Source: an optimization exercise on an open RTL-to-GDS flow (aim: small area). Production flows keep margins and buffers that such runs may drop.
The RTL was checked by simulation tests, not by an equivalence proof against the original design.
Some runs may be left out. An edit can pass the tests and still lose a function that they never use.
Power figures rest on the tool's default switching activity, not on a simulated workload.

===== flow/config.mk =====
export PLATFORM = sky130hd
export DESIGN_NAME = ALU
export DESIGN_NICKNAME = ALU
export VERILOG_FILES = /design/flow/design.v
export SDC_FILE = /design/flow/constraint.sdc
export NUM_CORES = 4
export LEC_CHECK = 0
export CAP_MARGIN = 0
export CORE_MARGIN = 2
export CORE_UTILIZATION = 40
export CTS_BUF_LIST = sky130_fd_sc_hd__clkbuf_4
export GPL_TIMING_DRIVEN = 0
export SETUP_SLACK_MARGIN = -0.8
export SLEW_MARGIN = 0

===== flow/standard.sh =====
#!/bin/bash
# synth_recipe.tcl (not shown) runs the flow's synth.tcl, then flattens the netlist and writes it again
# the make line also repeats each setting of config.mk as NAME=value (left out here)
make -C /OpenROAD-flow-scripts/flow DESIGN_CONFIG=/design/flow/config.mk WORK_HOME=/design/flow/orfs CLKGATE_MAP_FILE= SYNTH_SCRIPT=/design/flow/synth_recipe.tcl "${@:-finish}"

===== flow/flow/run.sh =====
#!/bin/bash
# Own flow: the standard synthesis (kept for reference), then the
# hand-built netlist in flow/net.v (same registers, same names) in its place,
# then the standard layout from floorplan to finish. Port buffers are
# buf_1 cells.
set -euo pipefail
R=orfs/results/$FLOW_PLATFORM/ALU/base
bash standard.sh synth > std_synth.log 2>&1
cp $R/1_2_yosys.v std_1_2_yosys.v
cp flow/net.v $R/1_2_yosys.v
touch $R/1_2_yosys.v
bash standard.sh "BUFFER_PORTS_ARGS=-buffer_cell sky130_fd_sc_hd__buf_2" finish > layout.log 2>&1

===== flow/constraint.sdc =====
create_clock -name core_clock -period 12.5 [get_ports {clk}]
set_input_delay 2.5000 -clock core_clock [delete_from_list [all_inputs] [get_ports {clk}]]
set_output_delay 2.5000 -clock core_clock [all_outputs]
set_load 0.01 [all_outputs]

===== flow/flow/net.v =====
module ALU(a, b, oper, clk, msb, lsb);
input [7:0] a; input [7:0] b; input [3:0] oper; input clk;
output [7:0] msb; output [7:0] lsb;
wire n0,n2,n3,n4,n5,n6,n7,n8,n9,n10,n11,n12,n13,n14,n15,n16,n17,n18,n19,n20;
wire n21,n22,n23,n24,n25,n26,n27,n28,n29,n30,n31,n32,n33,n34,n35,n36,n37,n38,n39,n40;
wire n41,n42,n43,n44,n45,n46,n47,n48,n49,n50,n51,n52,n53,n54,n55,n56,n57,n58,n59,n60;
wire n61,n62,n63,n64,n65,n66,n67,n68,n69,n70,n71,n72,n73,n74,n75,n76,n77,n78,n79,n80;
wire n81,n82,n83,n84,n85,n86,n87,n88,n89,n90,n91,n92,n93,n94,n95,n96,n97,n98,n99,n100;
wire n101,n102,n103,n104,n105,n106,n107,n108,n109,n110,n111,n112,n113,n114,n115,n116,n117,n118,n119,n120;
wire n121,n122,n123,n124,n125,n126,n127,n128,n129,n130,n131,n132,n133,n134,n135,n136,n137,n138,n139,n140;
wire n141,n142,n143,n144,n145,n146,n147,n148,n149,n150,n151,n152,n153,n154,n155,n156,n157,n158,n159,n160;
wire n161,n162,n163,n164,n165,n166,n167,n168,n169,n170,n171,n172,n173,n174,n175,n176,n177,n178,n179,n180;
wire n181,n182,n183,n184,n185,n186,n187,n188,n189,n190,n191,n192,n193,n194,n195,n196,n197,n198,n199,n200;
wire n201,n202,n203,n204,n205,n206,n207,n208,n209,n210,n211,n212,n213,n214,n215,n216,n217,n218,n219,n220;
wire n221,n222,n223,n224,n225,n226,n227,n228,n229,n230,n231,n232,n233,n234,n235,n236,n237,n238,n239,n240;
wire n241,n242,n243,n244,n245,n246,n247,n248,n249,n250,n251,n252,n253,n254,n255,n256,n257,n258,n259,n260;
wire n261,n262,n263,n264,n265,n266,n267,n268,n269,n270,n271,n272,n273,n274,n275,n276,n277,n278,n279,n280;
wire n281,n282,n283,n284,n285,n286,n287,n288,n289,n290,n291,n292,n293,n294,n295,n296,n297,n298,n299,n300;
wire n301,n302,n303,n304,n305,n306,n307,n308,n309,n310,n311,n312,n313,n314,n315,n316,n317,n318,n319,n320;
wire n321,n322,n323,n324,n325,n326,n327,n328,n329,n330,n331,n332,n333,n334,n335,n336,n337,n338,n339,n340;
wire n341,n342,n343,n344,n345,n346,n347,n348,n349,n350,n351,n352,n353,n354,n355,n356,n357,n358,n359,n360;
wire n361,n362,n363,n364,n365,n366,n367,n368,n369,n370,n371,n372,n373,n374,n375,n376,n377,n378,n379,n380;
wire n381,n382,n383,n384,n385,n386,n387,n388,n389,n390,n391,n392,n393,n394,n395,n396,n397,n398,n399,n400;
wire n401,n402,n403,n404,n405,n406,n407,n408,n409,n410,n411,n412,n413,n414,n415,n416,n417,n418,n419,n420;
wire n421,n422,n423,n424,n425,n426,n427,n428,n429,n430,n431,n432,n433,n434,n435,n436,n437,n438,n439,n440;
wire n441,n442,n443,n444,n445,n446,n447,n448,n449,n450,n451,n452,n453,n454,n455,n456,n457,n458,n459,n460;
wire n461,n462,n463,n464,n465,n466,n467,n468,n469,n470,n471,n472,n473,n474,n475,n476,n477,n478,n479,n480;
wire n481,n482,n483,n484,n485,n486,n487,n488,n489,n490,n491,n492,n493;
sky130_fd_sc_hd__clkinv_1 g0(.A(b[3]),.Y(n2));
sky130_fd_sc_hd__clkinv_1 g1(.A(b[1]),.Y(n3));
sky130_fd_sc_hd__clkinv_1 g2(.A(b[0]),.Y(n0));
sky130_fd_sc_hd__clkinv_1 g3(.A(b[5]),.Y(n4));
sky130_fd_sc_hd__nor3_1 g4(.A(b[6]),.B(b[5]),.C(b[7]),.Y(n5));
sky130_fd_sc_hd__nor2_1 g5(.A(b[3]),.B(b[4]),.Y(n6));
sky130_fd_sc_hd__nand2_1 g6(.A(n5),.B(n6),.Y(n7));
sky130_fd_sc_hd__nor3_1 g7(.A(b[1]),.B(b[2]),.C(n7),.Y(n8));
sky130_fd_sc_hd__clkinv_1 g8(.A(a[7]),.Y(n9));
sky130_fd_sc_hd__a21oi_1 g9(.A1(n8),.A2(b[0]),.B1(n9),.Y(n10));
sky130_fd_sc_hd__clkinv_1 g10(.A(b[1]),.Y(n11));
sky130_fd_sc_hd__nor2_1 g11(.A(a[7]),.B(n11),.Y(n12));
sky130_fd_sc_hd__clkinv_1 g12(.A(b[0]),.Y(n13));
sky130_fd_sc_hd__clkinv_1 g13(.A(b[2]),.Y(n14));
sky130_fd_sc_hd__o2111ai_1 g14(.A1(a[6]),.A2(n13),.B1(n14),.C1(n6),.D1(n5),.Y(n15));
sky130_fd_sc_hd__nor2_1 g15(.A(n12),.B(n15),.Y(n16));
sky130_fd_sc_hd__o31ai_1 g16(.A1(n13),.A2(n12),.A3(n15),.B1(a[6]),.Y(n17));
sky130_fd_sc_hd__o21ai_0 g17(.A1(n11),.A2(n15),.B1(n10),.Y(n18));
sky130_fd_sc_hd__nor2_1 g18(.A(a[5]),.B(n13),.Y(n19));
sky130_fd_sc_hd__xor2_1 g19(.A(b[1]),.B(n19),.X(n20));
sky130_fd_sc_hd__nand2_1 g20(.A(n17),.B(n20),.Y(n21));
sky130_fd_sc_hd__nand2_1 g21(.A(n19),.B(b[1]),.Y(n22));
sky130_fd_sc_hd__nand2_1 g22(.A(n21),.B(n22),.Y(n23));
sky130_fd_sc_hd__a21oi_1 g23(.A1(n23),.A2(b[2]),.B1(n7),.Y(n24));
sky130_fd_sc_hd__o21ai_0 g24(.A1(b[2]),.A2(n23),.B1(n18),.Y(n25));
sky130_fd_sc_hd__and2_2 g25(.A(n24),.B(n25),.X(n26));
sky130_fd_sc_hd__o21a_1 g26(.A1(n13),.A2(a[7]),.B1(n8),.X(n27));
sky130_fd_sc_hd__clkinv_1 g27(.A(oper[1]),.Y(n28));
sky130_fd_sc_hd__nand2_1 g28(.A(n28),.B(oper[2]),.Y(n29));
sky130_fd_sc_hd__nand2_1 g29(.A(oper[1]),.B(oper[0]),.Y(n30));
sky130_fd_sc_hd__a21oi_1 g30(.A1(oper[0]),.A2(oper[2]),.B1(oper[3]),.Y(n31));
sky130_fd_sc_hd__a21boi_0 g31(.A1(n29),.A2(n30),.B1_N(n31),.Y(n32));
sky130_fd_sc_hd__clkinv_1 g32(.A(n32),.Y(n33));
sky130_fd_sc_hd__a31oi_1 g33(.A1(n11),.A2(n14),.A3(n13),.B1(n33),.Y(n34));
sky130_fd_sc_hd__a21oi_1 g34(.A1(n24),.A2(n34),.B1(n9),.Y(n35));
sky130_fd_sc_hd__nor2_1 g35(.A(a[1]),.B(n13),.Y(n36));
sky130_fd_sc_hd__nor2_1 g36(.A(a[2]),.B(n13),.Y(n37));
sky130_fd_sc_hd__nor2_1 g37(.A(a[3]),.B(n13),.Y(n38));
sky130_fd_sc_hd__nor2_1 g38(.A(a[4]),.B(n13),.Y(n39));
sky130_fd_sc_hd__nand3_1 g39(.A(n24),.B(n25),.C(n32),.Y(n40));
sky130_fd_sc_hd__o21ai_0 g40(.A1(n13),.A2(n40),.B1(a[5]),.Y(n41));
sky130_fd_sc_hd__nand4_1 g41(.A(n24),.B(n25),.C(n19),.D(n32),.Y(n42));
sky130_fd_sc_hd__nand2_1 g42(.A(n41),.B(n42),.Y(n43));
sky130_fd_sc_hd__or2_2 g43(.A(b[7]),.B(n33),.X(n44));
sky130_fd_sc_hd__nand2_1 g44(.A(n32),.B(n5),.Y(n45));
sky130_fd_sc_hd__nor2_1 g45(.A(b[6]),.B(n44),.Y(n46));
sky130_fd_sc_hd__nor2_1 g46(.A(b[4]),.B(n45),.Y(n47));
sky130_fd_sc_hd__nand4_1 g47(.A(n24),.B(n25),.C(n20),.D(n32),.Y(n48));
sky130_fd_sc_hd__clkinv_1 g48(.A(a[6]),.Y(n49));
sky130_fd_sc_hd__a31oi_1 g49(.A1(n16),.A2(b[0]),.A3(n32),.B1(n49),.Y(n50));
sky130_fd_sc_hd__nor2_1 g50(.A(n21),.B(n40),.Y(n51));
sky130_fd_sc_hd__a21oi_1 g51(.A1(n48),.A2(n50),.B1(n51),.Y(n52));
sky130_fd_sc_hd__clkinv_1 g52(.A(n53),.Y(n54));
sky130_fd_sc_hd__nor2_1 g53(.A(oper[0]),.B(oper[2]),.Y(n55));
sky130_fd_sc_hd__clkinv_1 g54(.A(n55),.Y(n56));
sky130_fd_sc_hd__clkinv_1 g55(.A(oper[1]),.Y(n57));
sky130_fd_sc_hd__clkinv_1 g56(.A(oper[3]),.Y(n58));
sky130_fd_sc_hd__nand2_1 g57(.A(n57),.B(n58),.Y(n59));
sky130_fd_sc_hd__nor2_1 g58(.A(n56),.B(n59),.Y(n60));
sky130_fd_sc_hd__clkinv_1 g59(.A(n60),.Y(n61));
sky130_fd_sc_hd__nor2_1 g60(.A(b[3]),.B(n61),.Y(n62));
sky130_fd_sc_hd__a21oi_1 g61(.A1(b[3]),.A2(n61),.B1(n62),.Y(n63));
sky130_fd_sc_hd__nor2_1 g62(.A(b[1]),.B(n61),.Y(n64));
sky130_fd_sc_hd__a21oi_1 g63(.A1(b[1]),.A2(n61),.B1(n64),.Y(n65));
sky130_fd_sc_hd__clkinv_1 g64(.A(oper[2]),.Y(n66));
sky130_fd_sc_hd__nor2_1 g65(.A(n57),.B(oper[3]),.Y(n67));
sky130_fd_sc_hd__nand3_1 g66(.A(oper[0]),.B(n66),.C(n67),.Y(n68));
sky130_fd_sc_hd__clkinv_1 g67(.A(n68),.Y(n69));
sky130_fd_sc_hd__nand2_1 g68(.A(b[6]),.B(n61),.Y(n70));
sky130_fd_sc_hd__o21ai_0 g69(.A1(b[6]),.A2(n61),.B1(n70),.Y(n71));
sky130_fd_sc_hd__nand2_1 g70(.A(b[4]),.B(n61),.Y(n72));
sky130_fd_sc_hd__o21ai_0 g71(.A1(b[4]),.A2(n61),.B1(n72),.Y(n73));
sky130_fd_sc_hd__nand2_1 g72(.A(b[2]),.B(n61),.Y(n74));
sky130_fd_sc_hd__o21ai_0 g73(.A1(b[2]),.A2(n61),.B1(n74),.Y(n75));
sky130_fd_sc_hd__clkinv_1 g74(.A(oper[0]),.Y(n76));
sky130_fd_sc_hd__nor3_1 g75(.A(n76),.B(oper[2]),.C(n59),.Y(n77));
sky130_fd_sc_hd__clkinv_1 g76(.A(n77),.Y(n78));
sky130_fd_sc_hd__nand2_1 g77(.A(n55),.B(n67),.Y(n79));
sky130_fd_sc_hd__nor2_1 g78(.A(n76),.B(n66),.Y(n80));
sky130_fd_sc_hd__clkinv_1 g79(.A(n80),.Y(n81));
sky130_fd_sc_hd__nor3_1 g80(.A(oper[1]),.B(n58),.C(n81),.Y(n82));
sky130_fd_sc_hd__nor4_1 g81(.A(oper[1]),.B(n58),.C(oper[0]),.D(n66),.Y(n83));
sky130_fd_sc_hd__nor2_1 g82(.A(b[5]),.B(n61),.Y(n84));
sky130_fd_sc_hd__a21oi_1 g83(.A1(b[5]),.A2(n61),.B1(n84),.Y(n85));
sky130_fd_sc_hd__nor2_1 g84(.A(n57),.B(n58),.Y(n86));
sky130_fd_sc_hd__clkinv_1 g85(.A(n86),.Y(n87));
sky130_fd_sc_hd__o22ai_1 g86(.A1(oper[2]),.A2(oper[3]),.B1(n66),.B2(n67),.Y(n88));
sky130_fd_sc_hd__a21oi_1 g87(.A1(oper[0]),.A2(n87),.B1(n88),.Y(n89));
sky130_fd_sc_hd__clkinv_1 g88(.A(n89),.Y(n90));
sky130_fd_sc_hd__a22oi_1 g89(.A1(n81),.A2(n87),.B1(oper[3]),.B2(n56),.Y(n91));
sky130_fd_sc_hd__nor3_1 g90(.A(n55),.B(n88),.C(n86),.Y(n92));
sky130_fd_sc_hd__nor2_1 g91(.A(n55),.B(n88),.Y(n93));
sky130_fd_sc_hd__clkinv_1 g92(.A(b[0]),.Y(n94));
sky130_fd_sc_hd__nand3_1 g93(.A(n76),.B(oper[2]),.C(n86),.Y(n95));
sky130_fd_sc_hd__nand2_1 g94(.A(n94),.B(n95),.Y(n96));
sky130_fd_sc_hd__o21ai_0 g95(.A1(n94),.A2(n95),.B1(n96),.Y(n97));
sky130_fd_sc_hd__nand2b_1 g96(.A_N(a[0]),.B(n96),.Y(n98));
sky130_fd_sc_hd__o221ai_1 g97(.A1(n94),.A2(n95),.B1(b[0]),.B2(n61),.C1(n98),.Y(n99));
sky130_fd_sc_hd__nor2_1 g98(.A(b[7]),.B(n61),.Y(n100));
sky130_fd_sc_hd__a21oi_1 g99(.A1(b[7]),.A2(n61),.B1(n100),.Y(n101));
sky130_fd_sc_hd__nor2_1 g100(.A(n81),.B(n87),.Y(n102));
sky130_fd_sc_hd__nand2_1 g101(.A(n68),.B(n95),.Y(n103));
sky130_fd_sc_hd__nor2_1 g102(.A(n59),.B(n80),.Y(n53));
sky130_fd_sc_hd__a211oi_1 g103(.A1(n82),.A2(a[1]),.B1(n104),.C1(n105),.Y(n106));
sky130_fd_sc_hd__a21oi_1 g104(.A1(n107),.A2(n108),.B1(n109),.Y(n110));
sky130_fd_sc_hd__a21oi_1 g105(.A1(n111),.A2(n112),.B1(n113),.Y(n114));
sky130_fd_sc_hd__a21oi_1 g106(.A1(n115),.A2(n116),.B1(n117),.Y(n118));
sky130_fd_sc_hd__a21oi_1 g107(.A1(n83),.A2(a[6]),.B1(n119),.Y(n120));
sky130_fd_sc_hd__a21oi_1 g108(.A1(n121),.A2(n122),.B1(n123),.Y(n124));
sky130_fd_sc_hd__a21oi_1 g109(.A1(n125),.A2(n126),.B1(n127),.Y(n128));
sky130_fd_sc_hd__a21oi_1 g110(.A1(n129),.A2(n130),.B1(n131),.Y(n132));
sky130_fd_sc_hd__a21oi_1 g111(.A1(n133),.A2(n134),.B1(n135),.Y(n136));
sky130_fd_sc_hd__a21oi_1 g112(.A1(n137),.A2(n138),.B1(n139),.Y(n140));
sky130_fd_sc_hd__a21oi_1 g113(.A1(n141),.A2(n142),.B1(n143),.Y(n144));
sky130_fd_sc_hd__a21oi_1 g114(.A1(n145),.A2(n146),.B1(n147),.Y(n148));
sky130_fd_sc_hd__a21oi_1 g115(.A1(n149),.A2(n150),.B1(n151),.Y(n152));
sky130_fd_sc_hd__a221oi_1 g116(.A1(n83),.A2(a[0]),.B1(n82),.B2(a[2]),.C1(n153),.Y(n154));
sky130_fd_sc_hd__a221oi_1 g117(.A1(n83),.A2(a[1]),.B1(n82),.B2(a[3]),.C1(n155),.Y(n156));
sky130_fd_sc_hd__a221oi_1 g118(.A1(n83),.A2(a[2]),.B1(n82),.B2(a[4]),.C1(n157),.Y(n158));
sky130_fd_sc_hd__a221oi_1 g119(.A1(n83),.A2(a[3]),.B1(n82),.B2(a[5]),.C1(n159),.Y(n160));
sky130_fd_sc_hd__a221oi_1 g120(.A1(n83),.A2(a[4]),.B1(n82),.B2(a[6]),.C1(n161),.Y(n162));
sky130_fd_sc_hd__a221oi_1 g121(.A1(n83),.A2(a[5]),.B1(n82),.B2(a[7]),.C1(n163),.Y(n164));
sky130_fd_sc_hd__a2bb2oi_1 g122(.A1_N(n79),.A2_N(n165),.B1(n69),.B2(n166),.Y(n167));
sky130_fd_sc_hd__a2bb2oi_1 g123(.A1_N(n79),.A2_N(n168),.B1(n69),.B2(n169),.Y(n170));
sky130_fd_sc_hd__a2bb2oi_1 g124(.A1_N(n79),.A2_N(n171),.B1(n69),.B2(n26),.Y(n172));
sky130_fd_sc_hd__a2bb2oi_1 g125(.A1_N(n79),.A2_N(n173),.B1(n69),.B2(n16),.Y(n174));
sky130_fd_sc_hd__a2bb2oi_1 g126(.A1_N(n79),.A2_N(n175),.B1(n69),.B2(n27),.Y(n176));
sky130_fd_sc_hd__buf_2 g127(.A(n177),.X(n178));
sky130_fd_sc_hd__fa_1 g128(.A(n179),.B(n180),.CIN(n181),.COUT(n182),.SUM(n183));
sky130_fd_sc_hd__fa_1 g129(.A(n184),.B(n185),.CIN(n186),.COUT(n187),.SUM(n188));
sky130_fd_sc_hd__fa_1 g130(.A(n189),.B(n190),.CIN(n191),.COUT(n192),.SUM(n193));
sky130_fd_sc_hd__fa_1 g131(.A(n194),.B(n195),.CIN(n196),.COUT(n197),.SUM(n198));
sky130_fd_sc_hd__fa_1 g132(.A(n199),.B(n200),.CIN(n201),.COUT(n202),.SUM(n203));
sky130_fd_sc_hd__fa_1 g133(.A(n204),.B(n205),.CIN(n206),.COUT(n207),.SUM(n208));
sky130_fd_sc_hd__fa_1 g134(.A(n209),.B(n210),.CIN(n211),.COUT(n212),.SUM(n213));
sky130_fd_sc_hd__fa_1 g135(.A(n214),.B(n215),.CIN(n216),.COUT(n217),.SUM(n218));
sky130_fd_sc_hd__fa_1 g136(.A(n219),.B(n193),.CIN(n220),.COUT(n221),.SUM(n222));
sky130_fd_sc_hd__fa_1 g137(.A(n223),.B(n198),.CIN(n192),.COUT(n224),.SUM(n225));
sky130_fd_sc_hd__fa_1 g138(.A(n226),.B(n203),.CIN(n197),.COUT(n227),.SUM(n228));
sky130_fd_sc_hd__fa_1 g139(.A(n229),.B(n208),.CIN(n202),.COUT(n230),.SUM(n231));
sky130_fd_sc_hd__fa_1 g140(.A(n232),.B(n233),.CIN(n234),.COUT(n235),.SUM(n236));
sky130_fd_sc_hd__fa_1 g141(.A(n237),.B(n238),.CIN(n207),.COUT(n239),.SUM(n240));
sky130_fd_sc_hd__fa_1 g142(.A(n241),.B(n218),.CIN(n212),.COUT(n242),.SUM(n171));
sky130_fd_sc_hd__fa_1 g143(.A(n243),.B(n222),.CIN(n217),.COUT(n244),.SUM(n245));
sky130_fd_sc_hd__fa_1 g144(.A(n246),.B(n225),.CIN(n221),.COUT(n247),.SUM(n248));
sky130_fd_sc_hd__fa_1 g145(.A(n249),.B(n228),.CIN(n224),.COUT(n250),.SUM(n251));
sky130_fd_sc_hd__fa_1 g146(.A(n252),.B(n231),.CIN(n227),.COUT(n253),.SUM(n254));
sky130_fd_sc_hd__fa_1 g147(.A(n255),.B(n240),.CIN(n230),.COUT(n256),.SUM(n257));
sky130_fd_sc_hd__fa_1 g148(.A(n258),.B(n259),.CIN(n239),.COUT(n260),.SUM(n261));
sky130_fd_sc_hd__fa_1 g149(.A(n262),.B(n245),.CIN(n242),.COUT(n263),.SUM(n173));
sky130_fd_sc_hd__fa_1 g150(.A(n264),.B(n248),.CIN(n244),.COUT(n265),.SUM(n266));
sky130_fd_sc_hd__fa_1 g151(.A(n267),.B(n268),.CIN(n269),.COUT(n191),.SUM(n270));
sky130_fd_sc_hd__fa_1 g152(.A(n271),.B(n251),.CIN(n247),.COUT(n272),.SUM(n273));
sky130_fd_sc_hd__fa_1 g153(.A(n274),.B(n254),.CIN(n250),.COUT(n275),.SUM(n276));
sky130_fd_sc_hd__fa_1 g154(.A(n277),.B(n257),.CIN(n253),.COUT(n278),.SUM(n279));
sky130_fd_sc_hd__fa_1 g155(.A(n280),.B(n261),.CIN(n256),.COUT(n281),.SUM(n282));
sky130_fd_sc_hd__fa_1 g156(.A(n283),.B(n284),.CIN(n260),.COUT(n285),.SUM(n286));
sky130_fd_sc_hd__fa_1 g157(.A(n287),.B(n266),.CIN(n263),.COUT(n288),.SUM(n175));
sky130_fd_sc_hd__fa_1 g158(.A(n289),.B(n273),.CIN(n265),.COUT(n290),.SUM(n291));
sky130_fd_sc_hd__fa_1 g159(.A(n292),.B(n276),.CIN(n272),.COUT(n293),.SUM(n294));
sky130_fd_sc_hd__fa_1 g160(.A(n295),.B(n279),.CIN(n275),.COUT(n296),.SUM(n297));
sky130_fd_sc_hd__fa_1 g161(.A(n298),.B(n282),.CIN(n278),.COUT(n299),.SUM(n300));
sky130_fd_sc_hd__fa_1 g162(.A(n301),.B(n302),.CIN(n303),.COUT(n196),.SUM(n190));
sky130_fd_sc_hd__fa_1 g163(.A(n304),.B(n286),.CIN(n281),.COUT(n305),.SUM(n306));
sky130_fd_sc_hd__fa_1 g164(.A(n307),.B(n308),.CIN(n285),.COUT(n309),.SUM(n310));
sky130_fd_sc_hd__fa_1 g165(.A(n294),.B(n290),.CIN(n311),.COUT(n312),.SUM(n313));
sky130_fd_sc_hd__fa_1 g166(.A(n297),.B(n293),.CIN(n312),.COUT(n314),.SUM(n315));
sky130_fd_sc_hd__fa_1 g167(.A(n300),.B(n296),.CIN(n314),.COUT(n316),.SUM(n317));
sky130_fd_sc_hd__fa_1 g168(.A(n306),.B(n299),.CIN(n316),.COUT(n318),.SUM(n319));
sky130_fd_sc_hd__fa_1 g169(.A(n310),.B(n305),.CIN(n318),.COUT(n320),.SUM(n321));
sky130_fd_sc_hd__fa_1 g170(.A(n322),.B(n309),.CIN(n320),.COUT(n323),.SUM(n324));
sky130_fd_sc_hd__fa_1 g171(.A(n325),.B(n326),.CIN(n327),.COUT(n201),.SUM(n195));
sky130_fd_sc_hd__fa_1 g172(.A(n328),.B(n329),.CIN(n330),.COUT(n206),.SUM(n200));
sky130_fd_sc_hd__fa_1 g173(.A(n331),.B(n188),.CIN(n182),.COUT(n211),.SUM(n168));
sky130_fd_sc_hd__fa_1 g174(.A(n332),.B(n236),.CIN(n187),.COUT(n216),.SUM(n210));
sky130_fd_sc_hd__fa_1 g175(.A(n333),.B(n270),.CIN(n235),.COUT(n220),.SUM(n215));
sky130_fd_sc_hd__mux2i_1 g176(.A0(n102),.A1(n103),.S(n178),.Y(n334));
sky130_fd_sc_hd__mux2i_1 g177(.A0(n77),.A1(n60),.S(n178),.Y(n335));
sky130_fd_sc_hd__mux4_1 g178(.A0(n89),.A1(n93),.A2(n92),.A3(n91),.S0(b[0]),.S1(a[0]),.X(n104));
sky130_fd_sc_hd__mux4_1 g179(.A0(n89),.A1(n93),.A2(n92),.A3(n91),.S0(b[1]),.S1(a[1]),.X(n153));
sky130_fd_sc_hd__mux4_1 g180(.A0(n89),.A1(n93),.A2(n92),.A3(n91),.S0(b[2]),.S1(a[2]),.X(n155));
sky130_fd_sc_hd__mux4_1 g181(.A0(n89),.A1(n93),.A2(n92),.A3(n91),.S0(b[3]),.S1(a[3]),.X(n157));
sky130_fd_sc_hd__mux4_1 g182(.A0(n89),.A1(n93),.A2(n92),.A3(n91),.S0(b[4]),.S1(a[4]),.X(n159));
sky130_fd_sc_hd__mux4_1 g183(.A0(n89),.A1(n93),.A2(n92),.A3(n91),.S0(b[5]),.S1(a[5]),.X(n161));
sky130_fd_sc_hd__mux4_1 g184(.A0(n89),.A1(n93),.A2(n92),.A3(n91),.S0(b[6]),.S1(a[6]),.X(n163));
sky130_fd_sc_hd__mux4_1 g185(.A0(n89),.A1(n93),.A2(n92),.A3(n91),.S0(b[7]),.S1(a[7]),.X(n119));
sky130_fd_sc_hd__nand2_1 g186(.A(a[0]),.B(b[0]),.Y(n336));
sky130_fd_sc_hd__nand2_1 g187(.A(a[1]),.B(b[0]),.Y(n337));
sky130_fd_sc_hd__nand2_1 g188(.A(a[2]),.B(b[1]),.Y(n338));
sky130_fd_sc_hd__nand2_1 g189(.A(n339),.B(n101),.Y(n340));
sky130_fd_sc_hd__nand2_1 g190(.A(n83),.B(a[7]),.Y(n341));
sky130_fd_sc_hd__nand2_1 g191(.A(n53),.B(n342),.Y(n343));
sky130_fd_sc_hd__nand2_1 g192(.A(n53),.B(n344),.Y(n345));
sky130_fd_sc_hd__nand2_1 g193(.A(n53),.B(n346),.Y(n347));
sky130_fd_sc_hd__nand2_1 g194(.A(n53),.B(n348),.Y(n349));
sky130_fd_sc_hd__nand2_1 g195(.A(n335),.B(n350),.Y(n351));
sky130_fd_sc_hd__nand2_1 g196(.A(a[3]),.B(b[1]),.Y(n352));
sky130_fd_sc_hd__nand2_1 g197(.A(a[4]),.B(b[1]),.Y(n353));
sky130_fd_sc_hd__nand2_1 g198(.A(a[5]),.B(b[1]),.Y(n354));
sky130_fd_sc_hd__nand2_1 g199(.A(a[6]),.B(b[1]),.Y(n355));
sky130_fd_sc_hd__nand2_1 g200(.A(a[7]),.B(b[1]),.Y(n329));
sky130_fd_sc_hd__nand2_1 g201(.A(a[0]),.B(b[2]),.Y(n179));
sky130_fd_sc_hd__nand2_1 g202(.A(a[1]),.B(b[2]),.Y(n184));
sky130_fd_sc_hd__nand2_1 g203(.A(a[2]),.B(b[2]),.Y(n232));
sky130_fd_sc_hd__nand2_1 g204(.A(a[3]),.B(b[2]),.Y(n267));
sky130_fd_sc_hd__nand2_1 g205(.A(a[2]),.B(b[0]),.Y(n356));
sky130_fd_sc_hd__nand2_1 g206(.A(a[4]),.B(b[2]),.Y(n301));
sky130_fd_sc_hd__nand2_1 g207(.A(a[5]),.B(b[2]),.Y(n325));
sky130_fd_sc_hd__nand2_1 g208(.A(a[6]),.B(b[2]),.Y(n328));
sky130_fd_sc_hd__nand2_1 g209(.A(a[7]),.B(b[2]),.Y(n205));
sky130_fd_sc_hd__nand2_1 g210(.A(a[0]),.B(b[3]),.Y(n331));
sky130_fd_sc_hd__nand2_1 g211(.A(a[1]),.B(b[3]),.Y(n332));
sky130_fd_sc_hd__nand2_1 g212(.A(a[2]),.B(b[3]),.Y(n333));
sky130_fd_sc_hd__nand2_1 g213(.A(a[3]),.B(b[3]),.Y(n189));
sky130_fd_sc_hd__nand2_1 g214(.A(a[4]),.B(b[3]),.Y(n194));
sky130_fd_sc_hd__nand2_1 g215(.A(a[5]),.B(b[3]),.Y(n199));
sky130_fd_sc_hd__nand2_1 g216(.A(a[3]),.B(b[0]),.Y(n357));
sky130_fd_sc_hd__nand2_1 g217(.A(a[6]),.B(b[3]),.Y(n204));
sky130_fd_sc_hd__nand2_1 g218(.A(a[7]),.B(b[3]),.Y(n238));
sky130_fd_sc_hd__nand2_1 g219(.A(a[0]),.B(b[4]),.Y(n209));
sky130_fd_sc_hd__nand2_1 g220(.A(a[1]),.B(b[4]),.Y(n214));
sky130_fd_sc_hd__nand2_1 g221(.A(a[2]),.B(b[4]),.Y(n219));
sky130_fd_sc_hd__nand2_1 g222(.A(a[3]),.B(b[4]),.Y(n223));
sky130_fd_sc_hd__nand2_1 g223(.A(a[4]),.B(b[4]),.Y(n226));
sky130_fd_sc_hd__nand2_1 g224(.A(a[5]),.B(b[4]),.Y(n229));
sky130_fd_sc_hd__nand2_1 g225(.A(a[6]),.B(b[4]),.Y(n237));
sky130_fd_sc_hd__nand2_1 g226(.A(a[7]),.B(b[4]),.Y(n259));
sky130_fd_sc_hd__nand2_1 g227(.A(a[4]),.B(b[0]),.Y(n358));
sky130_fd_sc_hd__nand2_1 g228(.A(a[0]),.B(b[5]),.Y(n241));
sky130_fd_sc_hd__nand2_1 g229(.A(a[1]),.B(b[5]),.Y(n243));
sky130_fd_sc_hd__nand2_1 g230(.A(a[2]),.B(b[5]),.Y(n246));
sky130_fd_sc_hd__nand2_1 g231(.A(a[3]),.B(b[5]),.Y(n249));
sky130_fd_sc_hd__nand2_1 g232(.A(a[4]),.B(b[5]),.Y(n252));
sky130_fd_sc_hd__nand2_1 g233(.A(a[5]),.B(b[5]),.Y(n255));
sky130_fd_sc_hd__nand2_1 g234(.A(a[6]),.B(b[5]),.Y(n258));
sky130_fd_sc_hd__nand2_1 g235(.A(a[7]),.B(b[5]),.Y(n284));
sky130_fd_sc_hd__nand2_1 g236(.A(a[0]),.B(b[6]),.Y(n262));
sky130_fd_sc_hd__nand2_1 g237(.A(a[1]),.B(b[6]),.Y(n264));
sky130_fd_sc_hd__nand2_1 g238(.A(a[5]),.B(b[0]),.Y(n359));
sky130_fd_sc_hd__nand2_1 g239(.A(a[2]),.B(b[6]),.Y(n271));
sky130_fd_sc_hd__nand2_1 g240(.A(a[3]),.B(b[6]),.Y(n274));
sky130_fd_sc_hd__nand2_1 g241(.A(a[4]),.B(b[6]),.Y(n277));
sky130_fd_sc_hd__nand2_1 g242(.A(a[5]),.B(b[6]),.Y(n280));
sky130_fd_sc_hd__nand2_1 g243(.A(a[6]),.B(b[6]),.Y(n283));
sky130_fd_sc_hd__nand2_1 g244(.A(a[7]),.B(b[6]),.Y(n308));
sky130_fd_sc_hd__nand2_1 g245(.A(a[0]),.B(b[7]),.Y(n287));
sky130_fd_sc_hd__nand2_1 g246(.A(a[1]),.B(b[7]),.Y(n289));
sky130_fd_sc_hd__nand2_1 g247(.A(a[2]),.B(b[7]),.Y(n292));
sky130_fd_sc_hd__nand2_1 g248(.A(a[3]),.B(b[7]),.Y(n295));
sky130_fd_sc_hd__nand2_1 g249(.A(a[6]),.B(b[0]),.Y(n360));
sky130_fd_sc_hd__nand2_1 g250(.A(a[4]),.B(b[7]),.Y(n298));
sky130_fd_sc_hd__nand2_1 g251(.A(a[5]),.B(b[7]),.Y(n304));
sky130_fd_sc_hd__nand2_1 g252(.A(a[6]),.B(b[7]),.Y(n307));
sky130_fd_sc_hd__nand2_1 g253(.A(a[7]),.B(b[7]),.Y(n322));
sky130_fd_sc_hd__nand2_1 g254(.A(n43),.B(n3),.Y(n361));
sky130_fd_sc_hd__nand2_1 g255(.A(n52),.B(b[2]),.Y(n107));
sky130_fd_sc_hd__nand2_1 g256(.A(n35),.B(n2),.Y(n362));
sky130_fd_sc_hd__nand2_1 g257(.A(n363),.B(n3),.Y(n364));
sky130_fd_sc_hd__nand2_1 g258(.A(n365),.B(b[2]),.Y(n111));
sky130_fd_sc_hd__nand2_1 g259(.A(n366),.B(n2),.Y(n367));
sky130_fd_sc_hd__nand2_1 g260(.A(a[7]),.B(b[0]),.Y(n368));
sky130_fd_sc_hd__nand2_1 g261(.A(n369),.B(b[4]),.Y(n121));
sky130_fd_sc_hd__nand2_1 g262(.A(n169),.B(b[0]),.Y(n370));
sky130_fd_sc_hd__nand2_1 g263(.A(n169),.B(n371),.Y(n372));
sky130_fd_sc_hd__nand2_1 g264(.A(n169),.B(n373),.Y(n374));
sky130_fd_sc_hd__nand2_1 g265(.A(n169),.B(n375),.Y(n376));
sky130_fd_sc_hd__nand2_1 g266(.A(n169),.B(n377),.Y(n378));
sky130_fd_sc_hd__nand2_1 g267(.A(n379),.B(n3),.Y(n380));
sky130_fd_sc_hd__nand2_1 g268(.A(n381),.B(b[2]),.Y(n125));
sky130_fd_sc_hd__nand2_1 g269(.A(n382),.B(n2),.Y(n383));
sky130_fd_sc_hd__nand2_1 g270(.A(n384),.B(b[4]),.Y(n129));
sky130_fd_sc_hd__nand2_1 g271(.A(a[0]),.B(b[1]),.Y(n385));
sky130_fd_sc_hd__nand2_1 g272(.A(n386),.B(n4),.Y(n387));
sky130_fd_sc_hd__nand2_1 g273(.A(n388),.B(n3),.Y(n389));
sky130_fd_sc_hd__nand2_1 g274(.A(n390),.B(b[2]),.Y(n133));
sky130_fd_sc_hd__nand2_1 g275(.A(n391),.B(n2),.Y(n392));
sky130_fd_sc_hd__nand2_1 g276(.A(n393),.B(b[4]),.Y(n137));
sky130_fd_sc_hd__nand2_1 g277(.A(n394),.B(n4),.Y(n395));
sky130_fd_sc_hd__nand2_1 g278(.A(n396),.B(b[6]),.Y(n141));
sky130_fd_sc_hd__nand2_1 g279(.A(n166),.B(b[0]),.Y(n397));
sky130_fd_sc_hd__nand2_1 g280(.A(n166),.B(n398),.Y(n399));
sky130_fd_sc_hd__nand2_1 g281(.A(n166),.B(n400),.Y(n401));
sky130_fd_sc_hd__nand2_1 g282(.A(a[1]),.B(b[1]),.Y(n402));
sky130_fd_sc_hd__nand2_1 g283(.A(n166),.B(n403),.Y(n404));
sky130_fd_sc_hd__nand2_1 g284(.A(n166),.B(n405),.Y(n406));
sky130_fd_sc_hd__nand2_1 g285(.A(n166),.B(n407),.Y(n408));
sky130_fd_sc_hd__nand2_1 g286(.A(n166),.B(n409),.Y(n410));
sky130_fd_sc_hd__nand2_1 g287(.A(n411),.B(n65),.Y(n412));
sky130_fd_sc_hd__nand2_1 g288(.A(n413),.B(n75),.Y(n145));
sky130_fd_sc_hd__nand2_1 g289(.A(n414),.B(n63),.Y(n415));
sky130_fd_sc_hd__nand2_1 g290(.A(n416),.B(n73),.Y(n149));
sky130_fd_sc_hd__nand2_1 g291(.A(n417),.B(n85),.Y(n418));
sky130_fd_sc_hd__nand2_1 g292(.A(n419),.B(n71),.Y(n115));
sky130_fd_sc_hd__nand2_2 g293(.A(n47),.B(n420),.Y(n421));
sky130_fd_sc_hd__nand2_2 g294(.A(n46),.B(n422),.Y(n423));
sky130_fd_sc_hd__nand3_1 g295(.A(n343),.B(n424),.C(n156),.Y(n425));
sky130_fd_sc_hd__nand3_1 g296(.A(n345),.B(n426),.C(n160),.Y(n427));
sky130_fd_sc_hd__nand3_1 g297(.A(n347),.B(n174),.C(n164),.Y(n428));
sky130_fd_sc_hd__nand3_1 g298(.A(n349),.B(n334),.C(n106),.Y(n429));
sky130_fd_sc_hd__nor2_1 g299(.A(n43),.B(n3),.Y(n430));
sky130_fd_sc_hd__nor2_1 g300(.A(n52),.B(b[2]),.Y(n109));
sky130_fd_sc_hd__nor2_1 g301(.A(n369),.B(b[4]),.Y(n123));
sky130_fd_sc_hd__nor2_1 g302(.A(n379),.B(n3),.Y(n431));
sky130_fd_sc_hd__nor2_1 g303(.A(n381),.B(b[2]),.Y(n127));
sky130_fd_sc_hd__nor2_1 g304(.A(n382),.B(n2),.Y(n432));
sky130_fd_sc_hd__nor2_1 g305(.A(n384),.B(b[4]),.Y(n131));
sky130_fd_sc_hd__nor2_1 g306(.A(n386),.B(n4),.Y(n433));
sky130_fd_sc_hd__nor2_1 g307(.A(n423),.B(n0),.Y(n434));
sky130_fd_sc_hd__nor2_1 g308(.A(n423),.B(n435),.Y(n436));
sky130_fd_sc_hd__nor2_1 g309(.A(n423),.B(n437),.Y(n438));
sky130_fd_sc_hd__nor2_1 g310(.A(n423),.B(n439),.Y(n440));
sky130_fd_sc_hd__nor2_1 g311(.A(n35),.B(n2),.Y(n441));
sky130_fd_sc_hd__nor2_1 g312(.A(n423),.B(n442),.Y(n443));
sky130_fd_sc_hd__nor2_1 g313(.A(n423),.B(n444),.Y(n445));
sky130_fd_sc_hd__nor2_1 g314(.A(n388),.B(n3),.Y(n446));
sky130_fd_sc_hd__nor2_1 g315(.A(n390),.B(b[2]),.Y(n135));
sky130_fd_sc_hd__nor2_1 g316(.A(n391),.B(n2),.Y(n447));
sky130_fd_sc_hd__nor2_1 g317(.A(n393),.B(b[4]),.Y(n139));
sky130_fd_sc_hd__nor2_1 g318(.A(n394),.B(n4),.Y(n448));
sky130_fd_sc_hd__nor2_1 g319(.A(n396),.B(b[6]),.Y(n143));
sky130_fd_sc_hd__nor2_1 g320(.A(n411),.B(n65),.Y(n449));
sky130_fd_sc_hd__nor2_1 g321(.A(n413),.B(n75),.Y(n147));
sky130_fd_sc_hd__nor2_1 g322(.A(n421),.B(n0),.Y(n450));
sky130_fd_sc_hd__nor2_1 g323(.A(n414),.B(n63),.Y(n451));
sky130_fd_sc_hd__nor2_1 g324(.A(n416),.B(n73),.Y(n151));
sky130_fd_sc_hd__nor2_1 g325(.A(n417),.B(n85),.Y(n452));
sky130_fd_sc_hd__nor2_1 g326(.A(n419),.B(n71),.Y(n117));
sky130_fd_sc_hd__nor2_1 g327(.A(n339),.B(n101),.Y(n453));
sky130_fd_sc_hd__nor2_1 g328(.A(n454),.B(n97),.Y(n455));
sky130_fd_sc_hd__nor2_1 g329(.A(n454),.B(n456),.Y(n457));
sky130_fd_sc_hd__nor2_1 g330(.A(n454),.B(n458),.Y(n459));
sky130_fd_sc_hd__nor2_1 g331(.A(n454),.B(n460),.Y(n461));
sky130_fd_sc_hd__nor2_1 g332(.A(n454),.B(n462),.Y(n463));
sky130_fd_sc_hd__nor2_1 g333(.A(n421),.B(n464),.Y(n465));
sky130_fd_sc_hd__nor2_1 g334(.A(n454),.B(n466),.Y(n467));
sky130_fd_sc_hd__nor2_1 g335(.A(n454),.B(n468),.Y(n469));
sky130_fd_sc_hd__nor2_1 g336(.A(n454),.B(n470),.Y(n471));
sky130_fd_sc_hd__nor2_1 g337(.A(n79),.B(n336),.Y(n105));
sky130_fd_sc_hd__nor2_1 g338(.A(n421),.B(n472),.Y(n473));
sky130_fd_sc_hd__nor2_1 g339(.A(n421),.B(n474),.Y(n475));
sky130_fd_sc_hd__nor2_1 g340(.A(n363),.B(n3),.Y(n476));
sky130_fd_sc_hd__nor2_1 g341(.A(n365),.B(b[2]),.Y(n113));
sky130_fd_sc_hd__nor2_1 g342(.A(n366),.B(n2),.Y(n477));
sky130_fd_sc_hd__nor2_2 g343(.A(n45),.B(n124),.Y(n169));
sky130_fd_sc_hd__nor2_2 g344(.A(n44),.B(n144),.Y(n166));
sky130_fd_sc_hd__nor2_2 g345(.A(n33),.B(n177),.Y(n454));
sky130_fd_sc_hd__o211a_1 g346(.A1(n79),.A2(n478),.B1(n90),.C1(n341),.X(n350));
sky130_fd_sc_hd__o211ai_1 g347(.A1(n54),.A2(n479),.B1(n167),.C1(n154),.Y(n480));
sky130_fd_sc_hd__o211ai_1 g348(.A1(n54),.A2(n481),.B1(n170),.C1(n158),.Y(n482));
sky130_fd_sc_hd__o211ai_1 g349(.A1(n54),.A2(n483),.B1(n172),.C1(n162),.Y(n484));
sky130_fd_sc_hd__o211ai_1 g350(.A1(n54),.A2(n485),.B1(n176),.C1(n120),.Y(n486));
sky130_fd_sc_hd__o21ai_1 g351(.A1(n430),.A2(n39),.B1(n361),.Y(n108));
sky130_fd_sc_hd__o21ai_1 g352(.A1(n441),.A2(n110),.B1(n362),.Y(n420));
sky130_fd_sc_hd__o21ai_1 g353(.A1(n449),.A2(n99),.B1(n412),.Y(n146));
sky130_fd_sc_hd__o21ai_1 g354(.A1(n451),.A2(n148),.B1(n415),.Y(n150));
sky130_fd_sc_hd__o21ai_1 g355(.A1(n452),.A2(n152),.B1(n418),.Y(n116));
sky130_fd_sc_hd__o21ai_1 g356(.A1(n453),.A2(n118),.B1(n340),.Y(n177));
sky130_fd_sc_hd__o21ai_1 g357(.A1(n476),.A2(n38),.B1(n364),.Y(n112));
sky130_fd_sc_hd__o21ai_1 g358(.A1(n477),.A2(n114),.B1(n367),.Y(n122));
sky130_fd_sc_hd__o21ai_1 g359(.A1(n431),.A2(n37),.B1(n380),.Y(n126));
sky130_fd_sc_hd__o21ai_1 g360(.A1(n432),.A2(n128),.B1(n383),.Y(n130));
sky130_fd_sc_hd__o21ai_1 g361(.A1(n433),.A2(n132),.B1(n387),.Y(n422));
sky130_fd_sc_hd__o21ai_1 g362(.A1(n446),.A2(n36),.B1(n389),.Y(n134));
sky130_fd_sc_hd__o21ai_1 g363(.A1(n447),.A2(n136),.B1(n392),.Y(n138));
sky130_fd_sc_hd__o21ai_1 g364(.A1(n448),.A2(n140),.B1(n395),.Y(n142));
sky130_fd_sc_hd__o221ai_1 g365(.A1(n78),.A2(n178),.B1(n79),.B2(n313),.C1(n90),.Y(n487));
sky130_fd_sc_hd__o221ai_1 g366(.A1(n78),.A2(n178),.B1(n79),.B2(n315),.C1(n90),.Y(n488));
sky130_fd_sc_hd__o221ai_1 g367(.A1(n78),.A2(n178),.B1(n79),.B2(n317),.C1(n90),.Y(n489));
sky130_fd_sc_hd__o221ai_1 g368(.A1(n78),.A2(n178),.B1(n79),.B2(n319),.C1(n90),.Y(n490));
sky130_fd_sc_hd__o221ai_1 g369(.A1(n78),.A2(n178),.B1(n79),.B2(n321),.C1(n90),.Y(n491));
sky130_fd_sc_hd__o221ai_1 g370(.A1(n78),.A2(n178),.B1(n79),.B2(n324),.C1(n90),.Y(n492));
sky130_fd_sc_hd__o221ai_1 g371(.A1(n78),.A2(n178),.B1(n79),.B2(n323),.C1(n90),.Y(n493));
sky130_fd_sc_hd__o22a_1 g372(.A1(n68),.A2(n423),.B1(n79),.B2(n183),.X(n424));
sky130_fd_sc_hd__o22a_1 g373(.A1(n68),.A2(n421),.B1(n79),.B2(n213),.X(n426));
sky130_fd_sc_hd__or2_1 g374(.A(n385),.B(n337),.X(n181));
sky130_fd_sc_hd__or2_1 g375(.A(n402),.B(n356),.X(n186));
sky130_fd_sc_hd__or2_1 g376(.A(n338),.B(n357),.X(n234));
sky130_fd_sc_hd__or2_1 g377(.A(n352),.B(n358),.X(n269));
sky130_fd_sc_hd__or2_1 g378(.A(n353),.B(n359),.X(n303));
sky130_fd_sc_hd__or2_1 g379(.A(n354),.B(n360),.X(n327));
sky130_fd_sc_hd__or2_1 g380(.A(n355),.B(n368),.X(n330));
sky130_fd_sc_hd__or2_1 g381(.A(n291),.B(n288),.X(n311));
sky130_fd_sc_hd__xnor2_1 g382(.A(n385),.B(n337),.Y(n165));
sky130_fd_sc_hd__xnor2_1 g383(.A(n402),.B(n356),.Y(n180));
sky130_fd_sc_hd__xnor2_1 g384(.A(n52),.B(n473),.Y(n366));
sky130_fd_sc_hd__xnor2_1 g385(.A(b[3]),.B(n110),.Y(n474));
sky130_fd_sc_hd__xnor2_1 g386(.A(n35),.B(n475),.Y(n369));
sky130_fd_sc_hd__xnor2_1 g387(.A(a[3]),.B(n370),.Y(n379));
sky130_fd_sc_hd__xnor2_1 g388(.A(b[2]),.B(n112),.Y(n373));
sky130_fd_sc_hd__xnor2_1 g389(.A(b[4]),.B(n122),.Y(n377));
sky130_fd_sc_hd__xnor2_1 g390(.A(b[1]),.B(n37),.Y(n435));
sky130_fd_sc_hd__xnor2_1 g391(.A(n379),.B(n436),.Y(n390));
sky130_fd_sc_hd__xnor2_1 g392(.A(n381),.B(n438),.Y(n391));
sky130_fd_sc_hd__xnor2_1 g393(.A(b[3]),.B(n128),.Y(n439));
sky130_fd_sc_hd__xnor2_1 g394(.A(n338),.B(n357),.Y(n185));
sky130_fd_sc_hd__xnor2_1 g395(.A(n382),.B(n440),.Y(n393));
sky130_fd_sc_hd__xnor2_1 g396(.A(n384),.B(n443),.Y(n394));
sky130_fd_sc_hd__xnor2_1 g397(.A(b[5]),.B(n132),.Y(n444));
sky130_fd_sc_hd__xnor2_1 g398(.A(n386),.B(n445),.Y(n396));
sky130_fd_sc_hd__xnor2_1 g399(.A(a[1]),.B(n397),.Y(n411));
sky130_fd_sc_hd__xnor2_1 g400(.A(b[2]),.B(n134),.Y(n400));
sky130_fd_sc_hd__xnor2_1 g401(.A(b[4]),.B(n138),.Y(n405));
sky130_fd_sc_hd__xnor2_1 g402(.A(b[6]),.B(n142),.Y(n409));
sky130_fd_sc_hd__xnor2_1 g403(.A(n411),.B(n457),.Y(n479));
sky130_fd_sc_hd__xnor2_1 g404(.A(n413),.B(n459),.Y(n342));
sky130_fd_sc_hd__xnor2_1 g405(.A(n352),.B(n358),.Y(n233));
sky130_fd_sc_hd__xnor2_1 g406(.A(n414),.B(n461),.Y(n481));
sky130_fd_sc_hd__xnor2_1 g407(.A(n416),.B(n463),.Y(n344));
sky130_fd_sc_hd__xnor2_1 g408(.A(n417),.B(n467),.Y(n483));
sky130_fd_sc_hd__xnor2_1 g409(.A(n419),.B(n469),.Y(n346));
sky130_fd_sc_hd__xnor2_1 g410(.A(n339),.B(n471),.Y(n485));
sky130_fd_sc_hd__xnor2_1 g411(.A(n353),.B(n359),.Y(n268));
sky130_fd_sc_hd__xnor2_1 g412(.A(n354),.B(n360),.Y(n302));
sky130_fd_sc_hd__xnor2_1 g413(.A(n355),.B(n368),.Y(n326));
sky130_fd_sc_hd__xnor2_1 g414(.A(n291),.B(n288),.Y(n478));
sky130_fd_sc_hd__xnor2_1 g415(.A(b[1]),.B(n39),.Y(n464));
sky130_fd_sc_hd__xnor2_1 g416(.A(n43),.B(n465),.Y(n365));
sky130_fd_sc_hd__xor2_1 g417(.A(a[4]),.B(n450),.X(n363));
sky130_fd_sc_hd__xor2_1 g418(.A(b[2]),.B(n108),.X(n472));
sky130_fd_sc_hd__xor2_1 g419(.A(b[4]),.B(n130),.X(n442));
sky130_fd_sc_hd__xor2_1 g420(.A(b[1]),.B(n36),.X(n398));
sky130_fd_sc_hd__xor2_1 g421(.A(n388),.B(n399),.X(n413));
sky130_fd_sc_hd__xor2_1 g422(.A(n390),.B(n401),.X(n414));
sky130_fd_sc_hd__xor2_1 g423(.A(b[3]),.B(n136),.X(n403));
sky130_fd_sc_hd__xor2_1 g424(.A(n391),.B(n404),.X(n416));
sky130_fd_sc_hd__xor2_1 g425(.A(n393),.B(n406),.X(n417));
sky130_fd_sc_hd__xor2_1 g426(.A(b[5]),.B(n140),.X(n407));
sky130_fd_sc_hd__xor2_1 g427(.A(n394),.B(n408),.X(n419));
sky130_fd_sc_hd__xor2_1 g428(.A(n396),.B(n410),.X(n339));
sky130_fd_sc_hd__xor2_1 g429(.A(b[1]),.B(n38),.X(n371));
sky130_fd_sc_hd__xor2_1 g430(.A(a[0]),.B(n455),.X(n348));
sky130_fd_sc_hd__xor2_1 g431(.A(n65),.B(n99),.X(n456));
sky130_fd_sc_hd__xor2_1 g432(.A(n75),.B(n146),.X(n458));
sky130_fd_sc_hd__xor2_1 g433(.A(n63),.B(n148),.X(n460));
sky130_fd_sc_hd__xor2_1 g434(.A(n73),.B(n150),.X(n462));
sky130_fd_sc_hd__xor2_1 g435(.A(n85),.B(n152),.X(n466));
sky130_fd_sc_hd__xor2_1 g436(.A(n71),.B(n116),.X(n468));
sky130_fd_sc_hd__xor2_1 g437(.A(n101),.B(n118),.X(n470));
sky130_fd_sc_hd__xor2_1 g438(.A(n363),.B(n372),.X(n381));
sky130_fd_sc_hd__xor2_1 g439(.A(n365),.B(n374),.X(n382));
sky130_fd_sc_hd__xor2_1 g440(.A(b[3]),.B(n114),.X(n375));
sky130_fd_sc_hd__xor2_1 g441(.A(n366),.B(n376),.X(n384));
sky130_fd_sc_hd__xor2_1 g442(.A(n369),.B(n378),.X(n386));
sky130_fd_sc_hd__xor2_1 g443(.A(a[2]),.B(n434),.X(n388));
sky130_fd_sc_hd__xor2_1 g444(.A(b[2]),.B(n126),.X(n437));
sky130_fd_sc_hd__dfxtp_1 \lsb[0]$_DFF_P_ (.CLK(clk),.D(n429),.Q(lsb[0]));
sky130_fd_sc_hd__dfxtp_1 \lsb[1]$_DFF_P_ (.CLK(clk),.D(n480),.Q(lsb[1]));
sky130_fd_sc_hd__dfxtp_1 \lsb[2]$_DFF_P_ (.CLK(clk),.D(n425),.Q(lsb[2]));
sky130_fd_sc_hd__dfxtp_1 \lsb[3]$_DFF_P_ (.CLK(clk),.D(n482),.Q(lsb[3]));
sky130_fd_sc_hd__dfxtp_1 \lsb[4]$_DFF_P_ (.CLK(clk),.D(n427),.Q(lsb[4]));
sky130_fd_sc_hd__dfxtp_1 \lsb[5]$_DFF_P_ (.CLK(clk),.D(n484),.Q(lsb[5]));
sky130_fd_sc_hd__dfxtp_1 \lsb[6]$_DFF_P_ (.CLK(clk),.D(n428),.Q(lsb[6]));
sky130_fd_sc_hd__dfxtp_1 \lsb[7]$_DFF_P_ (.CLK(clk),.D(n486),.Q(lsb[7]));
sky130_fd_sc_hd__dfxtp_1 \msb[0]$_DFF_P_ (.CLK(clk),.D(n351),.Q(msb[0]));
sky130_fd_sc_hd__dfxtp_1 \msb[1]$_DFF_P_ (.CLK(clk),.D(n487),.Q(msb[1]));
sky130_fd_sc_hd__dfxtp_1 \msb[2]$_DFF_P_ (.CLK(clk),.D(n488),.Q(msb[2]));
sky130_fd_sc_hd__dfxtp_1 \msb[3]$_DFF_P_ (.CLK(clk),.D(n489),.Q(msb[3]));
sky130_fd_sc_hd__dfxtp_1 \msb[4]$_DFF_P_ (.CLK(clk),.D(n490),.Q(msb[4]));
sky130_fd_sc_hd__dfxtp_1 \msb[5]$_DFF_P_ (.CLK(clk),.D(n491),.Q(msb[5]));
sky130_fd_sc_hd__dfxtp_1 \msb[6]$_DFF_P_ (.CLK(clk),.D(n492),.Q(msb[6]));
sky130_fd_sc_hd__dfxtp_1 \msb[7]$_DFF_P_ (.CLK(clk),.D(n493),.Q(msb[7]));
endmodule

===== flow/design.v =====
module ALU(input [7:0] a, b, input [3:0] oper, input clk,
           output reg [7:0] msb, lsb);
    wire [7:0] pp [0:7];
    wire [7:0] s  [0:7];    
    wire [6:0] c  [0:7];    
    wire [15:0] prod;
    genvar i, j, k;
    generate
        for (i = 0; i < 8; i = i + 1) begin : ppg
            assign pp[i] = a & {8{b[i]}};
        end
        assign s[0] = pp[0];
        assign c[0] = 7'h00;
        for (i = 1; i < 8; i = i + 1) begin : mrow
            for (j = 0; j < 7; j = j + 1) begin : mcl
                wire x = pp[i][j];
                wire y = s[i-1][j+1];
                wire z = c[i-1][j];
                assign s[i][j] = x ^ y ^ z;
                assign c[i][j] = (x & y) | (x & z) | (y & z);
            end
            assign s[i][7] = pp[i][7];
        end
        for (i = 0; i < 8; i = i + 1) begin : plo
            assign prod[i] = s[i][0];
        end
    endgenerate
    wire [7:0] fc;
    assign fc[0] = 1'b0;
    generate
        for (j = 0; j < 7; j = j + 1) begin : fadd
            wire x = s[7][j+1];
            wire y = c[7][j];
            assign prod[8+j] = x ^ y ^ fc[j];
            assign fc[j+1] = (x & y) | (x & fc[j]) | (y & fc[j]);
        end
    endgenerate
    assign prod[15] = fc[7];
    wire isdiv = (oper == 4'h3) | (oper == 4'h4);
    wire add   = (oper == 4'h0);
    wire gt    = (oper == 4'hE);
    wire [7:0] q;
    wire co;
    generate
        for (k = 7; k >= 0; k = k - 1) begin : row
            localparam integer W = 8 - k;
            wire [W-1:0] x;
            wire [W-1:0] bb;
            wire [W:0]   cc;
            wire [W-1:0] r;
            wire         qq;
            if (k == 7) begin : first
                assign x = a[7];
            end else begin : next
                assign x = {row[k+1].r, a[k]};
            end
            if (k == 0) begin : r0
                assign bb = b ^ {8{add}};
                assign cc[0] = ~(add | gt);
                assign qq = ~isdiv | cc[W];
                assign co = cc[W];
            end else begin : rk
                assign bb = b[W-1:0];
                assign cc[0] = 1'b1;
                assign qq = isdiv & ~|b[7:W] & cc[W];
            end
            for (j = 0; j < W; j = j + 1) begin : bt
                assign cc[j+1] = (x[j] & ~bb[j]) | (x[j] & cc[j]) | (~bb[j] & cc[j]);
                assign r[j] = x[j] ^ (qq & (~bb[j] ^ cc[j]));
            end
            assign q[k] = (k == 0) ? cc[W] : qq;
        end
    endgenerate
    wire [7:0] rem = row[0].r;
    always @(posedge clk) begin
        case (oper)
            4'h0: {msb, lsb} <= {7'h00, co, rem};
            4'h1: {msb, lsb} <= {{8{~co}}, rem};
            4'h2: {msb, lsb} <= prod;
            4'h3: {msb, lsb} <= {8'h00, q};
            4'h4: {msb, lsb} <= {8'h00, rem};
            4'h5: {msb, lsb} <= {8'h00, a & b};
            4'h6: {msb, lsb} <= {8'hFF, ~(a & b)};
            4'h7: {msb, lsb} <= {8'h00, a | b};
            4'h8: {msb, lsb} <= {8'hFF, ~(a | b)};
            4'h9: {msb, lsb} <= {8'h00, a ^ b};
            4'hA: {msb, lsb} <= {8'hFF, a ~^ b};
            4'hB: {msb, lsb} <= {8'hFF, ~a};
            4'hC: {msb, lsb} <= {7'h00, a, 1'b0};
            4'hD: {msb, lsb} <= {9'h000, a[7:1]};
            4'hE: {msb, lsb} <= {15'h0000, co};
            default: {msb, lsb} <= {15'h0000, ~co};
        endcase
    end
endmodule

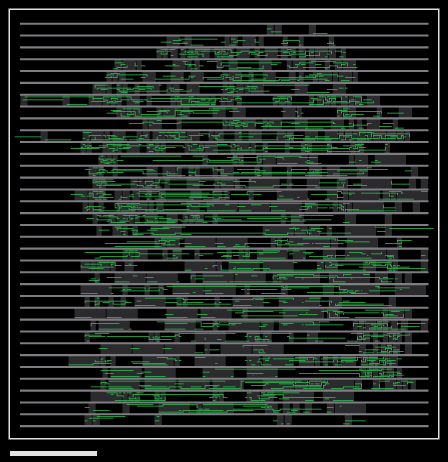
run_1/m1.png
Scale bar: 20 um. Supply wires on this layer in grey.
main direction: horizontal
wire length on this layer: 4020 um
longest straight run: 30.8 um
nets with wire on the layer: 481
share of all routed wire: 45%
routing usage on met1: 26.12%
total detailed-routing wirelength: 8.844 mm
total vias in the final route: 3262

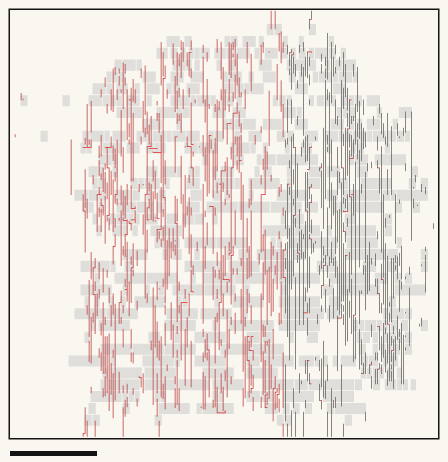
run_1/m2.png
Scale bar: 20 um.
nets with wire on the layer: 461
share of all routed wire: 49%
longest straight run: 42.8 um
wire length on this layer: 4310 um
met2 Usage GRT: 33.12%

==> impl_results.html, run 1 <==
<table>
<tr><th>Metric</th><th>Value</th></tr>
<tr><th colspan="2">Timing</th></tr>
<tr><td>Fin crit period</td><td>between 10 and 15 ns</td></tr>
<tr><td>Setup Total Neg Slack</td><td>0 ns</td></tr>
<tr><td>Fmax</td><td>roughly 0.085 GHz</td></tr>
<tr><td>Final period util</td><td>between 90% and 100%</td></tr>
<tr><td>Final Hold Vio Count</td><td>0</td></tr>
<tr><td>Worst hold slack</td><td>roughly 2.7 ns</td></tr>
<tr><td>Slew Limit Headroom</td><td>between 10% and 20%</td></tr>
<tr><td>Count of final max-slew check failures</td><td>0</td></tr>
<tr><td>Actual slew at the worst max-slew pin</td><td>about 1.3 ns</td></tr>
<tr><th colspan="2">Floorplanning</th></tr>
<tr><td>Number of placement rows</td><td>34</td></tr>
<tr><td>Horiz. Die Dim</td><td>98.35 um</td></tr>
<tr><td>Die ar.</td><td>approximately 9700 sq um</td></tr>
<tr><th colspan="2">Pwr</th></tr>
<tr><td>Largest voltage drop on the vdd net</td><td>~0.035 mV</td></tr>
<tr><td>Clock Power</td><td>about 0.000026 W</td></tr>
<tr><td>Share of power burned in the clock network</td><td>roughly 7.4%</td></tr>
<tr><td>Combinational Power Share</td><td>between 70% and 80%</td></tr>
<tr><td>Static leakage</td><td>1.434 nW</td></tr>
<tr><td>Dominant power group</td><td>combinational cells</td></tr>
<tr><td>Power Total</td><td>around 0.00035 W</td></tr>
<tr><td>Net switching power figure</td><td>approximately 0.00016 W</td></tr>
<tr><td>Power drawn by the combinational cells</td><td>around 0.00026 W</td></tr>
<tr><th colspan="2">Setup path</th></tr>
<tr><td>Crit-path max cell delay</td><td>0.32 ns</td></tr>
<tr><td>Crit path max-delay cell type</td><td>buf_2</td></tr>
<tr><td>Crit. End Element</td><td>register</td></tr>
<tr><td>Nature of the critical path startpoint</td><td>input pin</td></tr>
<tr><td>Largest driver fanout on the critical path</td><td>17</td></tr>
<tr><td>Signal arrival time at the worst endpoint</td><td>11.95 ns</td></tr>
<tr><td>Setup Crit Path Kind</td><td>input pin to register</td></tr>
<tr><td>Required time of the worst setup path</td><td>12.68 ns</td></tr>
<tr><td>Buffers and inverters on the worst path</td><td>3</td></tr>
<tr><th colspan="2">Layout</th></tr>
<tr><td>Total of fill cells in the finished design</td><td>917</td></tr>
<tr><td>Utilization after layout</td><td>45.10%</td></tr>
<tr><td>Synthesis-to-finish area growth</td><td>9.909%</td></tr>
<tr><td>NumNets Final</td><td>572</td></tr>
<tr><td>Antenna cells</td><td>0</td></tr>
<tr><td>Commonest cells after routing, fill and taps aside</td><td>122 x nand2_1, 67 x nor2_1, 48 x fa_1</td></tr>
<tr><th colspan="2">Synth</th></tr>
<tr><td>Synthesized instance count</td><td>between 400 and 500</td></tr>
<tr><td>Post-Synthesis Net Count</td><td>530</td></tr>
<tr><td>Synthesized cell area</td><td>3561 sq um</td></tr>
<tr><td>Mean instance size in the synthesized netlist</td><td>between 7 and 8 sq um</td></tr>
<tr><th colspan="2">GRT</th></tr>
<tr><td>First-pass GRT wire length</td><td>about 15 mm</td></tr>
<tr><td>Most utilized layer in the global route result</td><td>met2</td></tr>
<tr><td>Number of global-route vias before repair</td><td>3224</td></tr>
<tr><td>Initial antenna violation count</td><td>0</td></tr>
<tr><td>Met3 Use GR</td><td>under 10%</td></tr>
<tr><td>All-Layer GR Usage</td><td>19.28%</td></tr>
<tr><td>Total overflow reported by the global router</td><td>0</td></tr>
<tr><th colspan="2">Flow run</th></tr>
<tr><td>Number of maximum-capacitance violations</td><td>0</td></tr>
<tr><th colspan="2">Drt</th></tr>
<tr><td>Average detailed-routed wire length per instance</td><td>approximately 15 um</td></tr>
<tr><td>Met2 wirelength from detailed routing</td><td>about 4.3 mm</td></tr>
<tr><td>Vias per inst</td><td>5.356</td></tr>
<tr><td>Post-detailed-route DRC marker count</td><td>0</td></tr>
<tr><td>Post-route met1 wirelength</td><td>a little over 4 mm</td></tr>
<tr><td>Highest metal layer with signal wires</td><td>met4</td></tr>
<tr><td>Number of DRC markers in iteration 0</td><td>147</td></tr>
<tr><td>Amount of wire on met3 after detailed routing</td><td>roughly 400 um</td></tr>
<tr><th colspan="2">Place</th></tr>
<tr><td>Worst Setup Slack post-DPL</td><td>between 0.15 and 0.2 ns</td></tr>
<tr><td>Area after detailed placement</td><td>3876 sq um</td></tr>
<tr><td>Cells after DPL</td><td>just over 600</td></tr>
<tr><td>RePlAce Congestion</td><td>between 0.8 and 0.9</td></tr>
<tr><th colspan="2">Clock tree</th></tr>
<tr><td>CTS tree</td><td>yes</td></tr>
<tr><td>Maximum number of buffers from clock root to sink</td><td>2</td></tr>
<tr><td>Number of sinks on the clock net</td><td>16</td></tr>
<tr><td>Clock tree root buffer cell</td><td>clkbuf_4</td></tr>
<tr><td>CTS Buf Count</td><td>3</td></tr>
<tr><th colspan="2">Status</th></tr>
<tr><td>Status</td><td>no timing/DRC/antenna violations</td></tr>
<tr><th colspan="2">Min path</th></tr>
<tr><td>Worst min-delay path class</td><td>input pin to register</td></tr>
<tr><td>Worst Hold Endpoint</td><td>lsb[0]</td></tr>
<tr><td>Beginning of the worst hold path</td><td>a[1]</td></tr>
<tr><td>Cells on Worst Hold Path</td><td>3</td></tr>
</table>
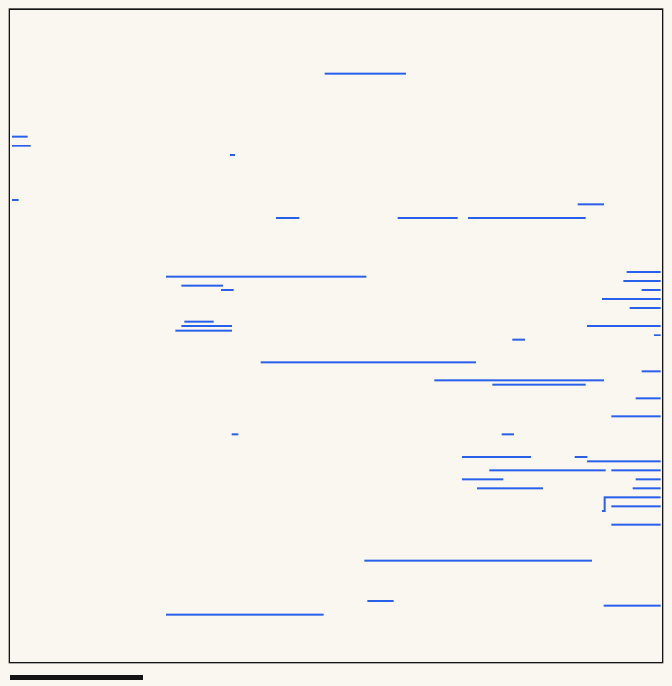
run_1/m3.png
Scale bar: 20 um.
longest straight run: 34.0 um
nets with wire on the layer: 40
main direction: horizontal
wire length on this layer: 397 um
share of all routed wire: 4.5%

run 1: registers in the layout (all words and copies together), names as in the netlist:
| register | count |
|---|---|
| lsb | 8 |
| msb | 8 |
run 1: worst max-delay path by stage:
stage / startpoint / end / slack, ns / depth (start not counted)
6_report: b[0] / lsb[0] / 0.73 / 55
5_1_grt: b[0] / lsb[0] / -0.74 / 57
4_1_cts: b[0] / lsb[0] / 0.43 / 57
3_5_place_dp: b[0] / lsb[0] / 0.16 / 57
3_3_place_gp: b[0] / lsb[5] / 0.34 / 56
2_1_floorplan: b[6] / lsb[0] / 2.19 / 56
run 1: cell type report:
type / instances / area, sq um / area share, %
timing repair buffer: 37 / 187.7 / 4.795
inverter: 24 / 93.84 / 2.398
sequential: 16 / 320.3 / 8.184
multi-input combinational: 420 / 3149 / 80.47
clock buffer: 3 / 22.52 / 0.5754
tap: 108 / 135.1 / 3.453
buffer: 1 / 5.005 / 0.1279
run 1: timing repair:
item / CTS / global route
gates resized for setup: 0 / 3
hold buffers: 0 / 0
endpoints found under the setup margin: 0 / 16
buffers inserted: 0 / 1
run_1/sizing.png
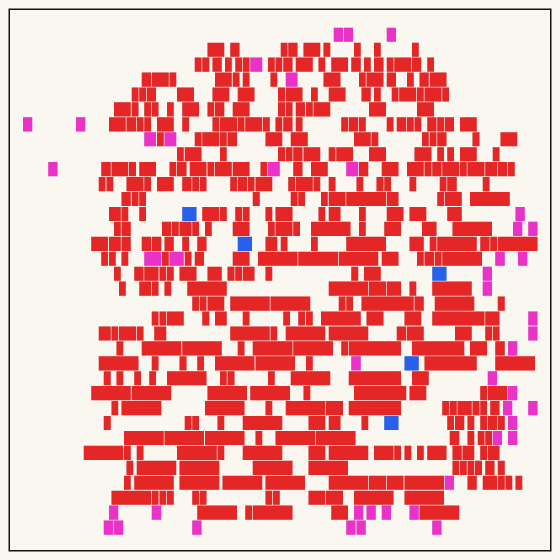

==> run 2: changes to the inputs <==
--- a/flow/config.mk
+++ b/flow/config.mk
@@ -11,4 +11,4 @@
 export CTS_BUF_LIST = sky130_fd_sc_hd__clkbuf_4
 export GPL_TIMING_DRIVEN = 0
-export SETUP_SLACK_MARGIN = -0.8
+export SETUP_SLACK_MARGIN = -1.1
 export SLEW_MARGIN = 0
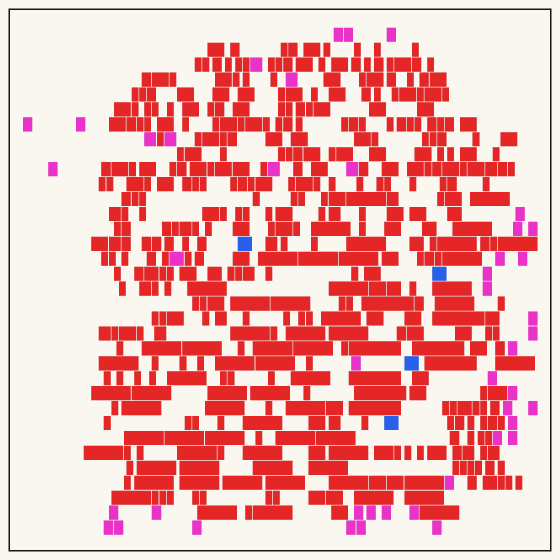
run_2/sizing.png
[magenta] x2 | cells: 44 | share: 8.8%
[blue] x3 and x4 | cells: 4 | share: 0.80%
[red] x1 and smaller | cells: 452 | share: 90%

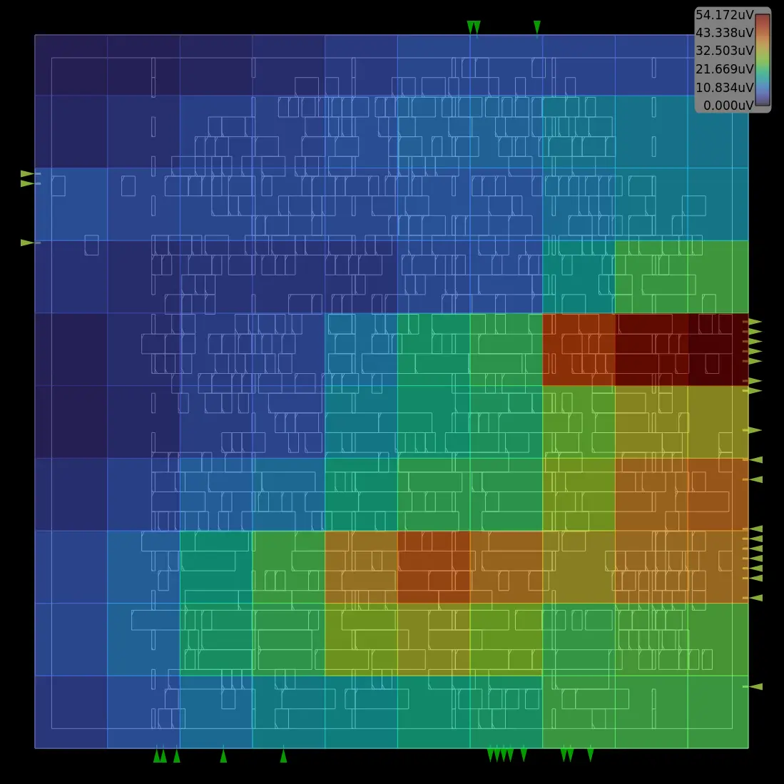
run_2/ir_map.png
net switching power figure: 0.0001612 W
Pint: 0.0001920 W

==> impl_results.html, run 2 <==
<table>
<tr><th>Metric</th><th>Value</th></tr>
<tr><th colspan="2">Clock tree</th></tr>
<tr><td>CTS Buf Count</td><td>3</td></tr>
<tr><td>Number of setup buffers added after CTS</td><td>0</td></tr>
<tr><td>Clock tree root buffer cell</td><td>clkbuf_4</td></tr>
<tr><td>Cts-stage hold buffer count</td><td>0</td></tr>
<tr><td>CTS tree</td><td>yes</td></tr>
<tr><td>PostCTS Resize Cnt</td><td>0</td></tr>
<tr><th colspan="2">GRT</th></tr>
<tr><td>Number of global-route vias before repair</td><td>approximately 3200</td></tr>
<tr><td>Total overflow reported by the global router</td><td>0</td></tr>
<tr><td>Initial antenna violation count</td><td>0</td></tr>
<tr><td>First-pass GRT wire length</td><td>approximately 15 mm</td></tr>
<tr><td>All-Layer GR Usage</td><td>about 19%</td></tr>
<tr><th colspan="2">Pwr</th></tr>
<tr><td>Share of power burned in the clock network</td><td>under 10%</td></tr>
<tr><td>Power Total</td><td>0.0003531 W</td></tr>
<tr><td>Largest voltage drop on the vdd net</td><td>0.03512 mV</td></tr>
<tr><td>Combinational Power Share</td><td>between 70 and 80%</td></tr>
<tr><td>Static leakage</td><td>about 1.4 nW</td></tr>
<tr><th colspan="2">Layout</th></tr>
<tr><td>Sequential cell area in the final layout</td><td>~320 sq um</td></tr>
<tr><td>Synthesis-to-finish area growth</td><td>9.592%</td></tr>
<tr><td>Commonest cells after routing, fill and taps aside</td><td>122 x nand2_1, 67 x nor2_1, 48 x fa_1</td></tr>
<tr><td>Total of fill cells in the finished design</td><td>approximately 920</td></tr>
<tr><td>NumNets Final</td><td>571</td></tr>
<tr><td>Antenna cells</td><td>0</td></tr>
<tr><th colspan="2">Synth</th></tr>
<tr><td>Synthesized cell area</td><td>roughly 3600 sq um</td></tr>
<tr><td>Synthesized instance count</td><td>~460</td></tr>
<tr><th colspan="2">Drt</th></tr>
<tr><td>Average detailed-routed wire length per instance</td><td>14.63 um</td></tr>
<tr><td>Number of DRC markers in iteration 0</td><td>between 100 and 150</td></tr>
<tr><td>Total vias in the final route</td><td>approximately 3300</td></tr>
<tr><th colspan="2">Min path</th></tr>
<tr><td>Worst min-delay path class</td><td>input pin to register</td></tr>
<tr><td>Worst Hold Endpoint</td><td>lsb[0]</td></tr>
<tr><td>Cells on Worst Hold Path</td><td>3</td></tr>
<tr><td>Beginning of the worst hold path</td><td>a[1]</td></tr>
<tr><th colspan="2">Setup path</th></tr>
<tr><td>Largest driver fanout on the critical path</td><td>17</td></tr>
<tr><td>Signal arrival time at the worst endpoint</td><td>around 12 ns</td></tr>
<tr><td>Crit. End Element</td><td>register</td></tr>
<tr><th colspan="2">Flow run</th></tr>
<tr><td>Number of maximum-capacitance violations</td><td>0</td></tr>
<tr><th colspan="2">Place</th></tr>
<tr><td>RePlAce Congestion</td><td>around 0.87</td></tr>
<tr><th colspan="2">Timing</th></tr>
<tr><td>Setup Total Neg Slack</td><td>0 ns</td></tr>
<tr><td>Final Hold Vio Count</td><td>0</td></tr>
<tr><td>Count of final max-slew check failures</td><td>0</td></tr>
<tr><td>Slew Limit Headroom</td><td>between 10 and 15%</td></tr>
<tr><td>Worst hold slack</td><td>2.675 ns</td></tr>
<tr><td>Final period util</td><td>between 90% and 100%</td></tr>
<tr><td>Actual slew at the worst max-slew pin</td><td>between 1 and 1.5 ns</td></tr>
<tr><td>Fin crit period</td><td>11.96 ns</td></tr>
<tr><th colspan="2">Floorplanning</th></tr>
<tr><td>Number of placement rows</td><td>34</td></tr>
<tr><td>Horiz. Die Dim</td><td>between 90 and 100 um</td></tr>
<tr><th colspan="2">Status</th></tr>
<tr><td>Status</td><td>no timing/DRC/antenna violations</td></tr>
</table>
==> run 2: worst max-delay path by stage <==
stage	endpoint	slack (ns)	cells after the start
floorplan	lsb[0]	2.19	56
global placement	lsb[5]	0.34	56
detailed placement	lsb[0]	0.16	57
CTS	lsb[0]	0.43	57
global route	lsb[0]	-1.01	57
finish	lsb[0]	0.54	55
==> run 2: routing by layer <==
layer	track usage (%)	part of all wire, %	vias up
met5	0	0	-
met4	5.269	1.5	0
met3	1.718	3.8	11
met2	33.12	48	70
met1	26.12	47	1600
li1	-	-	1630
==> run 2: power groups by stage <==
stage               clock network, W  logic [W]  registers (W)
detailed placement                 0   0.000268      0.0000642
finish                     0.0000263   0.000264      0.0000628
global placement                   0   0.000263      0.0000640
floorplan                          0   0.000191      0.0000697
CTS                        0.0000270   0.000268      0.0000630
global route               0.0000295   0.000304      0.0000637
==> run 2: final cells by class <==
type | count | share of cell area [%]
multi-input cells | 420 | 80.60
plain buffers | 1 | 0.1282
flip-flops and latches | 16 | 8.208
inverters | 24 | 2.405
repair buffers | 36 | 4.617
clock buffers | 3 | 0.5771
well taps | 108 | 3.463
run_2/m2.png
Scale bar: 20 um.
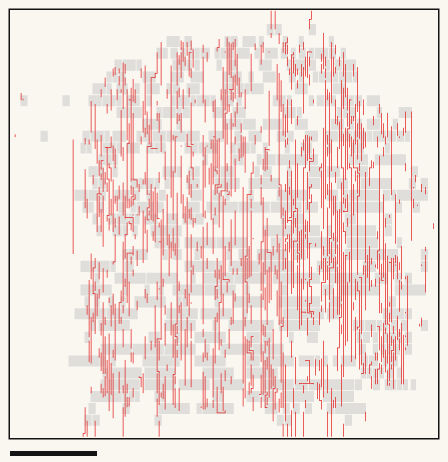

==> run 3: changes to the inputs <==
--- a/flow/config.mk
+++ b/flow/config.mk
@@ -9,5 +9,5 @@
 export CORE_MARGIN = 2
 export CORE_UTILIZATION = 40
-export CTS_BUF_LIST = sky130_fd_sc_hd__clkbuf_4
+export CTS_BUF_LIST = sky130_fd_sc_hd__clkbuf_8
 export GPL_TIMING_DRIVEN = 0
 export SETUP_SLACK_MARGIN = -1.1
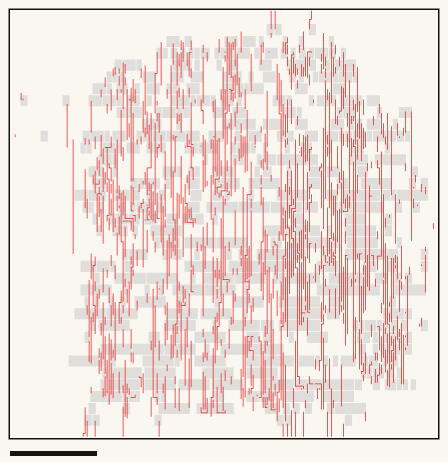
run_3/m2.png
Scale bar: 20 um.
main direction: vertical
longest straight run: 45.9 um

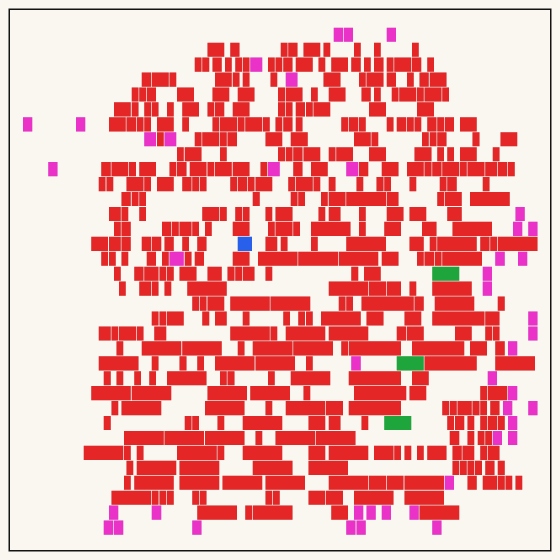
run_3/sizing.png
[blue] x3 and x4 | cells: 1 | share: 0.20%
[magenta] x2 | cells: 44 | share: 8.8%
[green] x6 and larger | cells: 3 | share: 0.60%
[red] x1 and smaller | cells: 452 | share: 90%

==> impl_results.html, run 3 <==
<table>
<tr><th>Metric</th><th>Value</th></tr>
<tr><th colspan="2">Pwr</th></tr>
<tr><td>Combinational Power Share</td><td>between 70 and 80%</td></tr>
<tr><td>Power drawn by the combinational cells</td><td>0.000264 W</td></tr>
<tr><td>Dominant power group</td><td>combinational cells</td></tr>
<tr><td>Seq group</td><td>~0.000063 W</td></tr>
<tr><td>Largest voltage drop on the vdd net</td><td>about 0.036 mV</td></tr>
<tr><td>Clock Power</td><td>around 0.000037 W</td></tr>
<tr><td>Share of power burned in the clock network</td><td>between 10% and 20%</td></tr>
<tr><td>Pint</td><td>0.0002022 W</td></tr>
<tr><td>Static leakage</td><td>~1.4 nW</td></tr>
<tr><td>Net switching power figure</td><td>0.0001619 W</td></tr>
<tr><th colspan="2">Synth</th></tr>
<tr><td>Mean instance size in the synthesized netlist</td><td>around 7.7 sq um</td></tr>
<tr><td>Post-Synthesis Net Count</td><td>530</td></tr>
<tr><td>Synthesized cell area</td><td>between 3000 and 4000 sq um</td></tr>
<tr><th colspan="2">Clock tree</th></tr>
<tr><td>Number of setup buffers added after CTS</td><td>0</td></tr>
<tr><td>CTS tree</td><td>yes</td></tr>
<tr><td>Number of sinks on the clock net</td><td>16</td></tr>
<tr><td>CTS Buf Count</td><td>3</td></tr>
<tr><td>Clock tree root buffer cell</td><td>clkbuf_8</td></tr>
<tr><td>Maximum number of buffers from clock root to sink</td><td>2</td></tr>
<tr><th colspan="2">Min path</th></tr>
<tr><td>Worst Hold Endpoint</td><td>lsb[0]</td></tr>
<tr><td>Beginning of the worst hold path</td><td>a[1]</td></tr>
<tr><td>Cells on Worst Hold Path</td><td>3</td></tr>
<tr><td>Worst min-delay path class</td><td>input pin to register</td></tr>
<tr><th colspan="2">Layout</th></tr>
<tr><td>Synthesis-to-finish area growth</td><td>10.12%</td></tr>
<tr><td>Clock buffer count</td><td>3</td></tr>
<tr><td>Largest contributor to cell area by class</td><td>multi-input combinational cells</td></tr>
<tr><td>Layout multi-input combinational cell count</td><td>420</td></tr>
<tr><td>Non-clock inverter count in the final layout</td><td>24</td></tr>
<tr><td>Non-clk buf share</td><td>under 10%</td></tr>
<tr><td>Total of fill cells in the finished design</td><td>918</td></tr>
<tr><td>Sequential cell area in the final layout</td><td>around 320 sq um</td></tr>
<tr><td>Antenna cells</td><td>0</td></tr>
<tr><td>NumNets Final</td><td>~570</td></tr>
<tr><td>Commonest cells after routing, fill and taps aside</td><td>122 x nand2_1, 67 x nor2_1, 48 x fa_1</td></tr>
<tr><td>Seq/total area</td><td>between 8 and 9%</td></tr>
<tr><td>Fraction of area in multi-input gates</td><td>~80%</td></tr>
<tr><td>Area used by multi-input combinational logic</td><td>3146 sq um</td></tr>
<tr><th colspan="2">Setup path</th></tr>
<tr><td>Crit. End Element</td><td>register</td></tr>
<tr><td>Required time of the worst setup path</td><td>roughly 13 ns</td></tr>
<tr><td>Setup Crit Path Kind</td><td>input pin to register</td></tr>
<tr><td>Crit-path max cell delay</td><td>0.36 ns</td></tr>
<tr><td>Crit path max-delay cell type</td><td>o21ai_0</td></tr>
<tr><th colspan="2">Place</th></tr>
<tr><td>Cells after DPL</td><td>between 600 and 700</td></tr>
<tr><td>Worst Setup Slack post-DPL</td><td>about 0.16 ns</td></tr>
<tr><th colspan="2">Timing</th></tr>
<tr><td>Slew Limit Headroom</td><td>12.08%</td></tr>
<tr><td>Actual slew at the worst max-slew pin</td><td>between 1 and 1.5 ns</td></tr>
<tr><td>Count of final max-slew check failures</td><td>0</td></tr>
<tr><td>Fmax</td><td>0.08302 GHz</td></tr>
<tr><td>Final Hold Vio Count</td><td>0</td></tr>
<tr><td>Fin crit period</td><td>~12 ns</td></tr>
<tr><td>Final period util</td><td>between 90 and 100%</td></tr>
<tr><th colspan="2">GRT</th></tr>
<tr><td>Initial antenna violation count</td><td>0</td></tr>
<tr><td>Number of global-route vias before repair</td><td>between 3000 and 4000</td></tr>
<tr><td>Met3 Use GR</td><td>approximately 1.7%</td></tr>
<tr><td>First-pass GRT wire length</td><td>~15 mm</td></tr>
<tr><td>All-Layer GR Usage</td><td>approximately a fifth</td></tr>
<tr><td>Total overflow reported by the global router</td><td>0</td></tr>
<tr><td>Most utilized layer in the global route result</td><td>met2</td></tr>
<tr><td>Met2 Usage GRT</td><td>approximately a third</td></tr>
<tr><td>Routing usage on met1</td><td>26.12%</td></tr>
<tr><th colspan="2">Status</th></tr>
<tr><td>Status</td><td>no timing/DRC/antenna violations</td></tr>
<tr><th colspan="2">Drt</th></tr>
<tr><td>Total detailed-routing wirelength</td><td>roughly 8.9 mm</td></tr>
<tr><td>Post-detailed-route DRC marker count</td><td>0</td></tr>
<tr><td>Vias per inst</td><td>~5.4</td></tr>
<tr><td>Average detailed-routed wire length per instance</td><td>14.56 um</td></tr>
<tr><th colspan="2">Floorplanning</th></tr>
<tr><td>Num tapcells</td><td>about 110</td></tr>
<tr><td>Number of placement rows</td><td>34</td></tr>
<tr><th colspan="2">Flow run</th></tr>
<tr><td>Number of maximum-capacitance violations</td><td>0</td></tr>
</table>
==> run 3: per-stage QoR <==
step	hold WS [ns]	total power [W]	setup TNS, ns	utilization, %
final	2.707	0.0003641	0	45.18
after CTS	2.706	0.0003694	0	45.14
after global placement	2.894	0.0003266	0	44.67
after global routing	2.768	0.0004089	-14.84	45.18
after floorplan	2.640	0.0002609	0	-
after detailed placement	2.896	0.0003325	0	44.67
==> run 3: worst max-delay path by stage <==
stage | start | to | slack, ns
global placement | b[0] | lsb[5] | 0.34
detailed placement | b[0] | lsb[0] | 0.16
CTS | b[0] | lsb[0] | 0.38
global route | b[0] | lsb[0] | -1.06
finish | b[0] | lsb[0] | 0.45
floorplan | b[6] | lsb[0] | 2.19
==> run 3: layer usage <==
metal	up-vias	part of all wire (%)
li1	1630	-
met1	1592	46
met2	74	48
met3	12	4.0
met4	0	1.5
met5	-	0
==> run 3: critical path: cells and delay by family <==
family	cells	cell delay, ns
buf+inv	3	0.94
compound gates	29	5.13
simple gates	18	2.23
mux	1	0.22
xor+xnor	4	1.11
==> run 3: repair_timing <==
item / CTS / global route
endpoints found under the setup margin: 0 / 5
hold buffers: 0 / 0
resized for setup: 0 / 1

static timing again, ports no longer ideal:
Ports are ideal in the flow. The routed layouts listed here were re-timed in OpenROAD.
Step 1, drivers: a clkbuf_16 drives clk and a buf_2 each remaining input, both assumed.
Step 2, shift: input delay + t, output delay - t, t = (earliest + latest rising clock arrival at the registers) / 2. This alone moves slack from input paths to output paths.
Slacks: ideal / step 1 / step 2; pairs: ideal / step 1.
| run | t, ns | slack for setup (ns) | latest minus earliest clock arrival (ns) | worst data-port slew with drivers (ns) | cell pins on the clock port's net |
|---|---|---|---|---|---|
| run 1 | 0.305 | 0.727 / 0.730 / 0.425 | 0.002 / 0.002 | 0.03 | 1 |
| run 2 | 0.307 | 0.536 / 0.540 / 0.233 | 0.004 / 0.004 | 0.03 | 1 |
| run 3 | 0.271 | 0.454 / 0.460 / 0.189 | 0.001 / 0.002 | 0.03 | 1 |
After both steps every run listed still meets setup and hold. For run 2, which loses most, drivers alone change the setup slack by +0.004 ns; drivers and shift together by -0.303 ns.
